What follows belongs to an exercise in optimizing a design on an open flow for small area, a short achievable clock period and few clock cycles; a production flow would make more cautious choices. Only simulation tests tie the RTL to the original design; equivalence was not proved. Some runs may be left out. An edit can pass the tests and still lose a function that they never use.

[config.mk]
export PLATFORM = sky130hd
export DESIGN_NAME = core
export DESIGN_NICKNAME = core
export VERILOG_FILES = /design/flow/design.v
export SDC_FILE = /design/flow/constraint.sdc
export NUM_CORES = 4
export LEC_CHECK = 0
export CAP_MARGIN = 20
export CELL_PAD_IN_SITES_DETAIL_PLACEMENT = 1
export CELL_PAD_IN_SITES_GLOBAL_PLACEMENT = 2
export CORE_MARGIN = 2
export CORE_UTILIZATION = 35
export PLACE_DENSITY = 0.55
export SETUP_SLACK_MARGIN = 1.0
export SLEW_MARGIN = 20
[constraint.sdc]
create_clock -name core_clock -period 11.0 [get_ports {clk_i}]
set_input_delay 2.2000 -clock core_clock [delete_from_list [all_inputs] [get_ports {clk_i}]]
set_output_delay 2.2000 -clock core_clock [all_outputs]
set_load 0.01 [all_outputs]
[design.v]
package rv32i_pkg;
  parameter REG_WIDTH = 32;
  parameter [6:0] OP_LUI     = 7'b0110111;  
  parameter [6:0] OP_AUIPC   = 7'b0010111;  
  parameter [6:0] OP_JAL     = 7'b1101111;  
  parameter [6:0] OP_BRANCH  = 7'b1100011;  
  parameter [6:0] OP_STORE   = 7'b0100011;  
  parameter [6:0] OP_ALU     = 7'b0110011;  
  parameter [6:0] OP_JALR    = 7'b1100111;  
  parameter [6:0] OP_LOAD    = 7'b0000011;  
  parameter [6:0] OP_ALUI    = 7'b0010011;  
  parameter [6:0] OP_FENCE   = 7'b0001111;  
  parameter [6:0] OP_SYSTEM  = 7'b1110011;  
  parameter [5:0] OP_ALU_NOP  = 6'b000000;
  parameter [5:0] OP_ALU_ADD  = 6'b011001;  
  parameter [5:0] OP_ALU_SUB  = 6'b011011;  
  parameter [5:0] OP_ALU_AND  = 6'b011101;  
  parameter [5:0] OP_ALU_OR   = 6'b011111;  
  parameter [5:0] OP_ALU_XOR  = 6'b100001;  
  parameter [5:0] OP_ALU_SLT  = 6'b100011;  
  parameter [5:0] OP_ALU_SLTU = 6'b100101;  
  parameter [5:0] OP_ALU_SLL  = 6'b100111;  
  parameter [5:0] OP_ALU_SRL  = 6'b101001;  
  parameter [5:0] OP_ALU_SRA  = 6'b101011;  
  parameter [2:0] BRANCH_BEQ      = 3'b000;  
  parameter [2:0] BRANCH_BNE      = 3'b001;  
  parameter [2:0] BRANCH_BLT      = 3'b100;  
  parameter [2:0] BRANCH_BGE      = 3'b101;  
  parameter [2:0] BRANCH_BLTU     = 3'b110;  
  parameter [2:0] BRANCH_BGEU     = 3'b111;  
  parameter [2:0] BRANCH_JAL_JALR = 3'b010;  
endpackage
import rv32i_pkg::*;
module alu (
    input   logic [5:0]           op_i,
    input   logic [REG_WIDTH-1:0] a_i,   
    input   logic [REG_WIDTH-1:0] b_i,   
    output  logic [REG_WIDTH-1:0] res_o
);
  always_comb begin : calculate_result
    case (op_i)
      OP_ALU_ADD: res_o = a_i           +   b_i;
      OP_ALU_SUB: res_o = a_i           -   b_i;
      OP_ALU_AND: res_o = a_i           &   b_i;
      OP_ALU_OR : res_o = a_i           |   b_i;
      OP_ALU_XOR: res_o = a_i           ^   b_i;
      OP_ALU_SLL: res_o = a_i           <<  b_i[4:0];
      OP_ALU_SRL: res_o = a_i           >>  b_i[4:0];
      OP_ALU_SRA: res_o = $signed(a_i)  >>> b_i[4:0];
      OP_ALU_SLT: res_o = ($signed(a_i) < $signed(b_i)) ? 32'd1 : 32'd0;
      OP_ALU_SLTU:res_o = (a_i          <         b_i)  ? 32'd1 : 32'd0;
      default:    res_o = {REG_WIDTH{1'b0}};
    endcase
  end
endmodule
import rv32i_pkg::*;
module branch_unit (
    input   logic [2:0]           op_i,
    input   logic                 branch,
    input   logic [REG_WIDTH-1:0] a_i,       
    input   logic [REG_WIDTH-1:0] b_i,       
    output  logic                 branch_o
);
  always_comb begin : calculate_result
    branch_o = 1'b0;
    if (branch) begin
      case (op_i)
        BRANCH_BEQ      : branch_o =         a_i  ==          b_i;
        BRANCH_BNE      : branch_o =         a_i  !=          b_i;
        BRANCH_BLT      : branch_o = $signed(a_i) <   $signed(b_i);
        BRANCH_BGE      : branch_o = $signed(a_i) >=  $signed(b_i);
        BRANCH_BLTU     : branch_o =         a_i  <           b_i;
        BRANCH_BGEU     : branch_o =         a_i  >=          b_i;
        BRANCH_JAL_JALR : branch_o = 1'b1;
        default         : branch_o = 1'b0;
      endcase
    end
  end
endmodule
import rv32i_pkg::*;
module controller (
    input   logic                 clk_i,
    input   logic                 rstn_i,
    input   logic [REG_WIDTH-1:0] inst_i,
    input   logic                 branch_taken_i,
    output  logic [2:0]           funct3_o,
    output  logic [REG_WIDTH-1:0] inst_o,
    output  logic                 read_inst,
    output  logic                 pc_en_o,
    output  logic [6:0]           op_o,
    output  logic                 branch_o,
    output  logic [1:0]           result_mux_o,  
    output  logic [2:0]           branch_op_o,
    output  logic                 mem_write_o,
    output  logic                 alu_src_a_o,   
    output  logic                 alu_src_b_o,   
    output  logic                 reg_write_o,
    output  logic [5:0]           alu_op_o,
    output  logic [4:0]           rs1_addr_o,
    output  logic [4:0]           rs2_addr_o,
    output  logic [4:0]           rd_addr_o
  );
  typedef enum logic [2:0] {
    STATE_FETCH,
    STATE_EXE_1,
    STATE_EXE_2,
    STATE_BOOT
  } state_t;
  state_t cur_state, nxt_state;
  always_ff @( posedge clk_i or negedge rstn_i ) begin
    if (!rstn_i) begin
      cur_state <= STATE_BOOT;
    end
    else begin
      cur_state <= nxt_state;
    end
  end
  always_comb begin
    nxt_state = STATE_FETCH;
    case (cur_state)
      STATE_FETCH : nxt_state = STATE_EXE_1;
      STATE_EXE_1 : begin
        if (op == OP_LOAD || op == OP_JAL || op == OP_JALR ||
            (op == OP_BRANCH && branch_taken_i)) begin
          nxt_state = STATE_EXE_2;
        end else begin
          nxt_state = STATE_FETCH;
        end
      end
      STATE_EXE_2 : nxt_state = STATE_FETCH;
      STATE_BOOT  : nxt_state = STATE_FETCH;
      default     : nxt_state = STATE_FETCH;
    endcase
  end
  logic [31:0] inst;
  logic [6:0] op;
  logic [2:0] funct3;
  logic [2:0] funct3_reg;
  /*verilator lint_off UNUSEDSIGNAL*/
  logic [6:0] funct7;
  /*verilator lint_on UNUSEDSIGNAL*/
  assign op         = inst[6:0];
  assign funct3     = inst[14:12];
  assign funct7     = inst[31:25];
  assign op_o       = op;
  assign rs2_addr_o = inst[24:20];
  assign rd_addr_o  = inst[11:7];
  assign funct3_o   = funct3_reg;
  always_ff @( posedge clk_i ) begin
    if (cur_state == STATE_FETCH) begin
      inst <= inst_i;
      funct3_reg <= inst_i[14:12];
    end
  end
  assign inst_o = inst;
  always_comb begin
    pc_en_o = 1'b0;
    read_inst = 1'b0;
    case (cur_state)
      STATE_FETCH:
      begin
        pc_en_o = 1'b0;
        read_inst = 1'b1;
      end
      STATE_EXE_1:
      begin
        if (op == OP_LOAD) begin
          pc_en_o = 1'b0;
        end
        else begin
          pc_en_o   = 1'b1;
        end
      end
      STATE_EXE_2:
      begin
        pc_en_o   = 1'b1;
      end
      STATE_BOOT:
      begin
        pc_en_o   = 1'b1;
      end
      default:
      begin
        pc_en_o = 1'b0;
      end
    endcase
  end
  always_comb begin
    branch_o      = '0;
    result_mux_o  = '0;
    branch_op_o   = '0;
    mem_write_o   = '0;
    alu_src_a_o   = '0;
    alu_src_b_o   = '0;
    reg_write_o   = '0;
    alu_op_o      = '0;
    rs1_addr_o    = inst[19:15];
    case (cur_state)
      STATE_FETCH:
      begin
        result_mux_o  = 2'b00;
        reg_write_o   = 1'b0;
        alu_src_a_o   = 1'b0;
        alu_src_b_o   = 1'b0;
        alu_op_o      = OP_ALU_ADD;
      end
      STATE_EXE_1:
      begin
        case (op)
          OP_ALU:
          begin
            result_mux_o  = 2'b00;  
            reg_write_o   = 1'b1;
            alu_src_a_o   = 1'b0;   
            alu_src_b_o   = 1'b0;   
            case ({funct7[5], funct3})
              4'b0000:  alu_op_o = OP_ALU_ADD;
              4'b1000:  alu_op_o = OP_ALU_SUB;
              4'b0001:  alu_op_o = OP_ALU_SLL;
              4'b0010:  alu_op_o = OP_ALU_SLT;
              4'b0011:  alu_op_o = OP_ALU_SLTU;
              4'b0100:  alu_op_o = OP_ALU_XOR;
              4'b0101:  alu_op_o = OP_ALU_SRL;
              4'b1101:  alu_op_o = OP_ALU_SRA;
              4'b0110:  alu_op_o = OP_ALU_OR;
              4'b0111:  alu_op_o = OP_ALU_AND;
              default:  alu_op_o = OP_ALU_NOP;
            endcase
          end
          OP_BRANCH:
          begin
            result_mux_o  = 2'b00;   
            alu_src_a_o   = 1'b1;    
            alu_src_b_o   = 1'b1;    
            branch_o      = 1'b1;
            alu_op_o      = OP_ALU_ADD;
            case (funct3)
              3'b000:   branch_op_o = BRANCH_BEQ;
              3'b001:   branch_op_o = BRANCH_BNE;
              3'b100:   branch_op_o = BRANCH_BLT;
              3'b101:   branch_op_o = BRANCH_BGE;
              3'b110:   branch_op_o = BRANCH_BLTU;
              3'b111:   branch_op_o = BRANCH_BGEU;
              default:  branch_op_o = BRANCH_BEQ;
            endcase
          end
        OP_STORE:
        begin
          mem_write_o = 1'b1;
          alu_src_a_o = 1'b0;  
          alu_src_b_o = 1'b1;  
          alu_op_o    = OP_ALU_ADD;
        end
        OP_JALR:
        begin
          result_mux_o  = 2'b01;   
          reg_write_o   = 1'b1;
          alu_src_a_o   = 1'b0;    
          alu_src_b_o   = 1'b1;    
          alu_op_o      = OP_ALU_ADD;
          branch_o      = 1'b1;
          branch_op_o   = BRANCH_JAL_JALR;
        end
        OP_JAL:
        begin
          result_mux_o  = 2'b01;   
          reg_write_o   = 1'b1;
          alu_src_a_o   = 1'b1;    
          alu_src_b_o   = 1'b1;    
          alu_op_o      = OP_ALU_ADD;
          branch_o      = 1'b1;
          branch_op_o   = BRANCH_JAL_JALR;
        end
        OP_LOAD:
        begin
          result_mux_o  = 2'b10;   
          reg_write_o   = 1'b0;
          alu_src_a_o   = 1'b0;    
          alu_src_b_o   = 1'b1;    
          alu_op_o      = OP_ALU_ADD;
        end
        OP_ALUI:
        begin
            result_mux_o  = 2'b00;  
            reg_write_o   = 1'b1;
            alu_src_a_o   = 1'b0;   
            alu_src_b_o   = 1'b1;   
            case (funct3)
              3'b000:   alu_op_o = OP_ALU_ADD;
              3'b010:   alu_op_o = OP_ALU_SLT;
              3'b011:   alu_op_o = OP_ALU_SLTU;
              3'b100:   alu_op_o = OP_ALU_XOR;
              3'b110:   alu_op_o = OP_ALU_OR;
              3'b111:   alu_op_o = OP_ALU_AND;
              3'b001:   alu_op_o = OP_ALU_SLL;
              3'b101: begin
                if (funct7[5] == 1'b0) begin
                  alu_op_o = OP_ALU_SRL;
                end else begin
                  alu_op_o = OP_ALU_SRA;
                end
              end
              default:  alu_op_o = OP_ALU_NOP;
            endcase
        end
        OP_FENCE:
        begin
          result_mux_o  = 2'b00;   
        end
        OP_LUI:
        begin
          result_mux_o  = 2'b00;   
          reg_write_o   = 1'b1;
          alu_src_a_o   = 1'b0;    
          alu_src_b_o   = 1'b1;    
          alu_op_o      = OP_ALU_ADD;
          rs1_addr_o    = '0;
        end
        OP_AUIPC:
        begin
          result_mux_o  = 2'b00;   
          reg_write_o   = 1'b1;
          alu_src_a_o   = 1'b1;    
          alu_src_b_o   = 1'b1;    
          alu_op_o      = OP_ALU_ADD;
        end
        OP_SYSTEM:
        begin
          result_mux_o  = 2'b00;
          reg_write_o   = 1'b0;
          alu_src_a_o   = 1'b0;
          alu_src_b_o   = 1'b0;
          alu_op_o      = OP_ALU_ADD;
        end
        default:
        begin
          result_mux_o  = 2'b00;
          reg_write_o   = 1'b0;
          alu_src_a_o   = 1'b0;
          alu_src_b_o   = 1'b0;
          alu_op_o      = OP_ALU_ADD;
        end
        endcase
      end
      STATE_EXE_2:
      begin
        if (op == OP_LOAD) begin
          result_mux_o  = 2'b10;   
          reg_write_o   = 1'b1;
          alu_src_a_o   = 1'b0;    
          alu_src_b_o   = 1'b1;    
          alu_op_o      = OP_ALU_ADD;
        end
        else begin
          result_mux_o  = 2'b00;
          reg_write_o   = 1'b0;
          alu_src_a_o   = 1'b0;
          alu_src_b_o   = 1'b0;
          alu_op_o      = OP_ALU_ADD;
        end
      end
      default:
      begin
        result_mux_o  = 2'b00;
        reg_write_o   = 1'b0;
        alu_src_a_o   = 1'b0;
        alu_src_b_o   = 1'b0;
        alu_op_o      = OP_ALU_ADD;
      end
    endcase
  end
endmodule
module rf (
    input   logic                     clk_i,
    input   logic                     rstn_i,
    input   logic                     chip_en_i,
    input   logic                     we_i,
    input   logic [31:0]              data_i,
    input   logic [4:0]               rd_addr_i,
    input   logic [4:0]               rs1_addr_i,
    input   logic [4:0]               rs2_addr_i,
    output  logic [31:0]              rs1_o,
    output  logic [31:0]              rs2_o
);
  localparam WIDTH = 32;
  localparam DEPTH = 32;
  logic [WIDTH-1:0] regs [DEPTH-1:0];
  logic [WIDTH-1:0] mux_out_1;
  logic [WIDTH-1:0] mux_out_2;
  always_ff @( posedge clk_i or negedge rstn_i ) begin : write_ff
    if (!rstn_i) begin
      for (int i = 0; i < DEPTH; i++) begin
        regs[i] <= 0;
      end
    end else begin
      if (we_i && chip_en_i) begin
        if (rd_addr_i != '0) begin
          regs[rd_addr_i] <= data_i;
        end
      end
    end
  end
  assign mux_out_1 = regs[rs1_addr_i];
  assign mux_out_2 = regs[rs2_addr_i];
  always_comb begin : output_comb
    rs1_o = '0;
    rs2_o = '0;
    if (chip_en_i) begin
      rs1_o = mux_out_1;
      rs2_o = mux_out_2;
    end
  end
endmodule
import rv32i_pkg::*;
module sign_ext_unit (
    /*verilator lint_off UNUSEDSIGNAL*/
    input   logic [REG_WIDTH-1:0] inst_i,
    /*verilator lint_on UNUSEDSIGNAL*/
    input   logic [6:0]           op_i,
    output  logic [REG_WIDTH-1:0] imm_ext_o
);
  always_comb begin
    imm_ext_o = 32'd0;
    case (op_i)
      OP_LUI, OP_AUIPC:
        imm_ext_o = {inst_i[31:12], 12'd0};
      OP_JAL:
        imm_ext_o =  {{11{inst_i[31]}},
                          inst_i[31],      
                          inst_i[19:12],   
                          inst_i[20],      
                          inst_i[30:21],   
                          1'b0};
      OP_BRANCH:
        imm_ext_o =  {{19{inst_i[31]}},
                          inst_i[31],      
                          inst_i[7],       
                          inst_i[30:25],   
                          inst_i[11:8],    
                          1'b0};
      OP_STORE:
        imm_ext_o = {{20{inst_i[31]}}, inst_i[31:25], inst_i[11:7]};
      OP_JALR, OP_LOAD, OP_ALUI:
        imm_ext_o = {{20{inst_i[31]}}, inst_i[31:20]};
      default:
        imm_ext_o = 32'd0;
    endcase
  end
endmodule
import rv32i_pkg::*;
module mem_ext_unit (
    input   logic [2:0]           op_i,    
    input   logic [REG_WIDTH-1:0] d_i,     
    input   logic [1:0]           addr_i,  
    output  logic [REG_WIDTH-1:0] d_o      
);
  always_comb begin : extend
    case (op_i)
      3'b000: begin
        case (addr_i)
          2'b00: d_o = {{24{d_i[7]}}, d_i[7:0]};      
          2'b01: d_o = {{24{d_i[15]}}, d_i[15:8]};    
          2'b10: d_o = {{24{d_i[23]}}, d_i[23:16]};   
          2'b11: d_o = {{24{d_i[31]}}, d_i[31:24]};   
        endcase
      end
      3'b001: begin
        case (addr_i[1])
          1'b0: d_o = {{16{d_i[15]}}, d_i[15:0]};     
          1'b1: d_o = {{16{d_i[31]}}, d_i[31:16]};    
        endcase
      end
      3'b010: begin
        d_o = d_i;
      end
      3'b100: begin
        case (addr_i)
          2'b00: d_o = {24'b0, d_i[7:0]};      
          2'b01: d_o = {24'b0, d_i[15:8]};     
          2'b10: d_o = {24'b0, d_i[23:16]};    
          2'b11: d_o = {24'b0, d_i[31:24]};    
        endcase
      end
      3'b101: begin
        case (addr_i[1])
          1'b0: d_o = {16'b0, d_i[15:0]};      
          1'b1: d_o = {16'b0, d_i[31:16]};     
        endcase
      end
      default: begin
        d_o = d_i;
      end
    endcase
  end
endmodule
import rv32i_pkg::*;
module mem_store_unit (
    input   logic [2:0]           op_i,      
    input   logic [REG_WIDTH-1:0] d_i,       
    input   logic [1:0]           addr_i,    
    input   logic                 we_i,
    output  logic [3:0]           we_o,      
    output  logic [REG_WIDTH-1:0] d_o        
);
  always_comb begin : store_alignment
    d_o = d_i;
    we_o = 4'b0000;
    if (we_i) begin
      case (op_i)
        3'b000: begin
          case (addr_i)
            2'b00: begin
              d_o = {24'h0, d_i[7:0]};
              we_o = 4'b0001;
            end
            2'b01: begin
              d_o = {16'h0, d_i[7:0], 8'h0};
              we_o = 4'b0010;
            end
            2'b10: begin
              d_o = {8'h0, d_i[7:0], 16'h0};
              we_o = 4'b0100;
            end
            2'b11: begin
              d_o = {d_i[7:0], 24'h0};
              we_o = 4'b1000;
            end
          endcase
        end
        3'b001: begin
          case (addr_i[1])
            1'b0: begin
              d_o = {16'h0, d_i[15:0]};
              we_o = 4'b0011;
            end
            1'b1: begin
              d_o = {d_i[15:0], 16'h0};
              we_o = 4'b1100;
            end
          endcase
        end
        3'b010: begin
          d_o = d_i;
          we_o = 4'b1111;
        end
        default: begin
          d_o = d_i;
          we_o = 4'b0000;
        end
      endcase
    end
  end
endmodule
module core (
    input   logic         clk_i,
    input   logic         rstn_i,
    output  logic [31:0]  imem_addr_o,
    input   logic [31:0]  imem_rdata_i,
    output  logic [31:0]  dmem_addr_o,
    output  logic [3:0]   dmem_we_o,
    output  logic [31:0]  dmem_wdata_o,
    input   logic [31:0]  dmem_rdata_i,
    output  logic [31:0]  reg_o
  );
  logic       mem_write;
  logic [3:0] mem_we;
  logic alu_src_a;
  logic alu_src_b;
  logic [5:0] alu_op;
  logic branch_en;
  logic branch;
  logic [2:0] branch_op;
  logic [6:0] op;
  logic [1:0] result_mux;
  logic reg_write;
  logic read_inst;
  logic [2:0] funct3;
  logic [31:0]  alu_result;
  logic [31:0]  rs1;
  logic [31:0]  rs2;
  logic [4:0]   rs1_addr;
  logic [4:0]   rs2_addr;
  logic [4:0]   rd_addr;
  logic [31:0]  result;
  logic [31:0]  res_mux_d [2:0];
  logic [31:0]  imm;
  logic [31:0]  pc;
  logic [31:0]  pc_next;
  logic [31:0]  pc_update;
  logic [31:0]  pc_last;
  logic [31:0]  inst;
  logic [31:0]  inst_mem;
  logic [31:0]  mem_raw;
  logic [31:0]  mem_ext;
  logic         pc_en;
  logic [31:0]  rs2_store;
  assign imem_addr_o  = pc;
  assign inst_mem     = imem_rdata_i;
  assign dmem_addr_o  = alu_result;
  assign dmem_we_o    = mem_we;
  assign dmem_wdata_o = rs2_store;
  assign mem_raw      = dmem_rdata_i;
  logic mem_sel_io;
  logic [31:0] out_reg;
  assign reg_o      = out_reg;
  assign mem_sel_io = (alu_result == 32'h10000);
  always_ff @(posedge clk_i or negedge rstn_i) begin
    if (!rstn_i) begin
      out_reg <= 32'd0;
    end
    else if (mem_write && mem_sel_io) begin
      out_reg <= rs2;
    end
  end
  assign res_mux_d[0] = pc;   
  assign res_mux_d[1] = mem_ext;
  assign res_mux_d[2] = alu_result;
  always_comb begin
    result = 32'd0;
    case (result_mux)
      2'b00: result = res_mux_d[2];  
      2'b01: result = res_mux_d[0];  
      2'b10: result = res_mux_d[1];  
      2'b11: result = res_mux_d[2];  
    endcase
  end
  assign pc_next    = pc + 32'd4;
  assign pc_update  = branch ? alu_result : pc_next;
  always_ff @( posedge clk_i or negedge rstn_i ) begin : program_counter
    if (!rstn_i) begin
      pc      <= 32'd0;
      pc_last <= 32'd0;
    end
    else begin
      if (pc_en) begin
        pc      <= pc_update;
        pc_last <= pc;
      end
    end
  end
  controller controller_0 (
    .clk_i        ( clk_i       ),
    .rstn_i       ( rstn_i      ),
    .inst_i       ( inst_mem    ),
    .branch_taken_i ( branch    ),
    .funct3_o     ( funct3      ),
    .inst_o       ( inst        ),
    .read_inst    ( read_inst   ),
    .pc_en_o      ( pc_en       ),
    .op_o         ( op          ),
    .branch_o     ( branch_en   ),
    .result_mux_o ( result_mux  ),
    .branch_op_o  ( branch_op   ),
    .mem_write_o  ( mem_write   ),
    .alu_src_a_o  ( alu_src_a   ),
    .alu_src_b_o  ( alu_src_b   ),
    .reg_write_o  ( reg_write   ),
    .alu_op_o     ( alu_op      ),
    .rs1_addr_o   ( rs1_addr    ),
    .rs2_addr_o   ( rs2_addr    ),
    .rd_addr_o    ( rd_addr     )
  );
  rf rf_0 (
    .clk_i      ( clk_i       ),
    .rstn_i     ( rstn_i      ),
    .chip_en_i  ( 1'b1        ),
    .we_i       ( reg_write   ),
    .data_i     ( result      ),
    .rd_addr_i  ( rd_addr     ),
    .rs1_addr_i ( rs1_addr    ),
    .rs2_addr_i ( rs2_addr    ),
    .rs1_o      ( rs1         ),
    .rs2_o      ( rs2         )
  );
  mem_store_unit mem_store_unit_0 (
    .op_i   ( funct3          ),   
    .d_i    ( rs2             ),    
    .addr_i ( alu_result[1:0] ),
    .we_i   ( mem_write       ),
    .we_o   ( mem_we          ),
    .d_o    ( rs2_store       )     
  );
  mem_ext_unit mem_ext_unit_0 (
    .op_i   ( funct3          ),
    .d_i    ( mem_raw         ),
    .addr_i ( alu_result[1:0] ),
    .d_o    ( mem_ext         )
  );
  alu alu_0 (
    .op_i       ( alu_op                      ),
    .a_i        ( alu_src_a ? pc_last   : rs1 ),
    .b_i        ( alu_src_b ? imm       : rs2 ),
    .res_o      ( alu_result                  )
  );
  branch_unit branch_unit_0 (
    .op_i       ( branch_op   ),
    .branch     ( branch_en   ),
    .a_i        ( rs1         ),
    .b_i        ( rs2         ),
    .branch_o   ( branch      )
  );
  sign_ext_unit sign_ext_unit_0 (
    .inst_i     ( inst        ),
    .op_i       ( op          ),
    .imm_ext_o  ( imm         )
  );
endmodule
[run.sh]
#!/bin/bash
# synth_recipe.tcl (not shown) runs the flow's synth.tcl, then flattens the netlist and writes it again
# the make line also repeats each setting of config.mk as NAME=value (left out here)
make -C /OpenROAD-flow-scripts/flow DESIGN_CONFIG=/design/flow/config.mk WORK_HOME=/design/flow/orfs CLKGATE_MAP_FILE= SYNTH_SCRIPT=/design/flow/synth_recipe.tcl finish
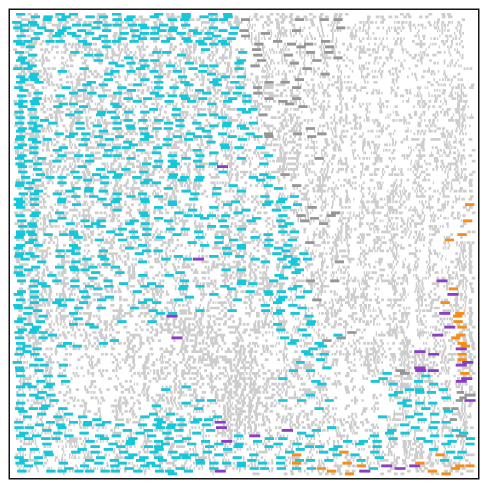
*Sequential cells grouped by signal name, run 1*
Scale: 1 px per um.
- out_reg: orange (flops 32)
- controller_0.inst: purple (flops 30)
- rf_0.regs: cyan (flops 1,024)
- not coloured: 74
fraction of area in registers: 31.6%
Final Util: 43.0%
Reg area: 29,200 um2

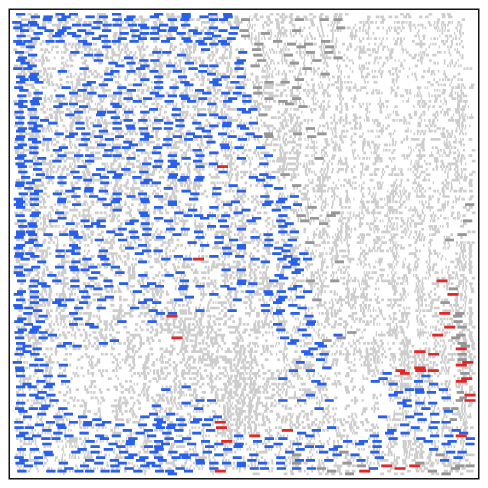
*Flops by top-level scope, run 1*
Scale: 1 px per um.
- rf_0: blue (flops 1,024)
- controller_0: red (flops 34)
- not coloured: 102
Finished Layout Cells: 11,400
DIE AREA: 219,000 um2

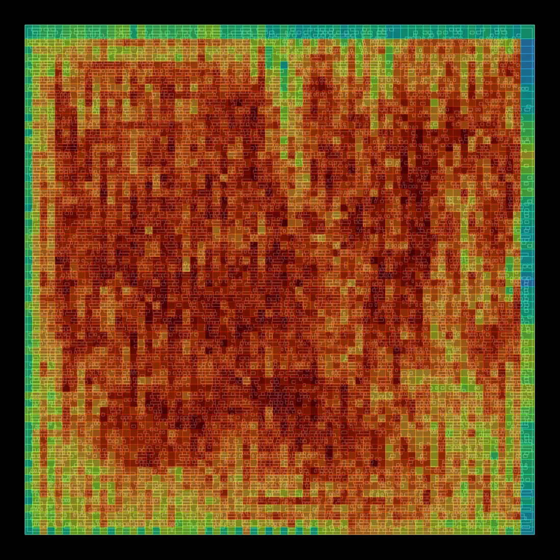
*Congestion heat map, run 1*
Routed WL per cell: 50.0 um
grt peak-use layer: met2
met3 Use GR: 19.7%
M2 GR Usage: 70.8%

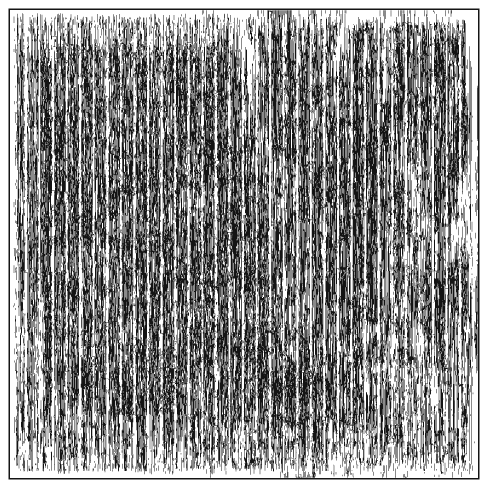
*Signal wires on met2, run 1*
Scale: 1 px per um.
- longest straight run: 169 um
- nets with wire on the layer: 7,602
DR vias: 83,900
Detailed Route WL: 571 mm

==> out/results.tsv, run 1 <==
metric	value	unit
initial antenna violation count	80	
gr usage total	50.6	%
final setup fails	0	
Slew headroom	11.0	%
global-route wire length before repair	749	mm
total CTS buffers	142	
Horiz. Die Dim	468	um
Fin. Hold Viols	0	
starting density of the core	35.1	%
final worst-path cycle share	94.1	%
design area	92200	um2
root buffer cell	clkbuf_16	
max_cap viols	0	
CORE AREA	214000	um2
number of I/O pins	198	
Clock Path Buffers	3	
number of buffers added on ports	197	
number of max-slew violations in the final report	0	
Seq cells post-synth	1160	
EDFF count, synth	32	
Synth top area share	37.2	%
largest net degree at the start of global routing	162	
status	timing/DRC/antenna clean	
cell mode on critical path	buf_4	
CP Max Fanout	18	
vias in the first global route	79700	
Overflow after GRT	0	
Final Critical Period	10.35	ns
clk sinks	1160	
First DRT Iteration DRCs	12500	
drt drc	0	
Reg clk slew, reported paths	0.07	ns
most flop-heavy register	rf_0.regs	
setup TNS	0	ns
# H-tree levels	4	
Final ANT Viol Nets	0	
Detailed Routing Iterations Pass 1	8	
Hold Crit Start	rf_0.regs[0][24]$_DFFE_PN0P_	
crit-path max cell delay	0.80	ns
CP startpoint	controller_0.inst[16]$_DFFE_PP_	
CTS hold repair buffers	0	
die height	468	um
library cells used by synthesis	121	
DPL Wire Length	404	mm
Worst R2R Setup Slack	2.00	ns
CTS tree	yes	
top_reg_cell synth	dfrtp_1	
Min-Delay Endpoint	rf_0.regs[0][24]$_DFFE_PN0P_	
Testbench counts for the RTL of run 1, summed over its fixed seeds: cycles 656,029.
[run 1: metal layers]
| metal | GRT usage (%) | vias up | part of all wire (%) |
|---|---|---|---|
| li1 | - | 31400 | - |
| met1 | 60.6 | 43100 | 37 |
| met2 | 70.8 | 7030 | 41 |
| met3 | 19.7 | 2262 | 12 |
| met4 | 42.3 | 38 | 10 |
| met5 | 1.41 | - | 0.11 |
[run 1: metrics by stage]
step | instances | hold WS (ns) | worst slack (ns)
floorplan | 8058 | 0.429 | 1.60
global placement | 10900 | 0.368 | -0.218
detailed placement | 10900 | 0.376 | -0.147
CTS | 11300 | 0.389 | 0.940
global route | 11400 | 0.404 | 0.744
finish | 11400 | 0.389 | 0.650
[run 1: placed cells by master (no fill, tap or decap), types with 35 or more instances in the layout]
master           count
a32oi_1             43
inv_1              173
clkbuf_1            35
nand3b_1            35
buf_4              675
nand4_1             87
a221o_1             42
and3_1             115
o211ai_1            60
o21ai_0            448
nor2_1             401
mux2i_1            173
a21oi_1            295
diode_2             68
clkbuf_16          143
ha_1               122
o22ai_1             49
dfrtp_1           1120
a21o_1              37
clkdlybuf4s50_1    159
a211oi_1            76
a221oi_1           150
buf_12              66
a32o_1              39
o31ai_1            117
a31oi_1            281
nand2_1            784
mux2_2             721
nand3_1            225
buf_6               41
a22oi_1            361
nor2_4              75
nor3_1              95
a22o_1             147
[run 1: final cells by class]
class / instances / area [um2]
Fill cell: 23700 / 122000
Multi-Input combinational cell: 5924 / 44500
Sequential cell: 1160 / 29200
Timing Repair Buffer: 1002 / 9310
Clock buffer: 204 / 4060
Tap cell: 2838 / 3550
Clock inverter: 50 / 817
Inverter: 185 / 699
Antenna cell: 68 / 170
[run 1: kinds of logic after synthesis]
logic type	after synthesis	synth area share, %
AO/OA/AOI/OAI	2627	25.0
XOR/XNOR	10	0.116
adder cells (fa/ha/maj)	143	2.39
buffers and inverters	976	5.85
flip-flops	1160	38.7
multiplexers	936	13.8
AND/OR/NAND/NOR	2206	14.1
### Wires at chosen ports, followed through buffers, run 1

Scale: 1.5 px per um.
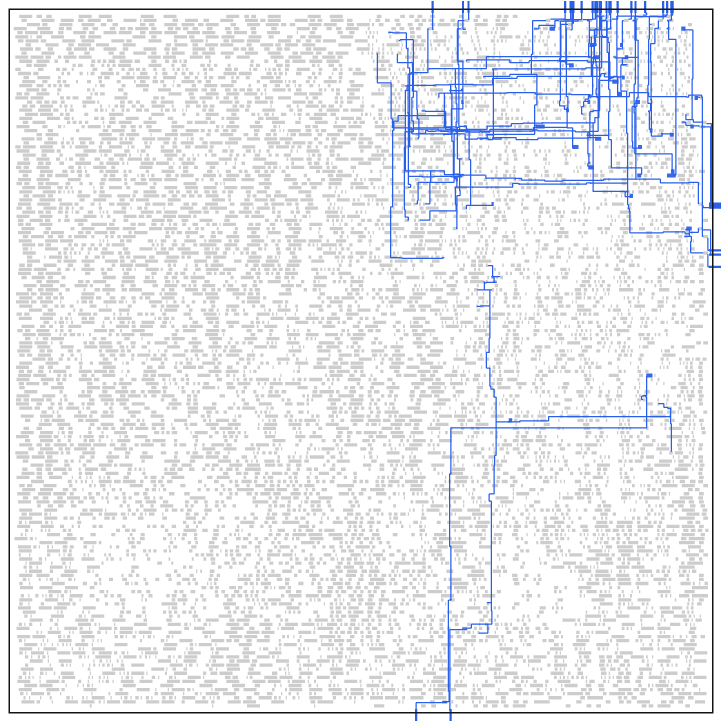

--- run 2 (changed files replaced; the others as in run 1) ---
==> design.v <==
module core (
    input   logic         clk_i,
    input   logic         rstn_i,
    output  logic [31:0]  imem_addr_o,
    input   logic [31:0]  imem_rdata_i,
    output  logic [31:0]  dmem_addr_o,
    output  logic [3:0]   dmem_we_o,
    output  logic [31:0]  dmem_wdata_o,
    input   logic [31:0]  dmem_rdata_i,
    output  logic [31:0]  reg_o
  );
  localparam logic [6:0] OP_LUI    = 7'b0110111;
  localparam logic [6:0] OP_AUIPC  = 7'b0010111;
  localparam logic [6:0] OP_JAL    = 7'b1101111;
  localparam logic [6:0] OP_JALR   = 7'b1100111;
  localparam logic [6:0] OP_BRANCH = 7'b1100011;
  localparam logic [6:0] OP_LOAD   = 7'b0000011;
  localparam logic [6:0] OP_STORE  = 7'b0100011;
  localparam logic [6:0] OP_ALUI   = 7'b0010011;
  localparam logic [6:0] OP_ALU    = 7'b0110011;
  logic [31:2] pc_d;         
  logic        d_valid;      
  logic [31:0] ex_a, ex_b, ex_c;
  logic        ex_cin;
  logic        ex_we, ex_load, ex_store, ex_branch, ex_jump, ex_jalr;
  logic [4:0]  ex_rd;
  logic [2:0]  ex_f3;
  logic        ex_sel_add, ex_sel_slt, ex_sel_sltu, ex_sel_xor, ex_sel_or, ex_sel_and;
  logic        ex_sel_sr, ex_sel_sl, ex_sel_link, ex_sra;
  logic        wb_we, wb_load;
  logic [4:0]  wb_rd;
  logic [2:0]  wb_f3;
  logic [31:0] wb_res;
  logic [31:0] rf_q [31:1];
  logic [31:1] rf_v;
  logic [32:0] sum;
  logic        eq, ltu, lt, cond, redirect;
  logic [31:0] shr, shl, alu_res, ex_res;
  logic [31:2] target;
  assign sum = {1'b0, ex_a} + {1'b0, ex_b} + {32'd0, ex_cin};
  assign eq  = &(ex_a ^ ex_b);                          
  assign ltu = ~sum[32];
  assign lt  = (ex_a[31] == ex_b[31]) ? ex_a[31] : ltu;
  assign cond     = (ex_f3[2] ? (ex_f3[1] ? ltu : lt) : eq) ^ ex_f3[0];
  assign redirect = ex_jump | (ex_branch & cond);
  assign target   = ex_jalr ? sum[31:2] : ex_c[31:2];
  assign shr = 32'($signed({ex_sra & ex_a[31], ex_a}) >>> ex_b[4:0]);
  always_comb
    for (int i = 0; i < 32; i++) shl[i] = shr[31-i];
  assign alu_res = ({32{ex_sel_add}}  & sum[31:0])
                 | ({32{ex_sel_slt}}  & {31'd0, lt})
                 | ({32{ex_sel_sltu}} & {31'd0, ltu})
                 | ({32{ex_sel_xor}}  & (ex_a ^ ex_b))
                 | ({32{ex_sel_or}}   & (ex_a | ex_b))
                 | ({32{ex_sel_and}}  & (ex_a & ex_b))
                 | ({32{ex_sel_sr}}   & shr)
                 | ({32{ex_sel_sl}}   & shl);
  assign ex_res  = ex_sel_link ? ex_c : alu_res;
  assign dmem_addr_o = sum[31:0];
  always_comb begin
    dmem_we_o = 4'b0000;
    if (ex_store && !ex_f3[2]) begin
      case (ex_f3[1:0])
        2'b00:   dmem_we_o = 4'b0001 << sum[1:0];
        2'b01:   dmem_we_o = sum[1] ? 4'b1100 : 4'b0011;
        2'b10:   dmem_we_o = 4'b1111;
        default: dmem_we_o = 4'b0000;
      endcase
    end
  end
  always_comb begin
    case (ex_f3[1:0])
      2'b00:   dmem_wdata_o = {4{ex_c[7:0]}};
      2'b01:   dmem_wdata_o = {2{ex_c[15:0]}};
      default: dmem_wdata_o = ex_c;
    endcase
  end
  always_ff @(posedge clk_i or negedge rstn_i) begin
    if (!rstn_i)
      reg_o <= 32'd0;
    else if (ex_store && sum[31:0] == 32'h00010000)
      reg_o <= ex_c;
  end
  logic [31:0] ld_word, wb_data;
  logic [15:0] ld_half;
  logic [7:0]  ld_byte;
  assign ld_half = wb_res[1] ? dmem_rdata_i[31:16] : dmem_rdata_i[15:0];
  assign ld_byte = wb_res[0] ? ld_half[15:8] : ld_half[7:0];
  always_comb begin
    case (wb_f3)
      3'b000:  ld_word = {{24{ld_byte[7]}}, ld_byte};
      3'b001:  ld_word = {{16{ld_half[15]}}, ld_half};
      3'b100:  ld_word = {24'd0, ld_byte};
      3'b101:  ld_word = {16'd0, ld_half};
      default: ld_word = dmem_rdata_i;
    endcase
  end
  assign wb_data = wb_load ? ld_word : wb_res;
  always_ff @(posedge clk_i)
    if (wb_we) rf_q[wb_rd] <= wb_data;
  always_ff @(posedge clk_i or negedge rstn_i) begin
    if (!rstn_i)
      rf_v <= '0;
    else if (wb_we)
      rf_v[wb_rd] <= 1'b1;
  end
  logic [31:0] inst;
  logic [6:0]  op;
  logic [2:0]  f3;
  logic [4:0]  rs1, rs2, rd;
  logic        is_lui, is_auipc, is_jal, is_jalr, is_branch, is_load, is_store, is_alui, is_alu;
  logic        uses_rs1, uses_rs2, writes_rd, stall, go;
  assign inst = imem_rdata_i;
  assign op   = inst[6:0];
  assign f3   = inst[14:12];
  assign rs1  = inst[19:15];
  assign rs2  = inst[24:20];
  assign rd   = inst[11:7];
  assign is_lui    = (op == OP_LUI);
  assign is_auipc  = (op == OP_AUIPC);
  assign is_jal    = (op == OP_JAL);
  assign is_jalr   = (op == OP_JALR);
  assign is_branch = (op == OP_BRANCH);
  assign is_load   = (op == OP_LOAD);
  assign is_store  = (op == OP_STORE);
  assign is_alui   = (op == OP_ALUI);
  assign is_alu    = (op == OP_ALU);
  assign uses_rs1  = is_jalr | is_branch | is_load | is_store | is_alui | is_alu;
  assign uses_rs2  = is_branch | is_store | is_alu;
  assign writes_rd = (is_lui | is_auipc | is_jal | is_jalr | is_load | is_alui | is_alu) &&
                     (rd != 5'd0);
  assign stall = ex_load && ex_we &&
                 ((uses_rs1 && rs1 == ex_rd) || (uses_rs2 && rs2 == ex_rd));
  assign go    = d_valid && !stall && !redirect;
  logic [31:0] r1, r2;
  always_comb begin
    if (ex_we && rs1 == ex_rd)
      r1 = ex_res;
    else if (wb_we && rs1 == wb_rd)
      r1 = wb_data;
    else if (rs1 != 5'd0 && rf_v[rs1])
      r1 = rf_q[rs1];
    else
      r1 = 32'd0;
  end
  always_comb begin
    if (ex_we && rs2 == ex_rd)
      r2 = ex_res;
    else if (wb_we && rs2 == wb_rd)
      r2 = wb_data;
    else if (rs2 != 5'd0 && rf_v[rs2])
      r2 = rf_q[rs2];
    else
      r2 = 32'd0;
  end
  logic [31:0] imm_i, imm_s, imm_b, imm_u, imm_j, imm;
  assign imm_i = {{20{inst[31]}}, inst[31:20]};
  assign imm_s = {{20{inst[31]}}, inst[31:25], inst[11:7]};
  assign imm_b = {{19{inst[31]}}, inst[31], inst[7], inst[30:25], inst[11:8], 1'b0};
  assign imm_u = {inst[31:12], 12'd0};
  assign imm_j = {{11{inst[31]}}, inst[31], inst[19:12], inst[20], inst[30:21], 1'b0};
  always_comb begin
    if (is_store)                imm = imm_s;
    else if (is_lui || is_auipc) imm = imm_u;
    else                         imm = imm_i;
  end
  logic sub, slt, sltu, xor_, or_, and_, sr, sl, sra, add;
  logic f7b5;
  assign f7b5 = inst[30];
  always_comb begin
    sub = 1'b0; slt = 1'b0; sltu = 1'b0; xor_ = 1'b0; or_ = 1'b0; and_ = 1'b0;
    sr = 1'b0; sl = 1'b0; sra = 1'b0;
    if (is_alu || is_alui) begin
      case (f3)
        3'b000: sub  = is_alu && f7b5;
        3'b001: sl   = 1'b1;
        3'b010: slt  = 1'b1;
        3'b011: sltu = 1'b1;
        3'b100: xor_ = 1'b1;
        3'b101: begin sr = 1'b1; sra = f7b5; end
        3'b110: or_  = 1'b1;
        3'b111: and_ = 1'b1;
      endcase
    end
  end
  assign add = !(slt || sltu || xor_ || or_ || and_ || sr || sl || is_jalr);
  logic        inv;
  logic [31:2] pc_inc, pc_tgt;
  logic [31:0] a_n, b_n, c_n, r1_rev;
  assign inv    = sub || slt || sltu || is_branch;
  assign pc_inc = pc_d + 30'd1;
  assign pc_tgt = pc_d + (is_jal ? imm_j[31:2] : imm_b[31:2]);
  always_comb
    for (int i = 0; i < 32; i++) r1_rev[i] = r1[31-i];
  always_comb begin
    if (is_lui)                 a_n = 32'd0;
    else if (is_auipc || is_jal) a_n = {pc_d, 2'b00};
    else if (sl)                a_n = r1_rev;
    else                        a_n = r1;
    if (is_jal)                 b_n = 32'd4;
    else if (is_alu || is_branch) b_n = r2 ^ {32{inv}};
    else                        b_n = imm ^ {32{inv}};
    if (is_store)               c_n = r2;
    else if (is_jalr)           c_n = {pc_inc, 2'b00};
    else                        c_n = {pc_tgt, 2'b00};
  end
  logic [31:2] fa;
  always_comb begin
    if (!d_valid)      fa = pc_d;
    else if (redirect) fa = target;
    else               fa = pc_inc;
  end
  assign imem_addr_o = {fa, 2'b00};
  always_ff @(posedge clk_i or negedge rstn_i) begin
    if (!rstn_i) begin
      pc_d      <= '0;
      d_valid   <= 1'b0;
      ex_we     <= 1'b0;
      ex_load   <= 1'b0;
      ex_store  <= 1'b0;
      ex_branch <= 1'b0;
      ex_jump   <= 1'b0;
      wb_we     <= 1'b0;
    end else begin
      if (!stall) pc_d <= fa;
      d_valid   <= !stall;
      ex_we     <= go && writes_rd;
      ex_load   <= go && is_load;
      ex_store  <= go && is_store;
      ex_branch <= go && is_branch;
      ex_jump   <= go && (is_jal || is_jalr);
      wb_we     <= ex_we;
    end
  end
  always_ff @(posedge clk_i) begin
    ex_a        <= a_n;
    ex_b        <= b_n;
    ex_c        <= c_n;
    ex_cin      <= inv;
    ex_rd       <= rd;
    ex_f3       <= f3;
    ex_jalr     <= is_jalr;
    ex_sel_add  <= add;
    ex_sel_slt  <= slt;
    ex_sel_sltu <= sltu;
    ex_sel_xor  <= xor_;
    ex_sel_or   <= or_;
    ex_sel_and  <= and_;
    ex_sel_sr   <= sr;
    ex_sel_sl   <= sl;
    ex_sel_link <= is_jalr;
    ex_sra      <= sra;
    wb_rd       <= ex_rd;
    wb_f3       <= ex_f3;
    wb_load     <= ex_load;
    wb_res      <= ex_res;
  end
endmodule
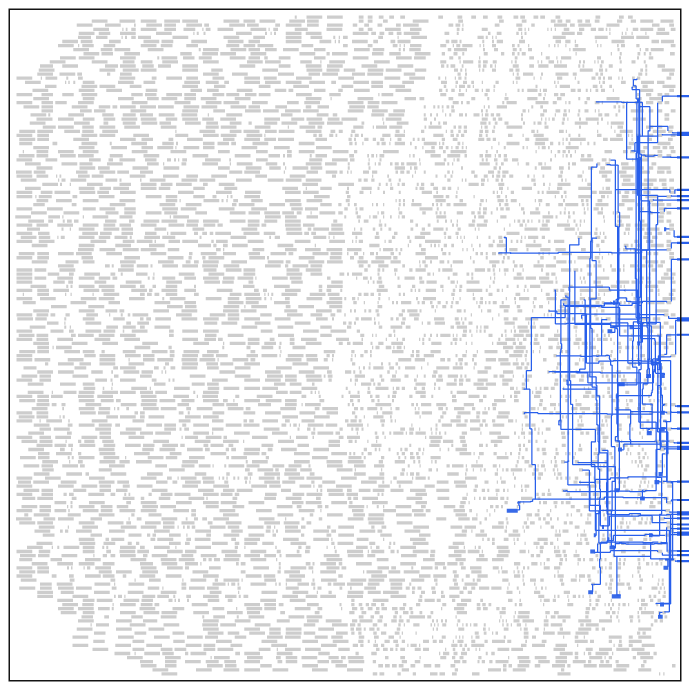
*Wires at chosen ports, followed through buffers, run 2*
Scale: 1.5 px per um.
- dmem_addr_o: blue (bits 32; direction output; edge east; end cells 32; buffers 45; wire 6,930 um)
number of buffers added on ports: 195
number of I/O pins: 198

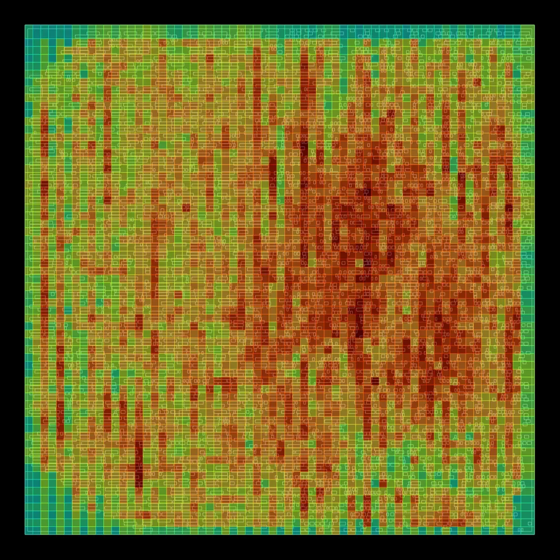
*Congestion heat map, run 2*
met3 Use GR: 3.82%
gr usage total: 31.4%

==> out/results.tsv, run 2 <==
metric	value	unit	change
Clock Path Buffers	3		unchanged
Routed WL per cell	39.3	um	-21%
synthesized-area fraction occupied by adder cells	2.06	%	-0.34 points
Overflow after GRT	0		unchanged
CORE AREA	195000	um2	-9.1%
Synth Area in Compound Gates	11.1	%	-14 points
placed insts	7706		-29%
starting density of the core	35.2	%	+0.065 points
commonest non-fill, non-tap cell in the layout	edfxtp_1		
most flop-heavy register	rf_q		
final setup fails	0		unchanged
Final Critical Period	8.32	ns	-2.02 ns
Detailed Routing Iterations Pass 1	5		-3
dominant combinational cell family by area after synthesis	multiplexers		
status	timing/DRC/antenna clean		
library cells used by synthesis	91		-25%
crit-path max cell delay	0.94	ns	+0.14 ns
CTS tree	yes		
global-route wire length before repair	432	mm	-42%
Synth top area share	43.4	%	+6.2 points
drt drc	0		unchanged
design area	79100	um2	-14%
Fin. Hold Viols	0		unchanged
Finished Layout Cells	7985		-30%
largest net degree at the start of global routing	99		-39%
max_cap viols	0		unchanged
Post-Synth XOR/XNOR Area	1.35	%	+1.2 points
# H-tree levels	4		unchanged
CTS hold repair buffers	0		unchanged
Horiz. Die Dim	447	um	-4.6%
Reg clk slew, reported paths	0.06	ns	about the same
Hold WS	0.387	ns	-0.00156 ns
DPL Wire Length	208	mm	-49%
Seq cells post-synth	1248		+7.6%
Final GP Congestion	0.932		
root buffer cell	clkbuf_16		
First DRT Iteration DRCs	4536		-64%
final worst-path cycle share	75.7	%	-18 points
initial antenna violation count	18		-78%
EDFF count, synth	992		+3000%
Detailed Route WL	314	mm	-45%
mux contribution to synthesized area	23.8	%	+10 points
total CTS buffers	151		+6.3%
DR vias	49200		-41%
DIE AREA	200000	um2	-8.9%
Testbench counts for the RTL of run 2, summed over its fixed seeds: cycles 335,727.
[run 2: cell count changes after synthesis, sizes merged, moves of 249 or more]
cell | previous run | this run
a22oi | 364 | 60
mux4 | 3 | 553
edfxtp | 32 | 992
nand2 | 796 | 328
dfrtp | 1120 | 100
clkbuf | 529 | 280
a31oi | 295 | 26
mux2 | 754 | 92
[run 2: stage by stage]
stage / util (%) / setup WS [ns]
after floorplan: - / 4.15
after detailed placement: 38.0 / 3.32
after global placement: 38.0 / 3.31
after global routing: 40.6 / 2.54
after CTS: 40.6 / 2.71
final: 40.6 / 2.68
[run 2: layout make-up]
| class | count | area [um2] |
|---|---|---|
| Inverter | 158 | 593 |
| Clock buffer | 194 | 4110 |
| Tap cell | 2624 | 3280 |
| Antenna cell | 8 | 20.0 |
| Sequential cell | 1248 | 35400 |
| Multi-Input combinational cell | 3300 | 31300 |
| Timing Repair Buffer | 378 | 3480 |
| Fill cell | 19800 | 116000 |
| Clock inverter | 75 | 908 |
[run 2: worst paths after layout]
check,start,to,slack (ns)
max in group asynchronous,rstn_i,pc_d[16]$_DFFE_PN0N_,8.16
min in group asynchronous,rstn_i,rf_v[11]$_DFFE_PN0P_,1.54
setup / recovery,ex_b[4]$_SDFF_PP0_,imem_addr_o[29],2.68
setup reg to reg,ex_b[4]$_SDFF_PP0_,reg_o[29]$_DFFE_PN0P_,5.09
hold / removal,ex_load$_DFF_PN0_,wb_load$_DFF_P_,0.39
hold reg to reg,ex_load$_DFF_PN0_,wb_load$_DFF_P_,0.39
[run 2: cells by family after synthesis]
| group | after synthesis |
|---|---|
| and+or+nand+nor | 990 |
| buffers and inverters | 560 |
| DFF | 1248 |
| AOI/OAI and AO/OA | 1172 |
| xor gates and xnor gates | 106 |
| other | 1 |
| muxes | 919 |
| adders and majority gates | 111 |
[run 2: per-layer routing]
layer  global-route usage (%)  vias up  wire, um
met4                     16.1        4     18200
met2                     52.4     1745    152000
li1                         -    20500         -
met5                        0        -        25
met1                     40.2    26400    128000
met3                     3.82      502     15200
### Sequential cells grouped by signal name, run 2

Scale: 1 px per um.
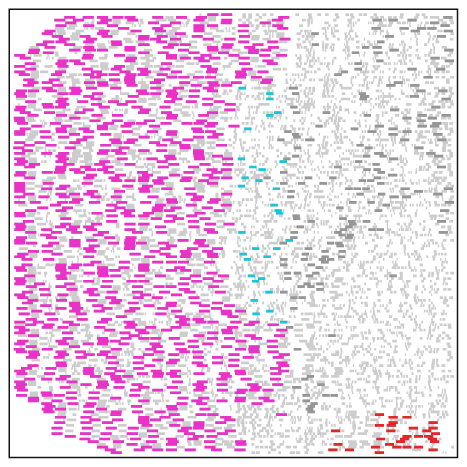

==> run 3: changes to the inputs <==
--- a/design.v
+++ b/design.v
@@ -134,2 +134,11 @@
   assign go    = d_valid && !stall && !redirect;
+  logic [31:0] rf1, rf2;
+  always_comb begin
+    rf1 = 32'd0;
+    rf2 = 32'd0;
+    for (int i = 1; i < 32; i++) begin
+      rf1 = rf1 | ({32{rf_v[i] && rs1 == 5'(i)}} & rf_q[i]);
+      rf2 = rf2 | ({32{rf_v[i] && rs2 == 5'(i)}} & rf_q[i]);
+    end
+  end
   logic [31:0] r1, r2;
@@ -140,6 +149,4 @@
       r1 = wb_data;
-    else if (rs1 != 5'd0 && rf_v[rs1])
-      r1 = rf_q[rs1];
     else
-      r1 = 32'd0;
+      r1 = rf1;
   end
@@ -150,6 +157,4 @@
       r2 = wb_data;
-    else if (rs2 != 5'd0 && rf_v[rs2])
-      r2 = rf_q[rs2];
     else
-      r2 = 32'd0;
+      r2 = rf2;
   end
--- a/config.mk
+++ b/config.mk
@@ -13,3 +13,3 @@
 export PLACE_DENSITY = 0.55
-export SETUP_SLACK_MARGIN = 1.0
+export SETUP_SLACK_MARGIN = 5.0
 export SLEW_MARGIN = 20
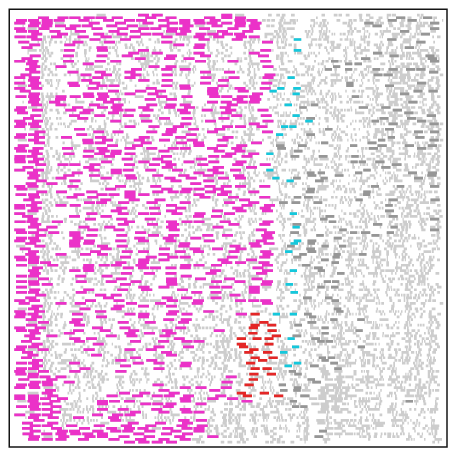
*Sequential cells grouped by signal name, run 3*
Scale: 1 px per um.
- rf_v: red (flops 31; where south)
- wb_res: cyan (flops 32)
- rf_q: magenta (flops 992)
- not coloured: 193
Reg area: 35,600 um2
fraction of area in registers: 44.5%
Final Util: 43.1%

==> out/results.tsv, run 3 <==
metric	value	unit	change
Reg clk slew, reported paths	0.06	ns	about the same
status	timing/DRC/antenna clean		
# H-tree levels	4		unchanged
Detailed Routing Iterations Pass 1	9		+4
library cells used by synthesis	103		+13%
Layout fillers	19600		-0.87%
drt drc	0		unchanged
grt peak-use layer	met2		
CORE AREA	185000	um2	-4.8%
Routed WL per cell	50.9	um	+30%
crit-path max cell delay	0.52	ns	-0.42 ns
CTS tree	yes		
most flop-heavy register	rf_q		
largest net degree at the start of global routing	61		-38%
M2 GR Usage	68.8	%	+16 points
GRT met1 Usage	54.1	%	+14 points
First DRT Iteration DRCs	10700		+140%
Clock Path Buffers	3		unchanged
Seq cells post-synth	1248		unchanged
EDFF count, synth	992		unchanged
capturing point of the worst reg2reg path	ex_b[7]$_SDFF_PN0_		
Testbench counts for the RTL of run 3, summed over its fixed seeds: cycles 335,727.
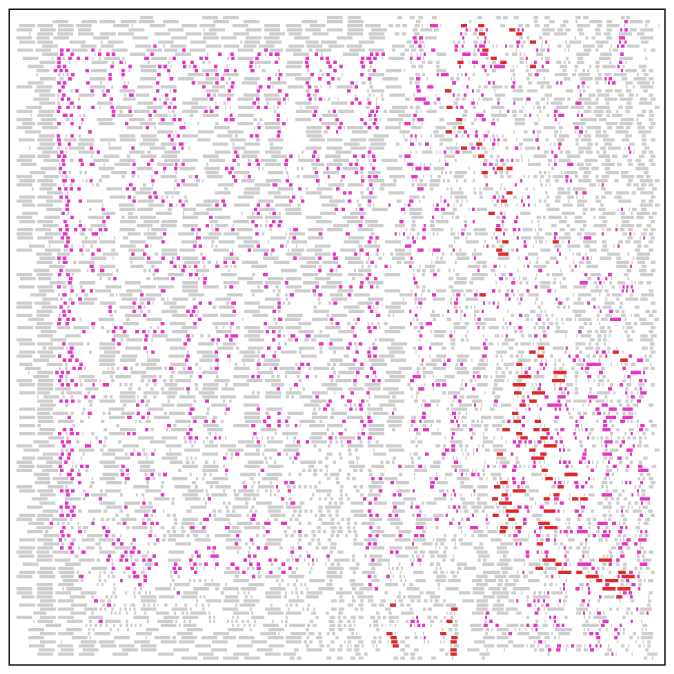
*Gate families picked out, run 3*
Scale: 1.5 px per um.
- fa/ha/maj cells: red (cells 109; most used ha_1; where a column on the right)
- aoi and oai cells: magenta (cells 1,543; most used a22oi_1; where spread over the die)
commonest non-fill, non-tap cell in the layout: edfxtp_1
multi-input logic portion of the cell area: 36.9%
Finished Layout Cells: 8,764

==> run 3: worst max path at each step <==
stage | cells past startpoint | from | endpoint
after global routing | 14 | ex_a[21]$_SDFF_PP0_ | imem_addr_o[13]
after detailed placement | 17 | imem_rdata_i[6] | ex_c[31]$_DFF_P_
final | 14 | ex_a[9]$_SDFF_PP0_ | imem_addr_o[13]
after global placement | 17 | imem_rdata_i[6] | ex_c[28]$_DFF_P_
after CTS | 16 | ex_b[0]$_SDFF_PN0_ | imem_addr_o[22]
after floorplan | 15 | ex_b[2]$_SDFF_PN1_ | imem_addr_o[7]
==> run 3: cells by family (layout without fill, tap and decap cells) <==
| logic type | Yosys count | in the layout | synth area share (%) |
|---|---|---|---|
| AO/OA/AOI/OAI | 1751 | 1751 | 19.6 |
| XOR/XNOR | 89 | 89 | 1.19 |
| adder cells (fa/ha/maj) | 109 | 109 | 2.12 |
| buffers and inverters | 612 | 1073 | 3.77 |
| flip-flops | 1248 | 1248 | 54.2 |
| multiplexers | 262 | 262 | 5.36 |
| other | 1 | 33 | 0.00574 |
| AND/OR/NAND/NOR | 1719 | 1719 | 13.8 |
==> run 3: metal layers <==
| layer | up-vias | share of wire, % |
|---|---|---|
| met5 | - | 0.12 |
| met4 | 44 | 9.6 |
| met3 | 1630 | 11 |
| met2 | 5467 | 43 |
| met1 | 32400 | 35 |
| li1 | 23700 | - |
==> run 3: cell type report <==
class	instances	share of cell area [%]
Clock buffer	183	5.06
Timing Repair Buffer	654	7.51
Sequential cell	1248	44.5
Clock inverter	93	1.36
Inverter	141	0.690
Tap cell	2480	3.88
Antenna cell	31	0.0970
Multi-Input combinational cell	3932	36.9
Timing Repair inverter	2	0.0125
==> run 3: worst max-delay path, delay by kind of cell (launching register included) <==
| family | cells | cell delay [ns] |
|---|---|---|
| AOI/OAI and AO/OA | 3 | 0.47 |
| DFF | 1 | 0.47 |
| buffers and inverters | 4 | 0.53 |
| and+or+nand+nor | 5 | 1.49 |
| adders and majority gates | 1 | 0.26 |
| muxes | 1 | 0.32 |
==> run 3: repair_timing <==
action	in CTS	in global routing
buffers inserted	85	40
endpoints found under the setup margin	107	84
hold buffers	0	0
gates resized for setup	466	135
pin swaps	36	33
cloned	13	1
### Signal wires on met2, run 3

Scale: 1 px per um.
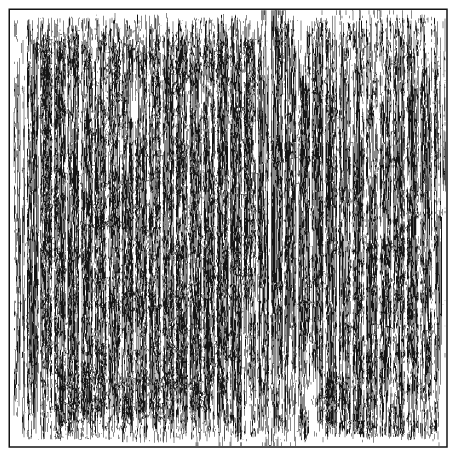

==> run 4: a larger rewrite; changed files in full <==
==> design.v <==
module core (
    input   logic         clk_i,
    input   logic         rstn_i,
    output  logic [31:0]  imem_addr_o,
    input   logic [31:0]  imem_rdata_i,
    output  logic [31:0]  dmem_addr_o,
    output  logic [3:0]   dmem_we_o,
    output  logic [31:0]  dmem_wdata_o,
    input   logic [31:0]  dmem_rdata_i,
    output  logic [31:0]  reg_o
  );
  localparam logic [6:0] OP_LUI    = 7'b0110111;
  localparam logic [6:0] OP_AUIPC  = 7'b0010111;
  localparam logic [6:0] OP_JAL    = 7'b1101111;
  localparam logic [6:0] OP_JALR   = 7'b1100111;
  localparam logic [6:0] OP_BRANCH = 7'b1100011;
  localparam logic [6:0] OP_LOAD   = 7'b0000011;
  localparam logic [6:0] OP_STORE  = 7'b0100011;
  localparam logic [6:0] OP_ALUI   = 7'b0010011;
  localparam logic [6:0] OP_ALU    = 7'b0110011;
  logic [31:2] pc_d;         
  logic [31:2] pc_seq;       
  logic        d_valid;      
  logic [31:0] ex_a, ex_b, ex_c;
  logic        ex_cin;
  logic        ex_we, ex_load, ex_store, ex_jal, ex_jalr;
  logic        ex_t_eq, ex_t_ne, ex_t_lt, ex_t_ge;
  logic [4:0]  ex_rd;
  logic [2:0]  ex_f3;
  logic        ex_sel_add, ex_sel_slt, ex_sel_xor, ex_sel_or, ex_sel_and;
  logic        ex_sel_sr, ex_sel_sl, ex_sel_link, ex_sra;
  logic        wb_we, wb_load;
  logic [4:0]  wb_rd;
  logic [2:0]  wb_f3;
  logic [31:0] wb_res;
  logic [31:0] rf_q [31:1];
  logic [31:1] rf_v;
  logic [31:0] g0, p0, gk, pk, gn, pn;
  logic [32:0] cy;
  logic [31:0] sum;
  assign g0 = ex_a & ex_b;
  assign p0 = ex_a ^ ex_b;
  always_comb begin
    gk = g0;
    pk = p0;
    gk[0] = g0[0] | (p0[0] & ex_cin);
    for (int d = 1; d < 32; d = d * 2) begin
      gn = gk;
      pn = pk;
      for (int i = d; i < 32; i++) begin
        gn[i] = gk[i] | (pk[i] & gk[i-d]);
        pn[i] = pk[i] & pk[i-d];
      end
      gk = gn;
      pk = pn;
    end
    cy = {gk, ex_cin};
  end
  assign sum = p0 ^ cy[31:0];
  logic eq, ltu, taken, redirect;
  assign eq  = &p0;
  assign ltu = ~cy[32];
  assign taken    = ex_jal | (ex_t_eq & eq) | (ex_t_ne & ~eq) | (ex_t_lt & ltu) | (ex_t_ge & ~ltu);
  assign redirect = taken | ex_jalr;
  logic [31:0] a_rev, sh_in, shr, shl;
  always_comb
    for (int i = 0; i < 32; i++) a_rev[i] = ex_a[31-i];
  assign sh_in = ex_sel_sl ? a_rev : ex_a;
  assign shr   = 32'($signed({ex_sra & ex_a[31], sh_in}) >>> ex_b[4:0]);
  always_comb
    for (int i = 0; i < 32; i++) shl[i] = shr[31-i];
  logic [31:0] ex_res;
  assign ex_res = ({32{ex_sel_add}}  & sum)
                | ({32{ex_sel_slt}}  & {31'd0, ltu})
                | ({32{ex_sel_xor}}  & p0)
                | ({32{ex_sel_or}}   & (ex_a | ex_b))
                | ({32{ex_sel_and}}  & g0)
                | ({32{ex_sel_sr}}   & shr)
                | ({32{ex_sel_sl}}   & shl)
                | ({32{ex_sel_link}} & ex_c);
  assign dmem_addr_o = sum;
  always_comb begin
    dmem_we_o = 4'b0000;
    if (ex_store && !ex_f3[2]) begin
      case (ex_f3[1:0])
        2'b00:   dmem_we_o = 4'b0001 << sum[1:0];
        2'b01:   dmem_we_o = sum[1] ? 4'b1100 : 4'b0011;
        2'b10:   dmem_we_o = 4'b1111;
        default: dmem_we_o = 4'b0000;
      endcase
    end
  end
  always_comb begin
    case (ex_f3[1:0])
      2'b00:   dmem_wdata_o = {4{ex_c[7:0]}};
      2'b01:   dmem_wdata_o = {2{ex_c[15:0]}};
      default: dmem_wdata_o = ex_c;
    endcase
  end
  always_ff @(posedge clk_i or negedge rstn_i) begin
    if (!rstn_i)
      reg_o <= 32'd0;
    else if (ex_store && sum == 32'h00010000)
      reg_o <= ex_c;
  end
  logic [31:0] ld_word, wb_data;
  logic [15:0] ld_half;
  logic [7:0]  ld_byte;
  assign ld_half = wb_res[1] ? dmem_rdata_i[31:16] : dmem_rdata_i[15:0];
  assign ld_byte = wb_res[0] ? ld_half[15:8] : ld_half[7:0];
  always_comb begin
    case (wb_f3)
      3'b000:  ld_word = {{24{ld_byte[7]}}, ld_byte};
      3'b001:  ld_word = {{16{ld_half[15]}}, ld_half};
      3'b100:  ld_word = {24'd0, ld_byte};
      3'b101:  ld_word = {16'd0, ld_half};
      default: ld_word = dmem_rdata_i;
    endcase
  end
  assign wb_data = wb_load ? ld_word : wb_res;
  always_ff @(posedge clk_i)
    if (wb_we) rf_q[wb_rd] <= wb_data;
  always_ff @(posedge clk_i or negedge rstn_i) begin
    if (!rstn_i)
      rf_v <= '0;
    else if (wb_we)
      rf_v[wb_rd] <= 1'b1;
  end
  logic [31:0] inst;
  logic [6:0]  op;
  logic [2:0]  f3;
  logic [4:0]  rs1, rs2, rd;
  logic        is_lui, is_auipc, is_jal, is_jalr, is_branch, is_load, is_store, is_alui, is_alu;
  logic        uses_rs1, uses_rs2, writes_rd, stall, go;
  assign inst = imem_rdata_i;
  assign op   = inst[6:0];
  assign f3   = inst[14:12];
  assign rs1  = inst[19:15];
  assign rs2  = inst[24:20];
  assign rd   = inst[11:7];
  assign is_lui    = (op == OP_LUI);
  assign is_auipc  = (op == OP_AUIPC);
  assign is_jal    = (op == OP_JAL);
  assign is_jalr   = (op == OP_JALR);
  assign is_branch = (op == OP_BRANCH);
  assign is_load   = (op == OP_LOAD);
  assign is_store  = (op == OP_STORE);
  assign is_alui   = (op == OP_ALUI);
  assign is_alu    = (op == OP_ALU);
  assign uses_rs1  = is_jalr | is_branch | is_load | is_store | is_alui | is_alu;
  assign uses_rs2  = is_branch | is_store | is_alu;
  assign writes_rd = (is_lui | is_auipc | is_jal | is_jalr | is_load | is_alui | is_alu) &&
                     (rd != 5'd0);
  assign stall = d_valid && ex_load && ex_we &&
                 ((uses_rs1 && rs1 == ex_rd) || (uses_rs2 && rs2 == ex_rd));
  assign go    = d_valid && !stall && !redirect;
  logic [31:0] rf1, rf2;
  always_comb begin
    rf1 = 32'd0;
    rf2 = 32'd0;
    for (int i = 1; i < 32; i++) begin
      rf1 = rf1 | ({32{rf_v[i] && rs1 == 5'(i)}} & rf_q[i]);
      rf2 = rf2 | ({32{rf_v[i] && rs2 == 5'(i)}} & rf_q[i]);
    end
  end
  logic [31:0] r1, r2;
  always_comb begin
    if (ex_we && rs1 == ex_rd)      r1 = ex_res;
    else if (wb_we && rs1 == wb_rd) r1 = wb_data;
    else                            r1 = rf1;
    if (ex_we && rs2 == ex_rd)      r2 = ex_res;
    else if (wb_we && rs2 == wb_rd) r2 = wb_data;
    else                            r2 = rf2;
  end
  logic [31:0] imm_i, imm_s, imm_b, imm_u, imm_j, imm;
  assign imm_i = {{20{inst[31]}}, inst[31:20]};
  assign imm_s = {{20{inst[31]}}, inst[31:25], inst[11:7]};
  assign imm_b = {{19{inst[31]}}, inst[31], inst[7], inst[30:25], inst[11:8], 1'b0};
  assign imm_u = {inst[31:12], 12'd0};
  assign imm_j = {{11{inst[31]}}, inst[31], inst[19:12], inst[20], inst[30:21], 1'b0};
  always_comb begin
    if (is_store)                imm = imm_s;
    else if (is_lui || is_auipc) imm = imm_u;
    else                         imm = imm_i;
  end
  logic sub, slt, sltu, xor_, or_, and_, sr, sl, sra, add;
  logic f7b5;
  assign f7b5 = inst[30];
  always_comb begin
    sub = 1'b0; slt = 1'b0; sltu = 1'b0; xor_ = 1'b0; or_ = 1'b0; and_ = 1'b0;
    sr = 1'b0; sl = 1'b0; sra = 1'b0;
    if (is_alu || is_alui) begin
      case (f3)
        3'b000: sub  = is_alu && f7b5;
        3'b001: sl   = 1'b1;
        3'b010: slt  = 1'b1;
        3'b011: sltu = 1'b1;
        3'b100: xor_ = 1'b1;
        3'b101: begin sr = 1'b1; sra = f7b5; end
        3'b110: or_  = 1'b1;
        3'b111: and_ = 1'b1;
      endcase
    end
  end
  assign add = !(slt || sltu || xor_ || or_ || and_ || sr || sl || is_jalr);
  logic br_eq, br_ne, br_lt, br_ge, scmp;
  assign br_eq = is_branch && f3[2:1] == 2'b00 && !f3[0];
  assign br_ne = is_branch && f3[2:1] == 2'b00 &&  f3[0];
  assign br_lt = is_branch && f3[2] && !f3[0];
  assign br_ge = is_branch && f3[2] &&  f3[0];
  assign scmp  = slt || (is_branch && f3[2] && !f3[1]);
  logic        inv;
  logic [31:2] pc_tgt;
  logic [31:0] a_n, b_n, c_n;
  assign inv    = sub || slt || sltu || is_branch;
  assign pc_tgt = pc_d + (is_jal ? imm_j[31:2] : imm_b[31:2]);
  always_comb begin
    if (is_lui)                   a_n = 32'd0;
    else if (is_auipc || is_jal)  a_n = {pc_d, 2'b00};
    else                          a_n = r1;
    a_n[31] = a_n[31] ^ scmp;
    if (is_jal)                   b_n = 32'd4;
    else if (is_alu || is_branch) b_n = r2 ^ {32{inv}};
    else                          b_n = imm ^ {32{inv}};
    b_n[31] = b_n[31] ^ scmp;
    if (is_store)                 c_n = r2;
    else if (is_jalr)             c_n = {pc_seq, 2'b00};
    else                          c_n = {pc_tgt, 2'b00};
  end
  logic [31:2] fa;
  always_comb begin
    if (taken)                         fa = ex_c[31:2];
    else if (ex_jalr)                  fa = sum[31:2];
    else                               fa = pc_seq;
  end
  assign imem_addr_o = {fa, 2'b00};
  always_ff @(posedge clk_i or negedge rstn_i) begin
    if (!rstn_i) begin
      pc_seq    <= '0;
      d_valid   <= 1'b0;
      ex_we     <= 1'b0;
      ex_load   <= 1'b0;
      ex_store  <= 1'b0;
      ex_jal    <= 1'b0;
      ex_jalr   <= 1'b0;
      ex_t_eq   <= 1'b0;
      ex_t_ne   <= 1'b0;
      ex_t_lt   <= 1'b0;
      ex_t_ge   <= 1'b0;
      wb_we     <= 1'b0;
    end else begin
      pc_seq    <= stall ? pc_d : fa + 30'd1;
      d_valid   <= !stall;
      ex_we     <= go && writes_rd;
      ex_load   <= go && is_load;
      ex_store  <= go && is_store;
      ex_jal    <= go && is_jal;
      ex_jalr   <= go && is_jalr;
      ex_t_eq   <= go && br_eq;
      ex_t_ne   <= go && br_ne;
      ex_t_lt   <= go && br_lt;
      ex_t_ge   <= go && br_ge;
      wb_we     <= ex_we;
    end
  end
  always_ff @(posedge clk_i) begin
    if (!stall) pc_d <= fa;
    ex_a        <= a_n;
    ex_b        <= b_n;
    ex_c        <= c_n;
    ex_cin      <= inv;
    ex_rd       <= rd;
    ex_f3       <= f3;
    ex_sel_add  <= add;
    ex_sel_slt  <= slt || sltu;
    ex_sel_xor  <= xor_;
    ex_sel_or   <= or_;
    ex_sel_and  <= and_;
    ex_sel_sr   <= sr;
    ex_sel_sl   <= sl;
    ex_sel_link <= is_jalr;
    ex_sra      <= sra;
    wb_rd       <= ex_rd;
    wb_f3       <= ex_f3;
    wb_load     <= ex_load;
    wb_res      <= ex_res;
  end
endmodule
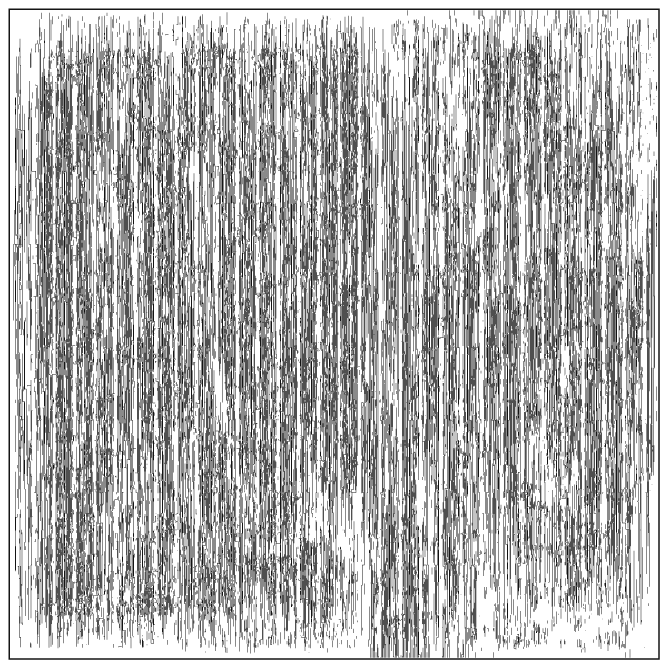
*Signal wires on met2, run 4*
Scale: 1.5 px per um.
- longest straight run: 215 um
- share of all routed wire: 45%
- wire length on this layer: 182 mm
- nets with wire on the layer: 5,284
- main direction: vertical
DR vias: 58,800
Detailed Route WL: 404 mm
M2 GR Usage: 66.2%

==> out/results.tsv, run 4 <==
metric	value	unit	change
Seq cells post-synth	1281		+2.6%
capturing point of the worst reg2reg path	reg_o[24]$_DFFE_PN0P_		
Hold WS	0.355	ns	
Reg clk slew, reported paths	0.07	ns	about the same
Layout fillers	18900		-3.8%
gr usage total	42.1	%	
Area contributors post-synth	edfxtp_1 (48%), dfxtp_1 (4.8%), a22oi_1 (4.3%)		
Clock Skews	0.0849	ns	
Place WS	2.74	ns	
largest net degree at the start of global routing	64		+4.9%
total CTS buffers	152		
Detailed Routing Iterations Pass 1	7		-2
Min-Delay Endpoint	wb_f3[2]$_DFF_P_		
setup TNS	0	ns	
Overflow after GRT	0		
crit-path max cell delay	0.49	ns	-0.03 ns
Synth async-reset ratio	8.12	%	
CP startpoint	ex_b[0]$_SDFF_PP0_		
Clock Path Buffers	3		unchanged
most flop-heavy register	rf_q		
CTS tree	yes		
status	timing/DRC/antenna clean		
clk latency of the worst-skew pair	0.85	ns	
Avg Cell Area, Syn	11.7	um2	
synth warn	1		
Reg area	36500	um2	+2.7%
CTS hold repair buffers	0		unchanged
die height	432	um	
First DRT Iteration DRCs	8906		-16%
# H-tree levels	4		unchanged
root buffer cell	clkbuf_16		
Synth-to-Final Area Change	22.8	%	
CORE AREA	183000	um2	-1.5%
commonest non-fill, non-tap cell in the layout	edfxtp_1		
Final ANT Viol Nets	0		
Finished Layout Cells	8349		-4.7%
drt drc	0		unchanged
multi-input logic area	27300	um2	
EDFF count, synth	1022		+3.0%
library cells used by synthesis	109		+5.8%
Testbench counts for the RTL of run 4, summed over its fixed seeds: cycles 335,727.
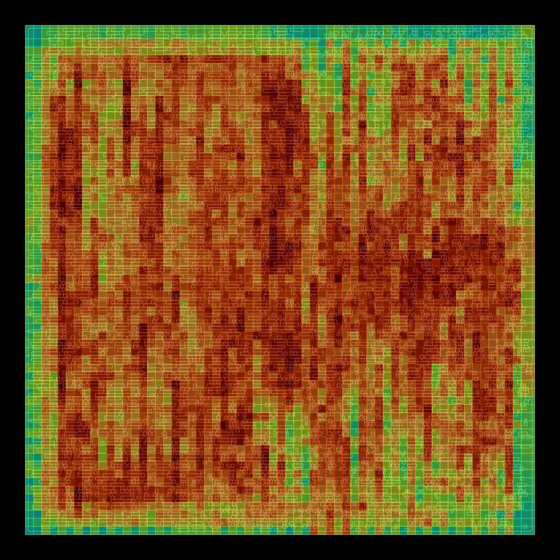
*Congestion heat map, run 4*
Final Util: 43.1%
met3 Use GR: 9.78%
Routed WL per cell: 48.4 um

run 4: cell types whose count changed after synthesis, moves of 34 or more:
cell       previous run  this run
a2111oi_0            54         3
a21oi_1             173       249
a221oi_1             33       288
a22o_1               46       274
a22oi_1             725       367
and2_1               81        22
and3_1              213        96
buf_2                49        11
mux2_2               69        35
nand2_1             358       320
nand3_1             332       135
nor3_1               84       124
nor4_1               65        17
run 4: worst max-delay path: cells and delay by family (launching register included):
kind | cells | cell delay, ns
fa+ha+maj | 2 | 0.56
simple gates | 3 | 0.79
buf+inv | 6 | 0.68
mux | 1 | 0.23
compound gates | 3 | 0.66
flops | 1 | 0.35
run 4: layer usage:
layer	GRT usage (%)	vias to the layer above	wire (um)
li1	-	22600	-
met1	50.7	30600	148000
met2	66.2	4341	182000
met3	9.78	1277	38800
met4	30.5	10	34900
met5	0	-	57
run 4: cell type report:
| cell class | count | area share [%] |
|---|---|---|
| Inverter | 172 | 0.839 |
| Tap cell | 2385 | 3.79 |
| Sequential cell | 1281 | 46.3 |
| Clock buffer | 188 | 5.18 |
| Multi-Input combinational cell | 3543 | 34.7 |
| Timing Repair inverter | 2 | 0.0127 |
| Clock inverter | 95 | 1.39 |
| Antenna cell | 12 | 0.0381 |
| Timing Repair Buffer | 671 | 7.68 |
run 4: how the worst max path moves through the flow:
stage               cells after the start              end  slack (ns)
floorplan                              17   imem_addr_o[2]        5.00
global placement                       12  imem_addr_o[14]        2.80
detailed placement                     12  imem_addr_o[14]        2.74
CTS                                    16  imem_addr_o[28]        4.62
global route                           15  imem_addr_o[25]        4.55
finish                                 15  imem_addr_o[19]        4.68
run 4: kinds of logic after synthesis:
logic type / synth area share [%]
xor gates and xnor gates: 1.39
muxes: 4.05
and+or+nand+nor: 9.64
AOI/OAI and AO/OA: 22.0
buffers and inverters: 4.04
DFF: 56.7
other: 0.00585
adders and majority gates: 2.16
run 4: timing repair:
action	in CTS	in global routing
endpoints found under the setup margin	159	75
resized for setup	545	128
hold endpoints to repair	0	0
cloned	10	0
pin swaps	83	52
setup buffers	161	46
### Wires at chosen ports, followed through buffers, run 4

Scale: 2 px per um.
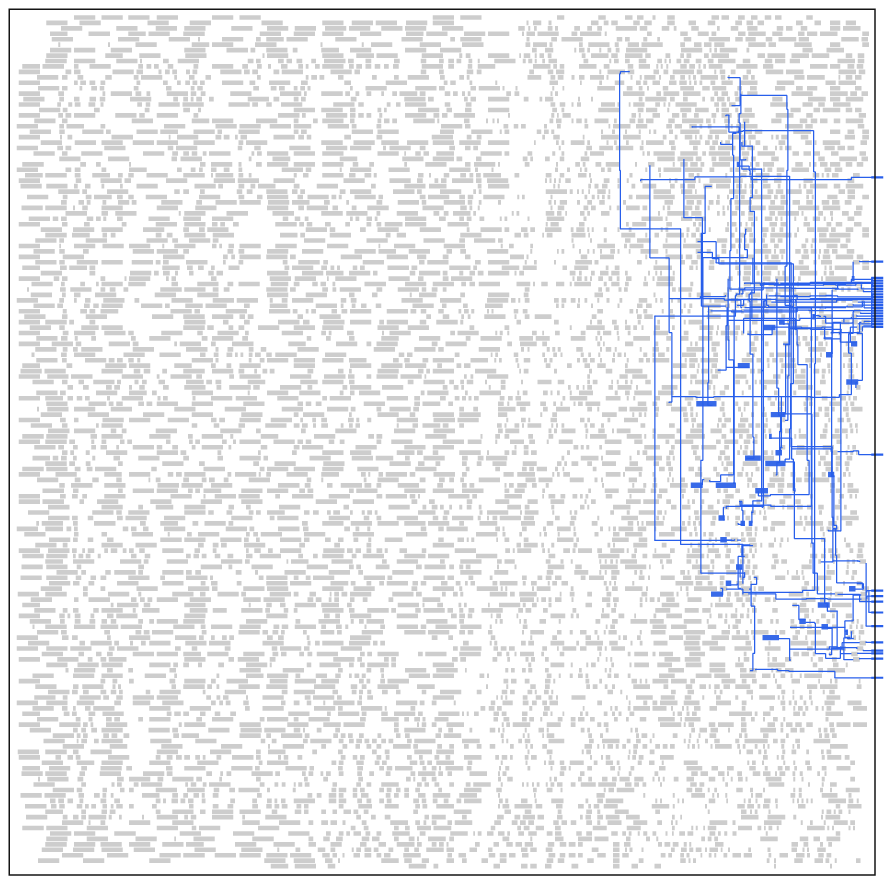

==> run 5: changes to the inputs <==
--- a/config.mk
+++ b/config.mk
@@ -12,2 +12,4 @@
 export CORE_UTILIZATION = 35
+export CTS_CLUSTER_DIAMETER = 80
+export CTS_CLUSTER_SIZE = 30
 export PLACE_DENSITY = 0.55
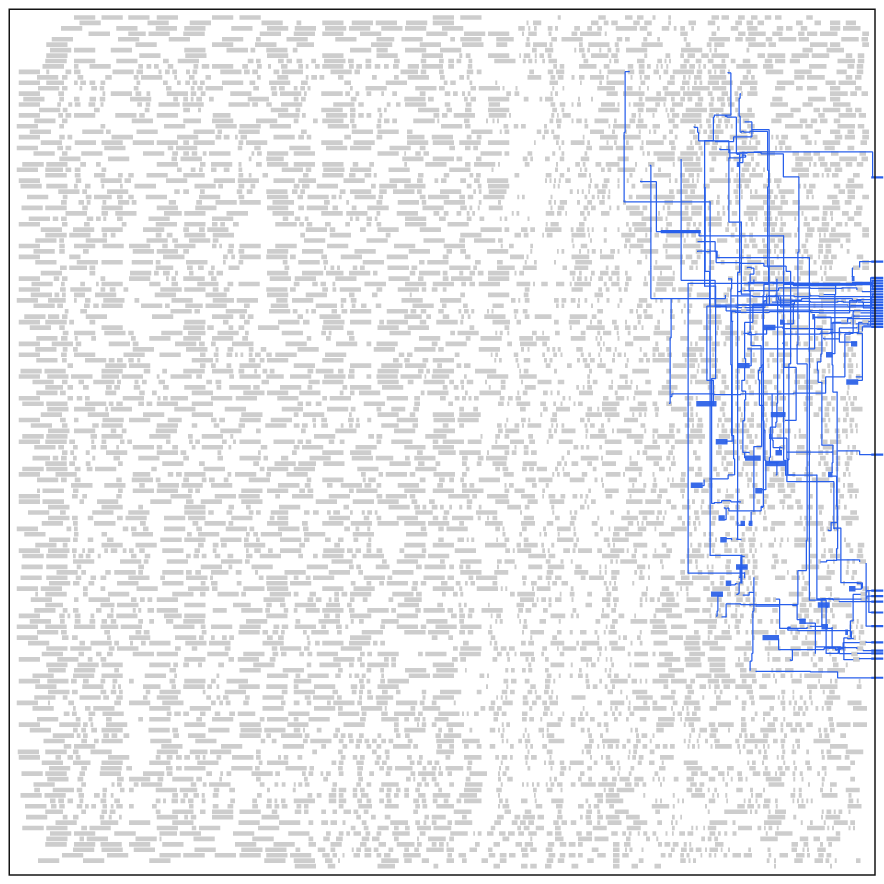
*Wires at chosen ports, followed through buffers, run 5*
Scale: 2 px per um.
- dmem_addr_o: blue (bits 32; direction output; edge east; end cells 32; buffers 51; wire 6,190 um)

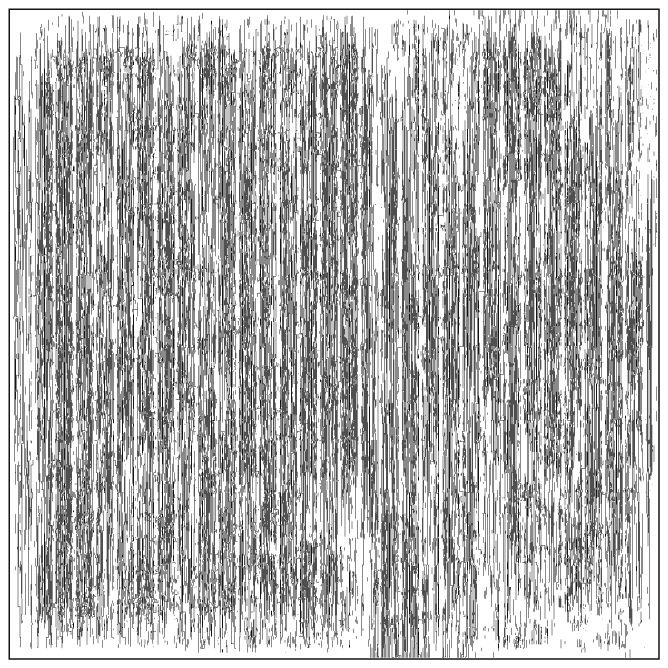
*Signal wires on met2, run 5*
Scale: 1.5 px per um.
- nets with wire on the layer: 5,215
- main direction: vertical
- wire length on this layer: 182 mm
- longest straight run: 190 um
- share of all routed wire: 45%
M2 GR Usage: 66.4%
Detailed Route WL: 402 mm
DR vias: 58,300

==> out/results.tsv, run 5 <==
metric	value	unit	change
gr usage total	41.9	%	-0.24 points
CORE AREA	183000	um2	unchanged
Clock Path Buffers	3		unchanged
Reg clk slew, reported paths	0.08	ns	about the same
Synth-to-Final Area Change	19.9	%	
clk latency of the worst-skew pair	0.81	ns	-0.04 ns
commonest non-fill, non-tap cell in the layout	edfxtp_1		
GRT met1 Usage	50.6	%	-0.16 points
multi-input logic area	27100	um2	-1.1%
met3 wire len	37.1	mm	-4.3%
Area contributors post-synth	edfxtp_1 (48%), dfxtp_1 (4.8%), a22oi_1 (4.3%)		
max layer used	met5		
# H-tree levels	3		-1
CTS tree	yes		
most flop-heavy register	rf_q		
crit-path max cell delay	0.56	ns	+0.07 ns
Place WS	2.74	ns	unchanged
Seq cells post-synth	1281		unchanged
Routed WL per cell	48.7	um	+0.73%
synth warn	1		unchanged
Clock Skews	0.0526	ns	-0.0322 ns
Overflow after GRT	0		unchanged
Met2 Wirelength	182	mm	about the same
status	timing/DRC/antenna clean		
library cells used by synthesis	109		unchanged
grt peak-use layer	met2		
Avg Cell Area, Syn	11.7	um2	unchanged
-- run 5: worst paths after layout --
kind | from | end | slack, ns | cells past startpoint
max | ex_b[0]$_SDFF_PP0_ | dmem_addr_o[16] | 4.65 | 13
max reg2reg | ex_b[0]$_SDFF_PP0_ | reg_o[24]$_DFFE_PN0P_ | 5.20 | 21
min | ex_f3[2]$_DFF_P_ | wb_f3[2]$_DFF_P_ | 0.36 | 0
max in group asynchronous | rstn_i | reg_o[0]$_DFFE_PN0P_ | 8.09 | 2
min in group asynchronous | rstn_i | ex_store$_DFF_PN0_ | 1.45 | 1
min reg2reg | ex_f3[2]$_DFF_P_ | wb_f3[2]$_DFF_P_ | 0.36 | 0
-- run 5: timing repair --
| action | 4_1_cts | 5_1_grt |
|---|---|---|
| cloned | 10 | 0 |
| resized for setup | 493 | 106 |
| setup buffers | 153 | 59 |
| endpoints found under the setup margin | 161 | 78 |
| pin swaps | 67 | 47 |
-- run 5: cell families after synthesis --
| kind of cell | count (synthesis) | synth area share [%] |
|---|---|---|
| XOR/XNOR | 101 | 1.39 |
| multiplexers | 190 | 4.05 |
| AO/OA/AOI/OAI | 1878 | 22.0 |
| adder cells (fa/ha/maj) | 109 | 2.16 |
| buffers and inverters | 644 | 4.04 |
| AND/OR/NAND/NOR | 1259 | 9.64 |
| flip-flops | 1281 | 56.7 |
| other | 1 | 0.00585 |
-- run 5: critical path: cells and delay by family (launching register included) --
kind,cells,cell delay (ns)
AOI/OAI and AO/OA,4,0.99
adders and majority gates,2,0.56
buffers and inverters,5,0.99
and+or+nand+nor,2,0.46
DFF,1,0.36
-- run 5: layout make-up --
cell class	count	share of cell area (%)
clock buffer	103	3.27
antenna	7	0.0228
sequential	1281	47.5
inverter	172	0.859
tap	2385	3.88
timing repair buffer	676	7.86
multi-input combinational	3543	35.2
timing repair inverter	2	0.0130
clock inverter	81	1.47
### Sequential cells grouped by signal name, run 5

Scale: 1.5 px per um.
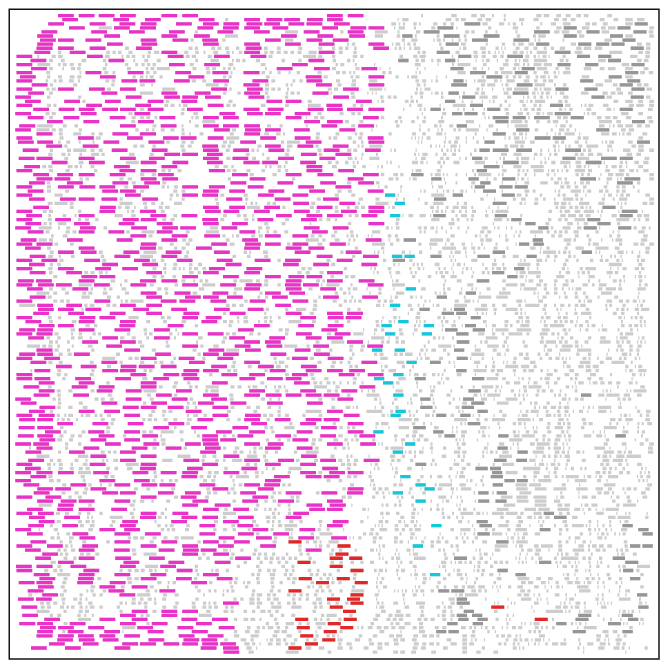

==> run 6: changes to the inputs <==
--- a/config.mk
+++ b/config.mk
@@ -11,6 +11,6 @@
 export CORE_MARGIN = 2
-export CORE_UTILIZATION = 35
+export CORE_UTILIZATION = 50
 export CTS_CLUSTER_DIAMETER = 80
 export CTS_CLUSTER_SIZE = 30
-export PLACE_DENSITY = 0.55
+export PLACE_DENSITY = 0.65
 export SETUP_SLACK_MARGIN = 5.0
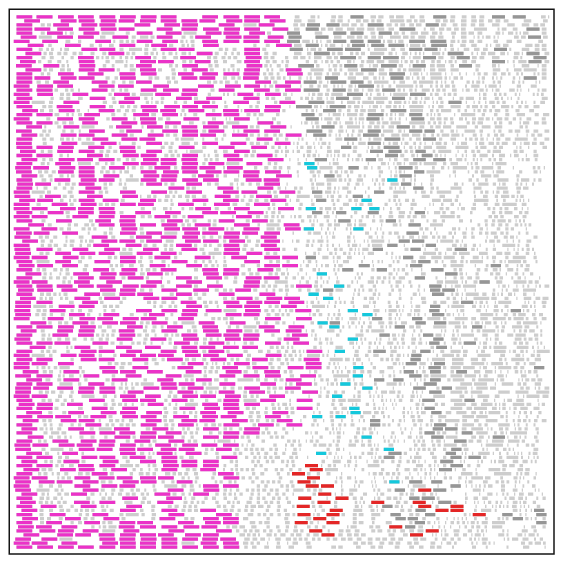
*Sequential cells grouped by signal name, run 6*
Scale: 1.5 px per um.
- rf_v: red (flops 31; where south)
- wb_res: cyan (flops 32)
- rf_q: magenta (flops 992)
- not coloured: 226
Final Util: 58.8%
Reg area: 36,500 um2
fraction of area in registers: 48.7%

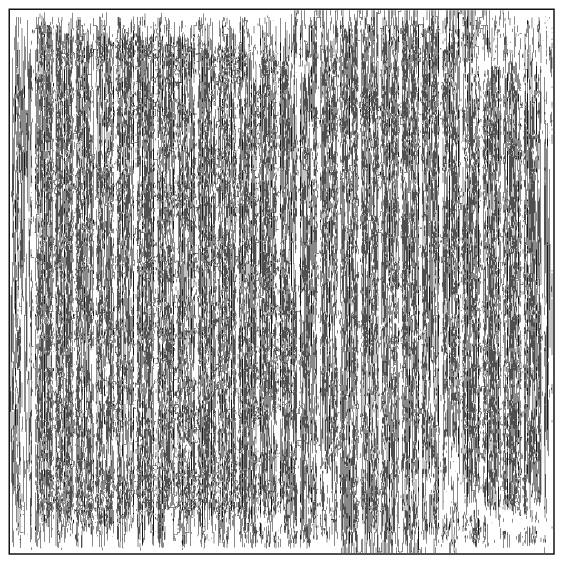
*Signal wires on met2, run 6*
Scale: 1.5 px per um.
- main direction: vertical
- nets with wire on the layer: 5,339
- wire length on this layer: 150 mm
- longest straight run: 139 um
- share of all routed wire: 41%
DR vias: 61,200
M2 GR Usage: 77.7%
Detailed Route WL: 363 mm

==> out/results.tsv, run 6 <==
metric	value	unit	change
status	timing/DRC/antenna clean		
Overflow after GRT	0		unchanged
sequential element share of the synthesized area	56.7	%	
largest net degree at the start of global routing	66		
Horiz. Die Dim	362	um	
library cells used by synthesis	109		unchanged
Routed WL per cell	48.8	um	+0.11%
Area contributors post-synth	edfxtp_1 (48%), dfxtp_1 (4.8%), a22oi_1 (4.3%)		
# H-tree levels	3		unchanged
Hold Crit Start	ex_f3[1]$_DFF_P_		
clk latency of the worst-skew pair	0.77	ns	-0.04 ns
R2R depth	17		-19%
Fin. Hold Viols	0		
multi-input logic area	27400	um2	+1.1%
CORE AREA	128000	um2	-30%
max layer used	met5		
Synth-to-Final Area Change	16.9	%	
gr usage total	53.9	%	+12 points
launching point of the worst reg2reg path	ex_b[0]$_SDFF_PP0_		
most flop-heavy register	rf_q		
commonest non-fill, non-tap cell in the layout	edfxtp_1		
grt peak-use layer	met2		
Worst setup SP type	primary input		
Clock Path Buffers	3		unchanged
Reg clk slew, reported paths	0.10	ns	+0.02 ns
Seq cells post-synth	1281		unchanged
Clock Skews	0.0809	ns	+0.0283 ns
worst hold path cell count	0		unchanged
CTS tree	yes		
Final GP Congestion	1.03		
CP startpoint	imem_rdata_i[15]		
Met2 Wirelength	150	mm	-17%
-- run 6: cell counts after synthesis --
No cell type changed its count.
-- run 6: path summary, 6_finish.rpt --
check / end / slack, ns
setup / recovery: ex_a[15]$_SDFF_PP0_ / 4.76
hold / removal: wb_f3[1]$_DFF_P_ / 0.36
setup reg to reg: reg_o[7]$_DFFE_PN0P_ / 5.84
hold reg to reg: wb_f3[1]$_DFF_P_ / 0.36
max in group asynchronous: ex_store$_DFF_PN0_ / 7.96
min in group asynchronous: ex_t_ge$_DFF_PN0_ / 1.48
-- run 6: per-stage QoR --
step	util, %	cell area [um2]	worst slack, ns
3_5_place_dp	53.7	68500	3.19
6_report	58.8	75000	4.76
5_1_grt	58.8	74900	4.69
2_1_floorplan	-	64200	5.00
4_1_cts	58.1	74100	4.81
3_3_place_gp	53.7	68500	3.24
-- run 6: area by class of cell --
class | instances | share of cell area [%]
inverters | 172 | 0.888
repair buffers | 634 | 7.73
diodes | 26 | 0.0868
repair inverters | 1 | 0.00667
clock inverters | 49 | 0.956
clock buffers | 73 | 2.35
well taps | 1662 | 2.77
flip-flops and latches | 1281 | 48.7
multi-input cells | 3539 | 36.5
-- run 6: what timing repair did --
action | CTS | global route
resized for setup | 523 | 128
gates cloned | 12 | 0
setup buffers | 156 | 40
endpoints found under the setup margin | 128 | 105
pin swaps | 81 | 50
-- run 6: kinds of logic after synthesis --
group / Yosys count / share of synthesized area [%]
compound gates: 1878 / 22.0
xor+xnor: 101 / 1.39
fa+ha+maj: 109 / 2.16
buf+inv: 644 / 4.04
flops: 1281 / 56.7
mux: 190 / 4.05
other cells: 1 / 0.00585
simple gates: 1259 / 9.64
-- run 6: worst max-delay path: stages --
cell	delay, ns
clkdlybuf4s50_1	0.86
nor2b_1	0.72
and3_2	0.29
buf_4	0.50
buf_4	0.55
a221oi_1	0.25
nand4_1	0.18
nor3_2	0.10
a21oi_1	0.44
a21oi_1	0.19
a211oi_1	0.50
### Gate families picked out, run 6

Scale: 2 px per um.
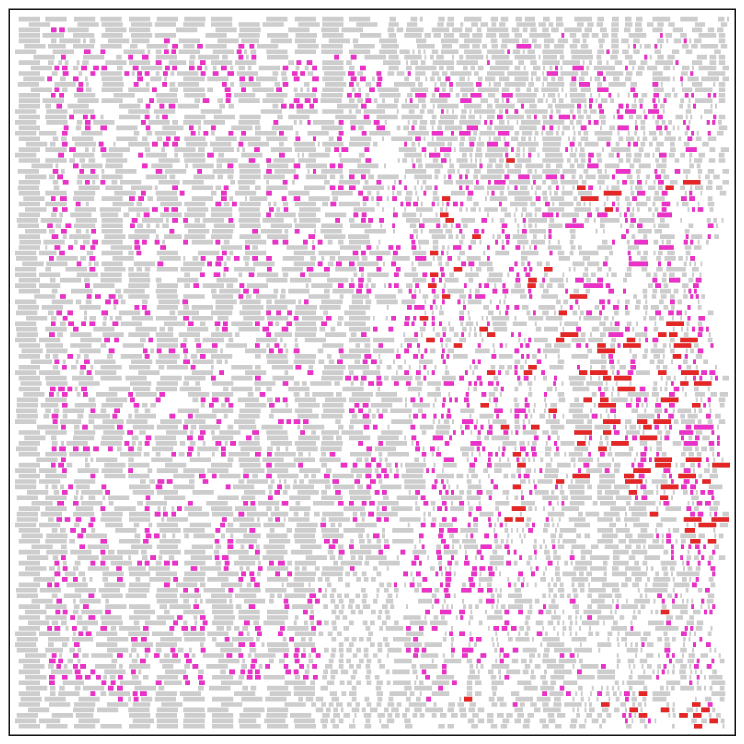

==> run 7: changes to the inputs <==
--- a/config.mk
+++ b/config.mk
@@ -12,4 +12,4 @@
 export CORE_UTILIZATION = 50
-export CTS_CLUSTER_DIAMETER = 80
-export CTS_CLUSTER_SIZE = 30
+export CTS_CLUSTER_DIAMETER = 70
+export CTS_CLUSTER_SIZE = 26
 export PLACE_DENSITY = 0.65
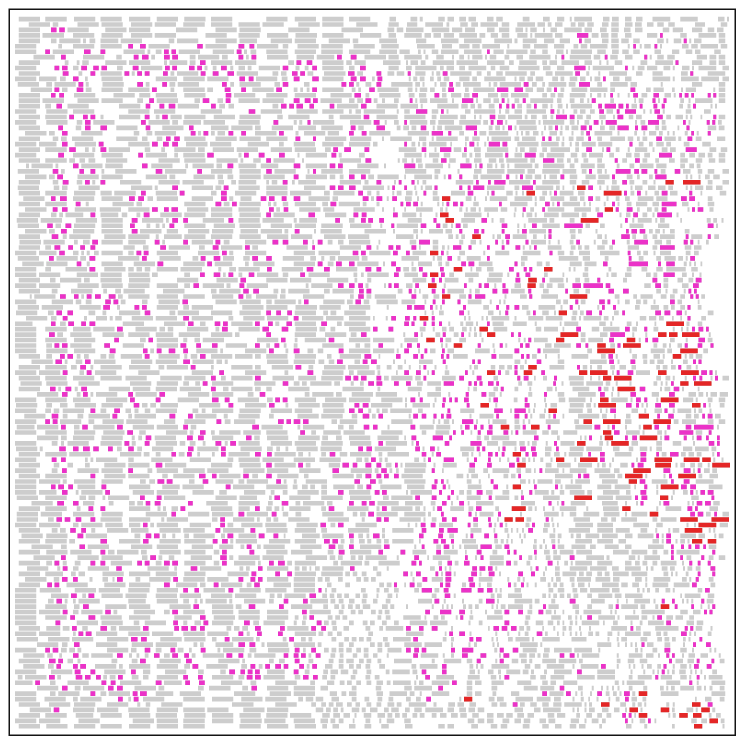
*Gate families picked out, run 7*
Scale: 2 px per um.
Finished Layout Cells: 7,474
multi-input logic portion of the cell area: 36.1%

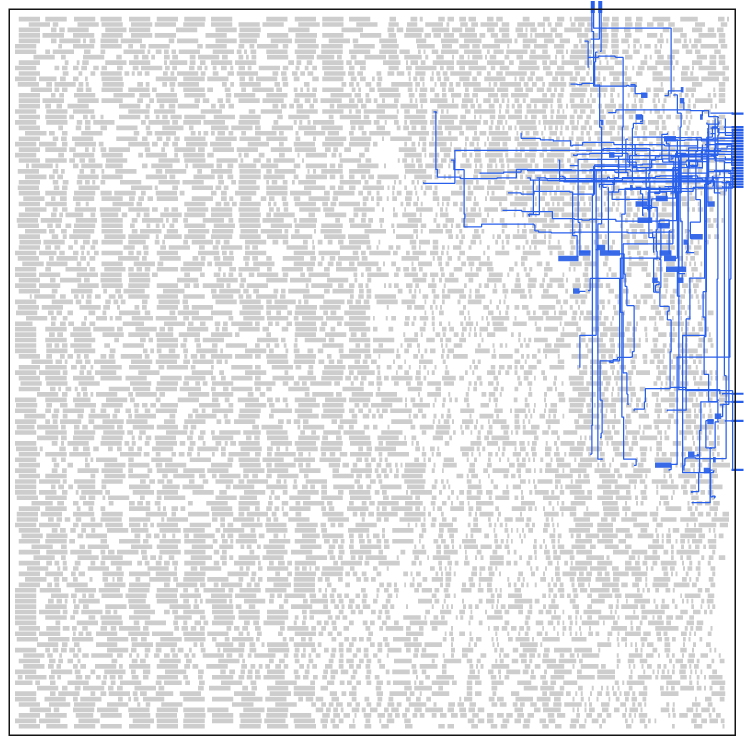
*Wires at chosen ports, followed through buffers, run 7*
Scale: 2 px per um.
- dmem_addr_o: blue (bits 32; direction output; edge 28 east, 4 north; end cells 32; buffers 50; wire 6,230 um)

==> out/results.tsv, run 7 <==
metric	value	unit	change
largest net degree at the start of global routing	66		unchanged
worst-path cell chain	clkinvlp_4, ha_4, nand4_1, nor4_2, buf_4, a31oi_4, or4_4, nor3_4, nor2_4, buf_12, buf_16, buf_6, a221o_1, buf_6		
Area contributors post-synth	edfxtp_1 (48%), dfxtp_1 (4.8%), a22oi_1 (4.3%)		
synthesized-area fraction occupied by adder cells	2.16	%	unchanged
most flop-heavy register	rf_q		
dominant combinational cell family by area after synthesis	compound AO/OA/AOI/OAI gates		
mux contribution to synthesized area	4.05	%	unchanged
Seq cells post-synth	1281		unchanged
library cells used by synthesis	109		unchanged
Detailed Route WL	365	mm	+0.70%
vias in the first global route	59400		
Fin. Hold Viols	0		unchanged
gr usage total	54.0	%	+0.14 points
CORE AREA	128000	um2	unchanged
Synth top area share	47.8	%	
Post-Synth XOR/XNOR Area	1.39	%	unchanged
final worst-path cycle share	57.4	%	
clk latency of the worst-skew pair	0.78	ns	about the same
commonest non-fill, non-tap cell in the layout	edfxtp_1		
Crit path max-delay family	simple AND/OR/NAND/NOR gates		
Overflow after GRT	0		unchanged
class of the worst hold path	flop to flop		
synth warn	1		
drt drc	0		
CTS tree	yes		
Final GP Congestion	1.03		unchanged
CP required	8.80	ns	
CP max stage cell	or4_4		
cell area after synthesis	64200	um2	
DR vias	62000		+1.2%
Clock Skews	0.0631	ns	-0.0178 ns
Routed WL per cell	48.9	um	+0.20%
DPL Wire Length	227	mm	
DR vias/cell	8.29		
# H-tree levels	3		unchanged
max_cap viols	0		
root buffer cell	clkbuf_16		
Horiz. Die Dim	362	um	unchanged
Synth Area in Compound Gates	22.0	%	unchanged
Avg Cell Area, Syn	11.7	um2	
Clock Path Buffers	3		unchanged
crit-path max cell delay	0.49	ns	-0.37 ns
layout cell share with drive strength beyond 1	20.1	%	
status	timing/DRC/antenna clean		
Worst Path Buf+Inv	6		+3
Worst setup SP type	flop		
Final ANT Viol Nets	0		
Synth-to-Final Area Change	17.9	%	
cell mode on critical path	buf_6		
sequential element share of the synthesized area	56.7	%	unchanged
Synth Area in Simple Gates	9.64	%	unchanged
Reg clk slew, reported paths	0.08	ns	-0.02 ns
Syn Inst Count	5463		
==> run 7: final timing paths <==
kind	from	cells after the start	slack, ns	end
worst max-delay path	ex_a[31]$_DFF_P_	14	4.68	imem_addr_o[27]
worst min-delay path	ex_f3[1]$_DFF_P_	0	0.35	wb_f3[1]$_DFF_P_
worst max register to register	ex_a[0]$_SDFF_PP0_	16	5.39	reg_o[23]$_DFFE_PN0P_
max in group asynchronous	rstn_i	2	7.96	ex_jalr$_DFF_PN0_
worst min register to register	ex_f3[1]$_DFF_P_	0	0.35	wb_f3[1]$_DFF_P_
min in group asynchronous	rstn_i	1	1.51	rf_v[17]$_DFFE_PN0P_
==> run 7: timing repair <==
action | CTS | global route
pin swaps | 75 | 44
gates resized for setup | 508 | 121
setup buffers | 149 | 47
hold endpoints to repair | 0 | 0
setup endpoints to repair | 133 | 106
hold buffers | 0 | 0
gates cloned | 11 | 0
==> run 7: final cells by class <==
| class | count | area [um2] |
|---|---|---|
| fill | 12600 | 51900 |
| sequential | 1281 | 36500 |
| multi-input combinational | 3539 | 27300 |
| timing repair buffer | 631 | 5730 |
| clock buffer | 94 | 2300 |
| tap | 1662 | 2080 |
| clock inverter | 68 | 943 |
| inverter | 172 | 669 |
| antenna | 25 | 62.6 |
| timing repair inverter | 2 | 13.8 |
==> run 7: layer usage <==
| metal | wire length [um] | vias to the layer above | GRT usage (%) |
|---|---|---|---|
| met5 | 337 | - | 0.0740 |
| met3 | 55100 | 2501 | 21.4 |
| met2 | 150000 | 6818 | 77.9 |
| met4 | 43600 | 30 | 48.4 |
| met1 | 116000 | 30300 | 62.0 |
| li1 | - | 22400 | - |
==> run 7: through the flow <==
stage	area, um2	util, %	worst slack, ns	hold WS (ns)
3_3_place_gp	68500	53.7	3.24	0.338
6_report	75600	59.3	4.68	0.355
3_5_place_dp	68500	53.7	3.19	0.347
2_1_floorplan	64200	-	5.00	0.322
4_1_cts	74700	58.6	4.75	0.354
5_1_grt	75600	59.3	4.61	0.361
### Signal wires on met2, run 7

Scale: 1.5 px per um.
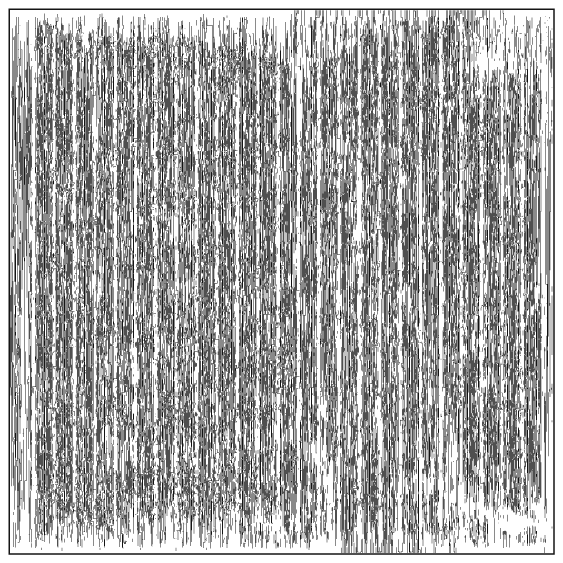

==> run 8: changes to the inputs <==
--- a/config.mk
+++ b/config.mk
@@ -11,6 +11,6 @@
 export CORE_MARGIN = 2
-export CORE_UTILIZATION = 50
-export CTS_CLUSTER_DIAMETER = 70
-export CTS_CLUSTER_SIZE = 26
-export PLACE_DENSITY = 0.65
+export CORE_UTILIZATION = 45
+export CTS_CLUSTER_DIAMETER = 80
+export CTS_CLUSTER_SIZE = 30
+export PLACE_DENSITY = 0.6
 export SETUP_SLACK_MARGIN = 5.0
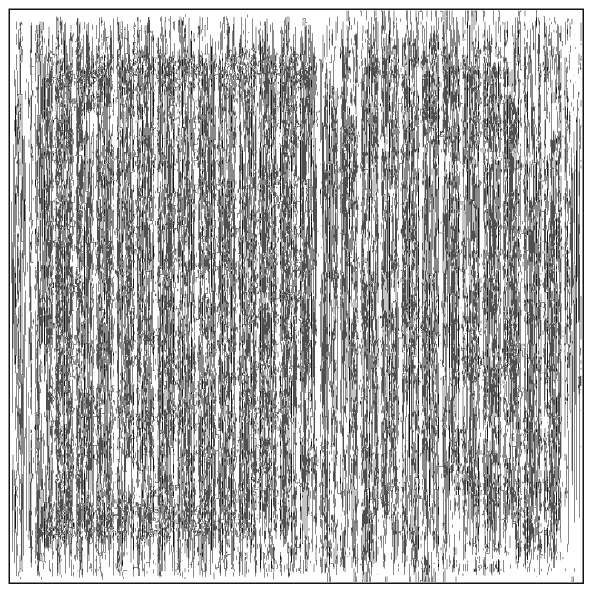
*Signal wires on met2, run 8*
Scale: 1.5 px per um.
- wire length on this layer: 155 mm
- longest straight run: 256 um
- nets with wire on the layer: 5,260
- main direction: vertical
- share of all routed wire: 42%
Detailed Route WL: 368 mm
DR vias: 59,900
M2 GR Usage: 72.3%

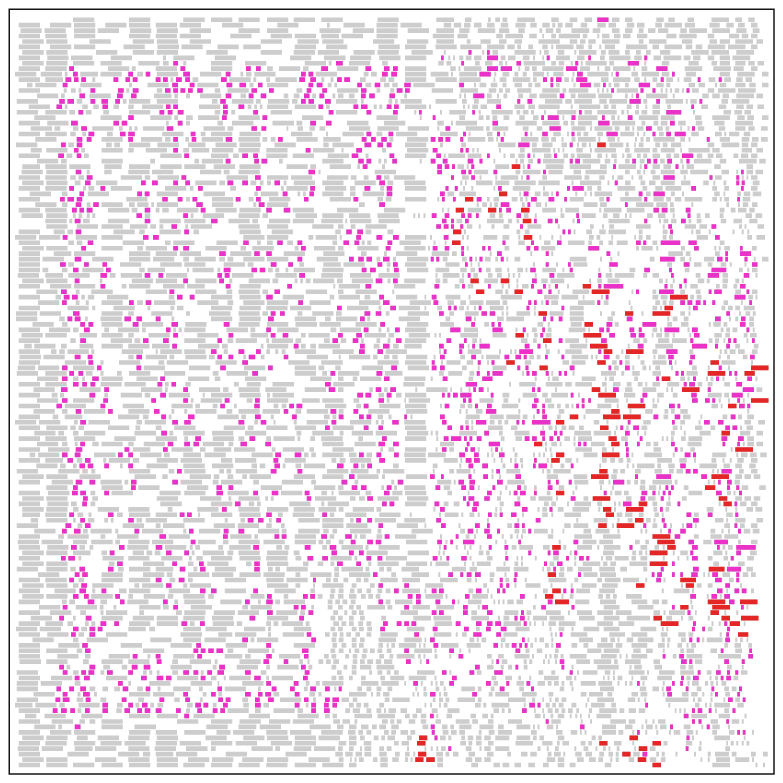
*Gate families picked out, run 8*
Scale: 2 px per um.
- aoi and oai cells: magenta (cells 1,479; most used a22oi_1; where spread over the die)
- fa/ha/maj cells: red (cells 109; most used ha_1)
multi-input logic portion of the cell area: 36.0%
Finished Layout Cells: 7,675

==> out/results.tsv, run 8 <==
metric	value	unit	change
status	timing/DRC/antenna clean		
capturing point of the worst reg2reg path	reg_o[26]$_DFFE_PN0P_		
CTS tree	yes		
R2R depth	19		+3
clk latency of the worst-skew pair	0.78	ns	about the same
worst setup path end	imem_addr_o[9]		
CP required	8.80	ns	about the same
Fin. Hold Viols	0		unchanged
CORE AREA	142000	um2	+11%
Min-Delay Endpoint	wb_load$_DFF_P_		
library cells used by synthesis	109		unchanged
most flop-heavy register	rf_q		
vias in the first global route	57600		-3.1%
layout cell share with drive strength beyond 1	19.8	%	-0.29 points
max_cap viols	0		unchanged
Routed WL per cell	48.0	um	-1.9%
commonest non-fill, non-tap cell in the layout	edfxtp_1		
Horiz. Die Dim	382	um	+5.3%
DR vias/cell	7.80		-6.0%
# H-tree levels	3		unchanged
sequential element share of the synthesized area	56.7	%	unchanged
Syn Inst Count	5463		unchanged
root buffer cell	clkbuf_16		
final worst-path cycle share	57.4	%	-0.067 points
drt drc	0		unchanged
Worst setup SP type	flop		
Area contributors post-synth	edfxtp_1 (48%), dfxtp_1 (4.8%), a22oi_1 (4.3%)		
CP startpoint	ex_a[29]$_SDFF_PP0_		
cell area after synthesis	64200	um2	unchanged
launching point of the worst reg2reg path	ex_a[0]$_SDFF_PP0_		
DPL Wire Length	235	mm	+3.5%
worst hold path cell count	0		unchanged
Overflow after GRT	0		unchanged
## run 8: kinds of logic (layout without fill, tap and decap cells)
logic type,Yosys count,in the layout,synth area share (%)
AOI/OAI and AO/OA,1878,1878,22.0
DFF,1281,1281,56.7
and+or+nand+nor,1259,1259,9.64
buffers and inverters,644,957,4.04
muxes,190,190,4.05
adders and majority gates,109,109,2.16
xor gates and xnor gates,101,101,1.39
other,1,10,0.00585
## run 8: layout make-up
type / instances / area, um2
clock inverter: 61 / 865
timing repair inverter: 2 / 10.0
inverter: 172 / 663
multi-input combinational: 3539 / 27200
clock buffer: 86 / 2070
timing repair buffer: 636 / 5860
tap: 1890 / 2360
antenna: 8 / 20.0
sequential: 1281 / 36500
fill: 14300 / 66000
## run 8: critical path, cell delays in order, from the launching register on
cell     delay (ns)
dfxtp_4        0.49
inv_4          0.05
ha_4           0.24
nand4_1        0.22
nor4_2         0.06
buf_4          0.16
buf_6          0.13
and4_4         0.19
or4_4          0.56
or3_4          0.40
nand2_8        0.10
buf_12         0.14
buf_6          0.11
mux2i_4        0.26
inv_2          0.09
buf_6          0.13
## run 8: per-stage QoR
stage	worst slack (ns)	cell area (um2)	hold slack (ns)	util, %
floorplan	5.00	64200	0.322	-
global placement	3.43	69000	0.385	48.7
detailed placement	3.44	69000	0.390	48.7
CTS	4.61	74600	0.407	52.7
global route	4.62	75500	0.420	53.4
finish	4.69	75600	0.411	53.4
## run 8: layer usage
layer | global-route usage [%] | vias up | share of wire (%)
li1 | - | 22300 | -
met1 | 57.8 | 29800 | 34
met3 | 16.9 | 1866 | 14
met5 | 0 | - | 0.054
met2 | 72.3 | 5884 | 42
met4 | 39.7 | 22 | 11
## run 8: what timing repair did
| item | 4_1_cts | 5_1_grt |
|---|---|---|
| gates cloned | 11 | 2 |
| pin swaps | 62 | 46 |
| setup endpoints to repair | 110 | 63 |
| buffers inserted | 119 | 53 |
| resized for setup | 506 | 123 |
### Wires at chosen ports, followed through buffers, run 8

Scale: 2 px per um.
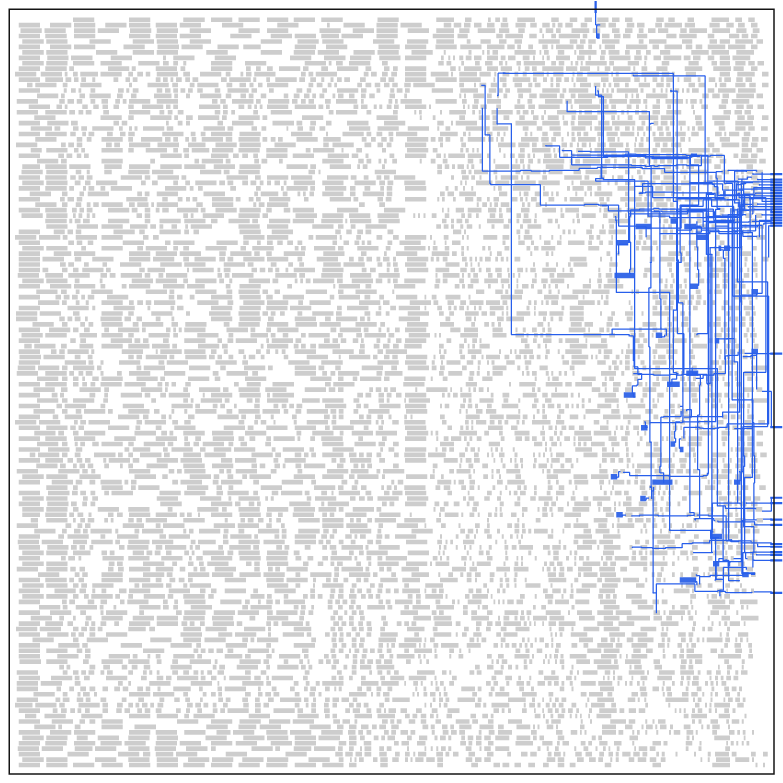

==> run 9: changes to the inputs <==
--- a/design.v
+++ b/design.v
@@ -156,19 +156,15 @@
   assign go    = d_valid && !stall && !redirect;
-  logic [31:0] rf1, rf2;
-  always_comb begin
-    rf1 = 32'd0;
-    rf2 = 32'd0;
+  logic        hx1, hw1, hx2, hw2;
+  logic [31:0] r1, r2;
+  assign hx1 = ex_we && rs1 == ex_rd;
+  assign hw1 = wb_we && rs1 == wb_rd && !hx1;
+  assign hx2 = ex_we && rs2 == ex_rd;
+  assign hw2 = wb_we && rs2 == wb_rd && !hx2;
+  always_comb begin
+    r1 = ({32{hx1}} & ex_res) | ({32{hw1}} & wb_data);
+    r2 = ({32{hx2}} & ex_res) | ({32{hw2}} & wb_data);
     for (int i = 1; i < 32; i++) begin
-      rf1 = rf1 | ({32{rf_v[i] && rs1 == 5'(i)}} & rf_q[i]);
-      rf2 = rf2 | ({32{rf_v[i] && rs2 == 5'(i)}} & rf_q[i]);
-    end
-  end
-  logic [31:0] r1, r2;
-  always_comb begin
-    if (ex_we && rs1 == ex_rd)      r1 = ex_res;
-    else if (wb_we && rs1 == wb_rd) r1 = wb_data;
-    else                            r1 = rf1;
-    if (ex_we && rs2 == ex_rd)      r2 = ex_res;
-    else if (wb_we && rs2 == wb_rd) r2 = wb_data;
-    else                            r2 = rf2;
+      r1 = r1 | ({32{rf_v[i] && rs1 == 5'(i) && !hx1 && !hw1}} & rf_q[i]);
+      r2 = r2 | ({32{rf_v[i] && rs2 == 5'(i) && !hx2 && !hw2}} & rf_q[i]);
+    end
   end
@@ -216,10 +212,11 @@
   assign pc_tgt = pc_d + (is_jal ? imm_j[31:2] : imm_b[31:2]);
-  always_comb begin
-    if (is_lui)                   a_n = 32'd0;
-    else if (is_auipc || is_jal)  a_n = {pc_d, 2'b00};
-    else                          a_n = r1;
+  logic use_pc, use_r1, use_r2, use_imm;
+  assign use_pc  = is_auipc || is_jal;
+  assign use_r1  = !(is_lui || use_pc);
+  assign use_r2  = is_alu || is_branch;
+  assign use_imm = !(use_r2 || is_jal);
+  always_comb begin
+    a_n = ({32{use_pc}} & {pc_d, 2'b00}) | ({32{use_r1}} & r1);
     a_n[31] = a_n[31] ^ scmp;
-    if (is_jal)                   b_n = 32'd4;
-    else if (is_alu || is_branch) b_n = r2 ^ {32{inv}};
-    else                          b_n = imm ^ {32{inv}};
+    b_n = (({32{use_r2}} & r2) | ({32{use_imm}} & imm) | {29'd0, is_jal, 2'b00}) ^ {32{inv}};
     b_n[31] = b_n[31] ^ scmp;
--- a/config.mk
+++ b/config.mk
@@ -11,6 +11,6 @@
 export CORE_MARGIN = 2
-export CORE_UTILIZATION = 45
-export CTS_CLUSTER_DIAMETER = 80
-export CTS_CLUSTER_SIZE = 30
-export PLACE_DENSITY = 0.6
+export CORE_UTILIZATION = 50
+export CTS_CLUSTER_DIAMETER = 70
+export CTS_CLUSTER_SIZE = 26
+export PLACE_DENSITY = 0.65
 export SETUP_SLACK_MARGIN = 5.0
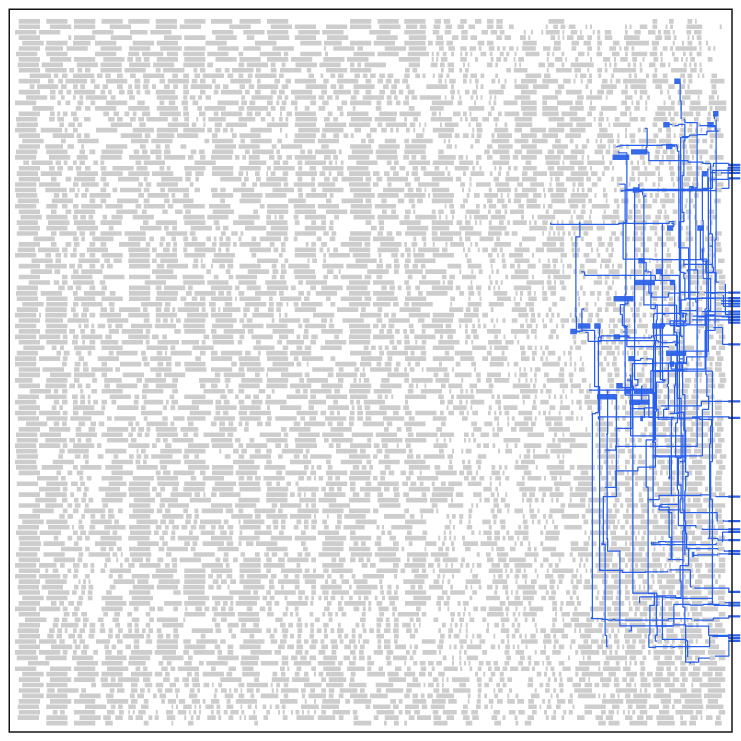
*Wires at chosen ports, followed through buffers, run 9*
Scale: 2 px per um.

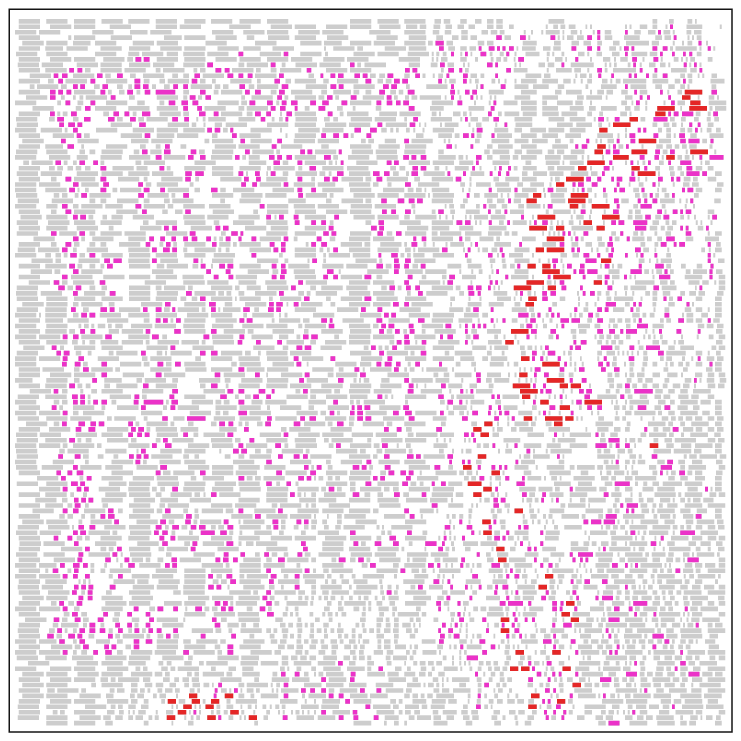
*Gate families picked out, run 9*
Scale: 2 px per um.
- aoi and oai cells: magenta (cells 1,418; most used a22oi_1; where spread over the die)
- fa/ha/maj cells: red (cells 109; most used ha_1)
Finished Layout Cells: 7,340
multi-input logic portion of the cell area: 35.8%

==> out/results.tsv, run 9 <==
metric	value	unit	change
CP required	8.80	ns	about the same
layout cell share with drive strength beyond 1	20.5	%	+0.66 points
clk latency of the worst-skew pair	0.82	ns	+0.04 ns
commonest non-fill, non-tap cell in the layout	edfxtp_1		
root buffer cell	clkbuf_16		
vias in the first global route	57900		+0.64%
worst setup path end	imem_addr_o[28]		
capturing point of the worst reg2reg path	pc_seq[30]$_DFF_PN0_		
sequential element share of the synthesized area	57.2	%	+0.50 points
Syn Inst Count	5302		-2.9%
synthesized-area fraction occupied by adder cells	2.18	%	+0.019 points
Synth Area in Simple Gates	9.79	%	+0.15 points
worst-path cell chain	fa_2, fa_2, nand3_4, a21oi_4, or4_4, and3_4, o21a_4, nor2_4, buf_12, buf_6, buf_8, mux2i_4, inv_2, buf_6		
Post-Synth XOR/XNOR Area	1.78	%	+0.39 points
Area after DPL	68300	um2	-1.0%
Area contributors post-synth	edfxtp_1 (48%), dfxtp_1 (4.9%), a22oi_1 (4.7%)		
Detailed Route WL	359	mm	-2.5%
CORE AREA	126000	um2	-11%
Setup WS post-layout	4.68	ns	-0.00932 ns
met3 Use GR	24.0	%	+7.1 points
Final Util	59.7	%	+6.4 points
design area	75200	um2	-0.45%
status	timing/DRC/antenna clean		
M2 GR Usage	76.0	%	+3.7 points
Synth Area in Compound Gates	21.3	%	-0.69 points
R2R depth	20		+1
mux contribution to synthesized area	4.12	%	+0.069 points
CP startpoint	ex_b[0]$_DFF_P_		
DPL Wire Length	224	mm	-4.5%
most flop-heavy register	rf_q		
Routed WL per cell	48.9	um	+1.9%
Overflow after GRT	0		unchanged
launching point of the worst reg2reg path	ex_b[0]$_DFF_P_		
CP max stage cell	or4_4		
drt drc	0		unchanged
GRT met1 Usage	60.9	%	+3.1 points
worst hold path cell count	0		unchanged
Horiz. Die Dim	361	um	-5.5%
Place WS	3.01	ns	-0.437 ns
Testbench counts for the RTL of run 9, summed over its fixed seeds: cycles 335,727.
==> run 9: changes by cell type in the layout (fill, tap and decap cells not counted), moves of 21 or more <==
cell      change
and3_2       -56
nor2_1       -82
o221ai_1     -21
nand2_1      +43
a221oi_1     -23
and4_2       +30
nand4_1      +34
nor3_1       -55
a22oi_1      +25
o211ai_1     -41
a21oi_1      -31
a211oi_1     -31
xnor2_1      +27
==> run 9: what timing repair did <==
item                                    4_1_cts  5_1_grt
pin swaps                                    45       56
endpoints found under the setup margin      201       90
setup buffers                               109       60
gates cloned                                  9        3
resized for setup                           468      174
==> run 9: cell type report <==
cell class                      instances  area, um2  area share (%)
Multi-Input combinational cell       3452      27000            35.8
Clock buffer                           96       2310            3.07
Clock inverter                         74       1060            1.41
Timing Repair Buffer                  628       5710            7.60
Inverter                              141        563           0.749
Sequential cell                      1281      36500            48.5
Timing Repair inverter                  2       13.8          0.0183
Tap cell                             1650       2060            2.74
Antenna cell                           16       40.0          0.0532
==> run 9: critical path, delay by kind of cell (launching register included) <==
family          cells  cell delay (ns)
flops               1             0.37
mux                 1             0.25
simple gates        4             1.01
buf+inv             5             0.57
fa+ha+maj           2             0.82
compound gates      2             0.33
==> run 9: worst min path at each step <==
stage | startpoint | end | slack, ns
2_1_floorplan | ex_f3[2]$_DFF_P_ | wb_f3[2]$_DFF_P_ | 0.33
3_5_place_dp | ex_load$_DFF_PN0_ | wb_load$_DFF_P_ | 0.37
4_1_cts | ex_load$_DFF_PN0_ | wb_load$_DFF_P_ | 0.39
6_report | ex_load$_DFF_PN0_ | wb_load$_DFF_P_ | 0.39
5_1_grt | ex_load$_DFF_PN0_ | wb_load$_DFF_P_ | 0.40
3_3_place_gp | ex_load$_DFF_PN0_ | wb_load$_DFF_P_ | 0.38
==> run 9: metal layers <==
metal	up-vias	share of wire, %	wire [um]
met1	29600	31	113000
met2	6684	41	146000
li1	21900	-	-
met4	13	12	42400
met3	2412	16	57800
met5	-	0.094	337
==> run 9: through the flow <==
step	hold WS (ns)
after floorplan	0.332
after global placement	0.376
after detailed placement	0.372
after CTS	0.392
after global routing	0.404
final	0.390

## what the ideal ports hide
No port has a modelled driver above. Below, the same layouts with a new extraction and two added sets of constraints.
Step 1: set_driving_cell puts a clkbuf_16 on clk_i and a buf_2 on each other input, an assumption about the parent block.
Step 2, shift: input delay + t, output delay - t, t = (earliest + latest rising clock arrival at the registers) / 2. This alone moves slack from input paths to output paths.
a / b / c = ideal ports / drivers / drivers and shift; a / b = the first two.
run | shift t [ns] | setup WS [ns] | latest minus earliest clock arrival (ns)
run 1 | 0.929 | 0.650 / 0.550 / 1.479 | 0.104 / 0.104
run 2 | 0.893 | 2.675 / 2.587 / 3.330 | 0.037 / 0.037
run 3 | 0.923 | 4.383 / 4.295 / 3.883 | 0.034 / 0.034
run 4 | 0.901 | 4.683 / 4.588 / 4.053 | 0.085 / 0.085
run 5 | 0.874 | 4.652 / 4.559 / 4.022 | 0.056 / 0.056
run 6 | 0.815 | 4.758 / 4.694 / 3.995 | 0.093 / 0.093
run 7 | 0.839 | 4.681 / 4.594 / 3.945 | 0.067 / 0.066
run 8 | 0.825 | 4.688 / 4.603 / 4.101 | 0.086 / 0.086
run 9 | 0.859 | 4.679 / 4.581 / 4.117 | 0.111 / 0.110
After both steps every run listed still meets setup and hold. The setup slack of run 6, which loses most, moves by -0.064 ns with the drivers and by -0.763 ns with both steps.
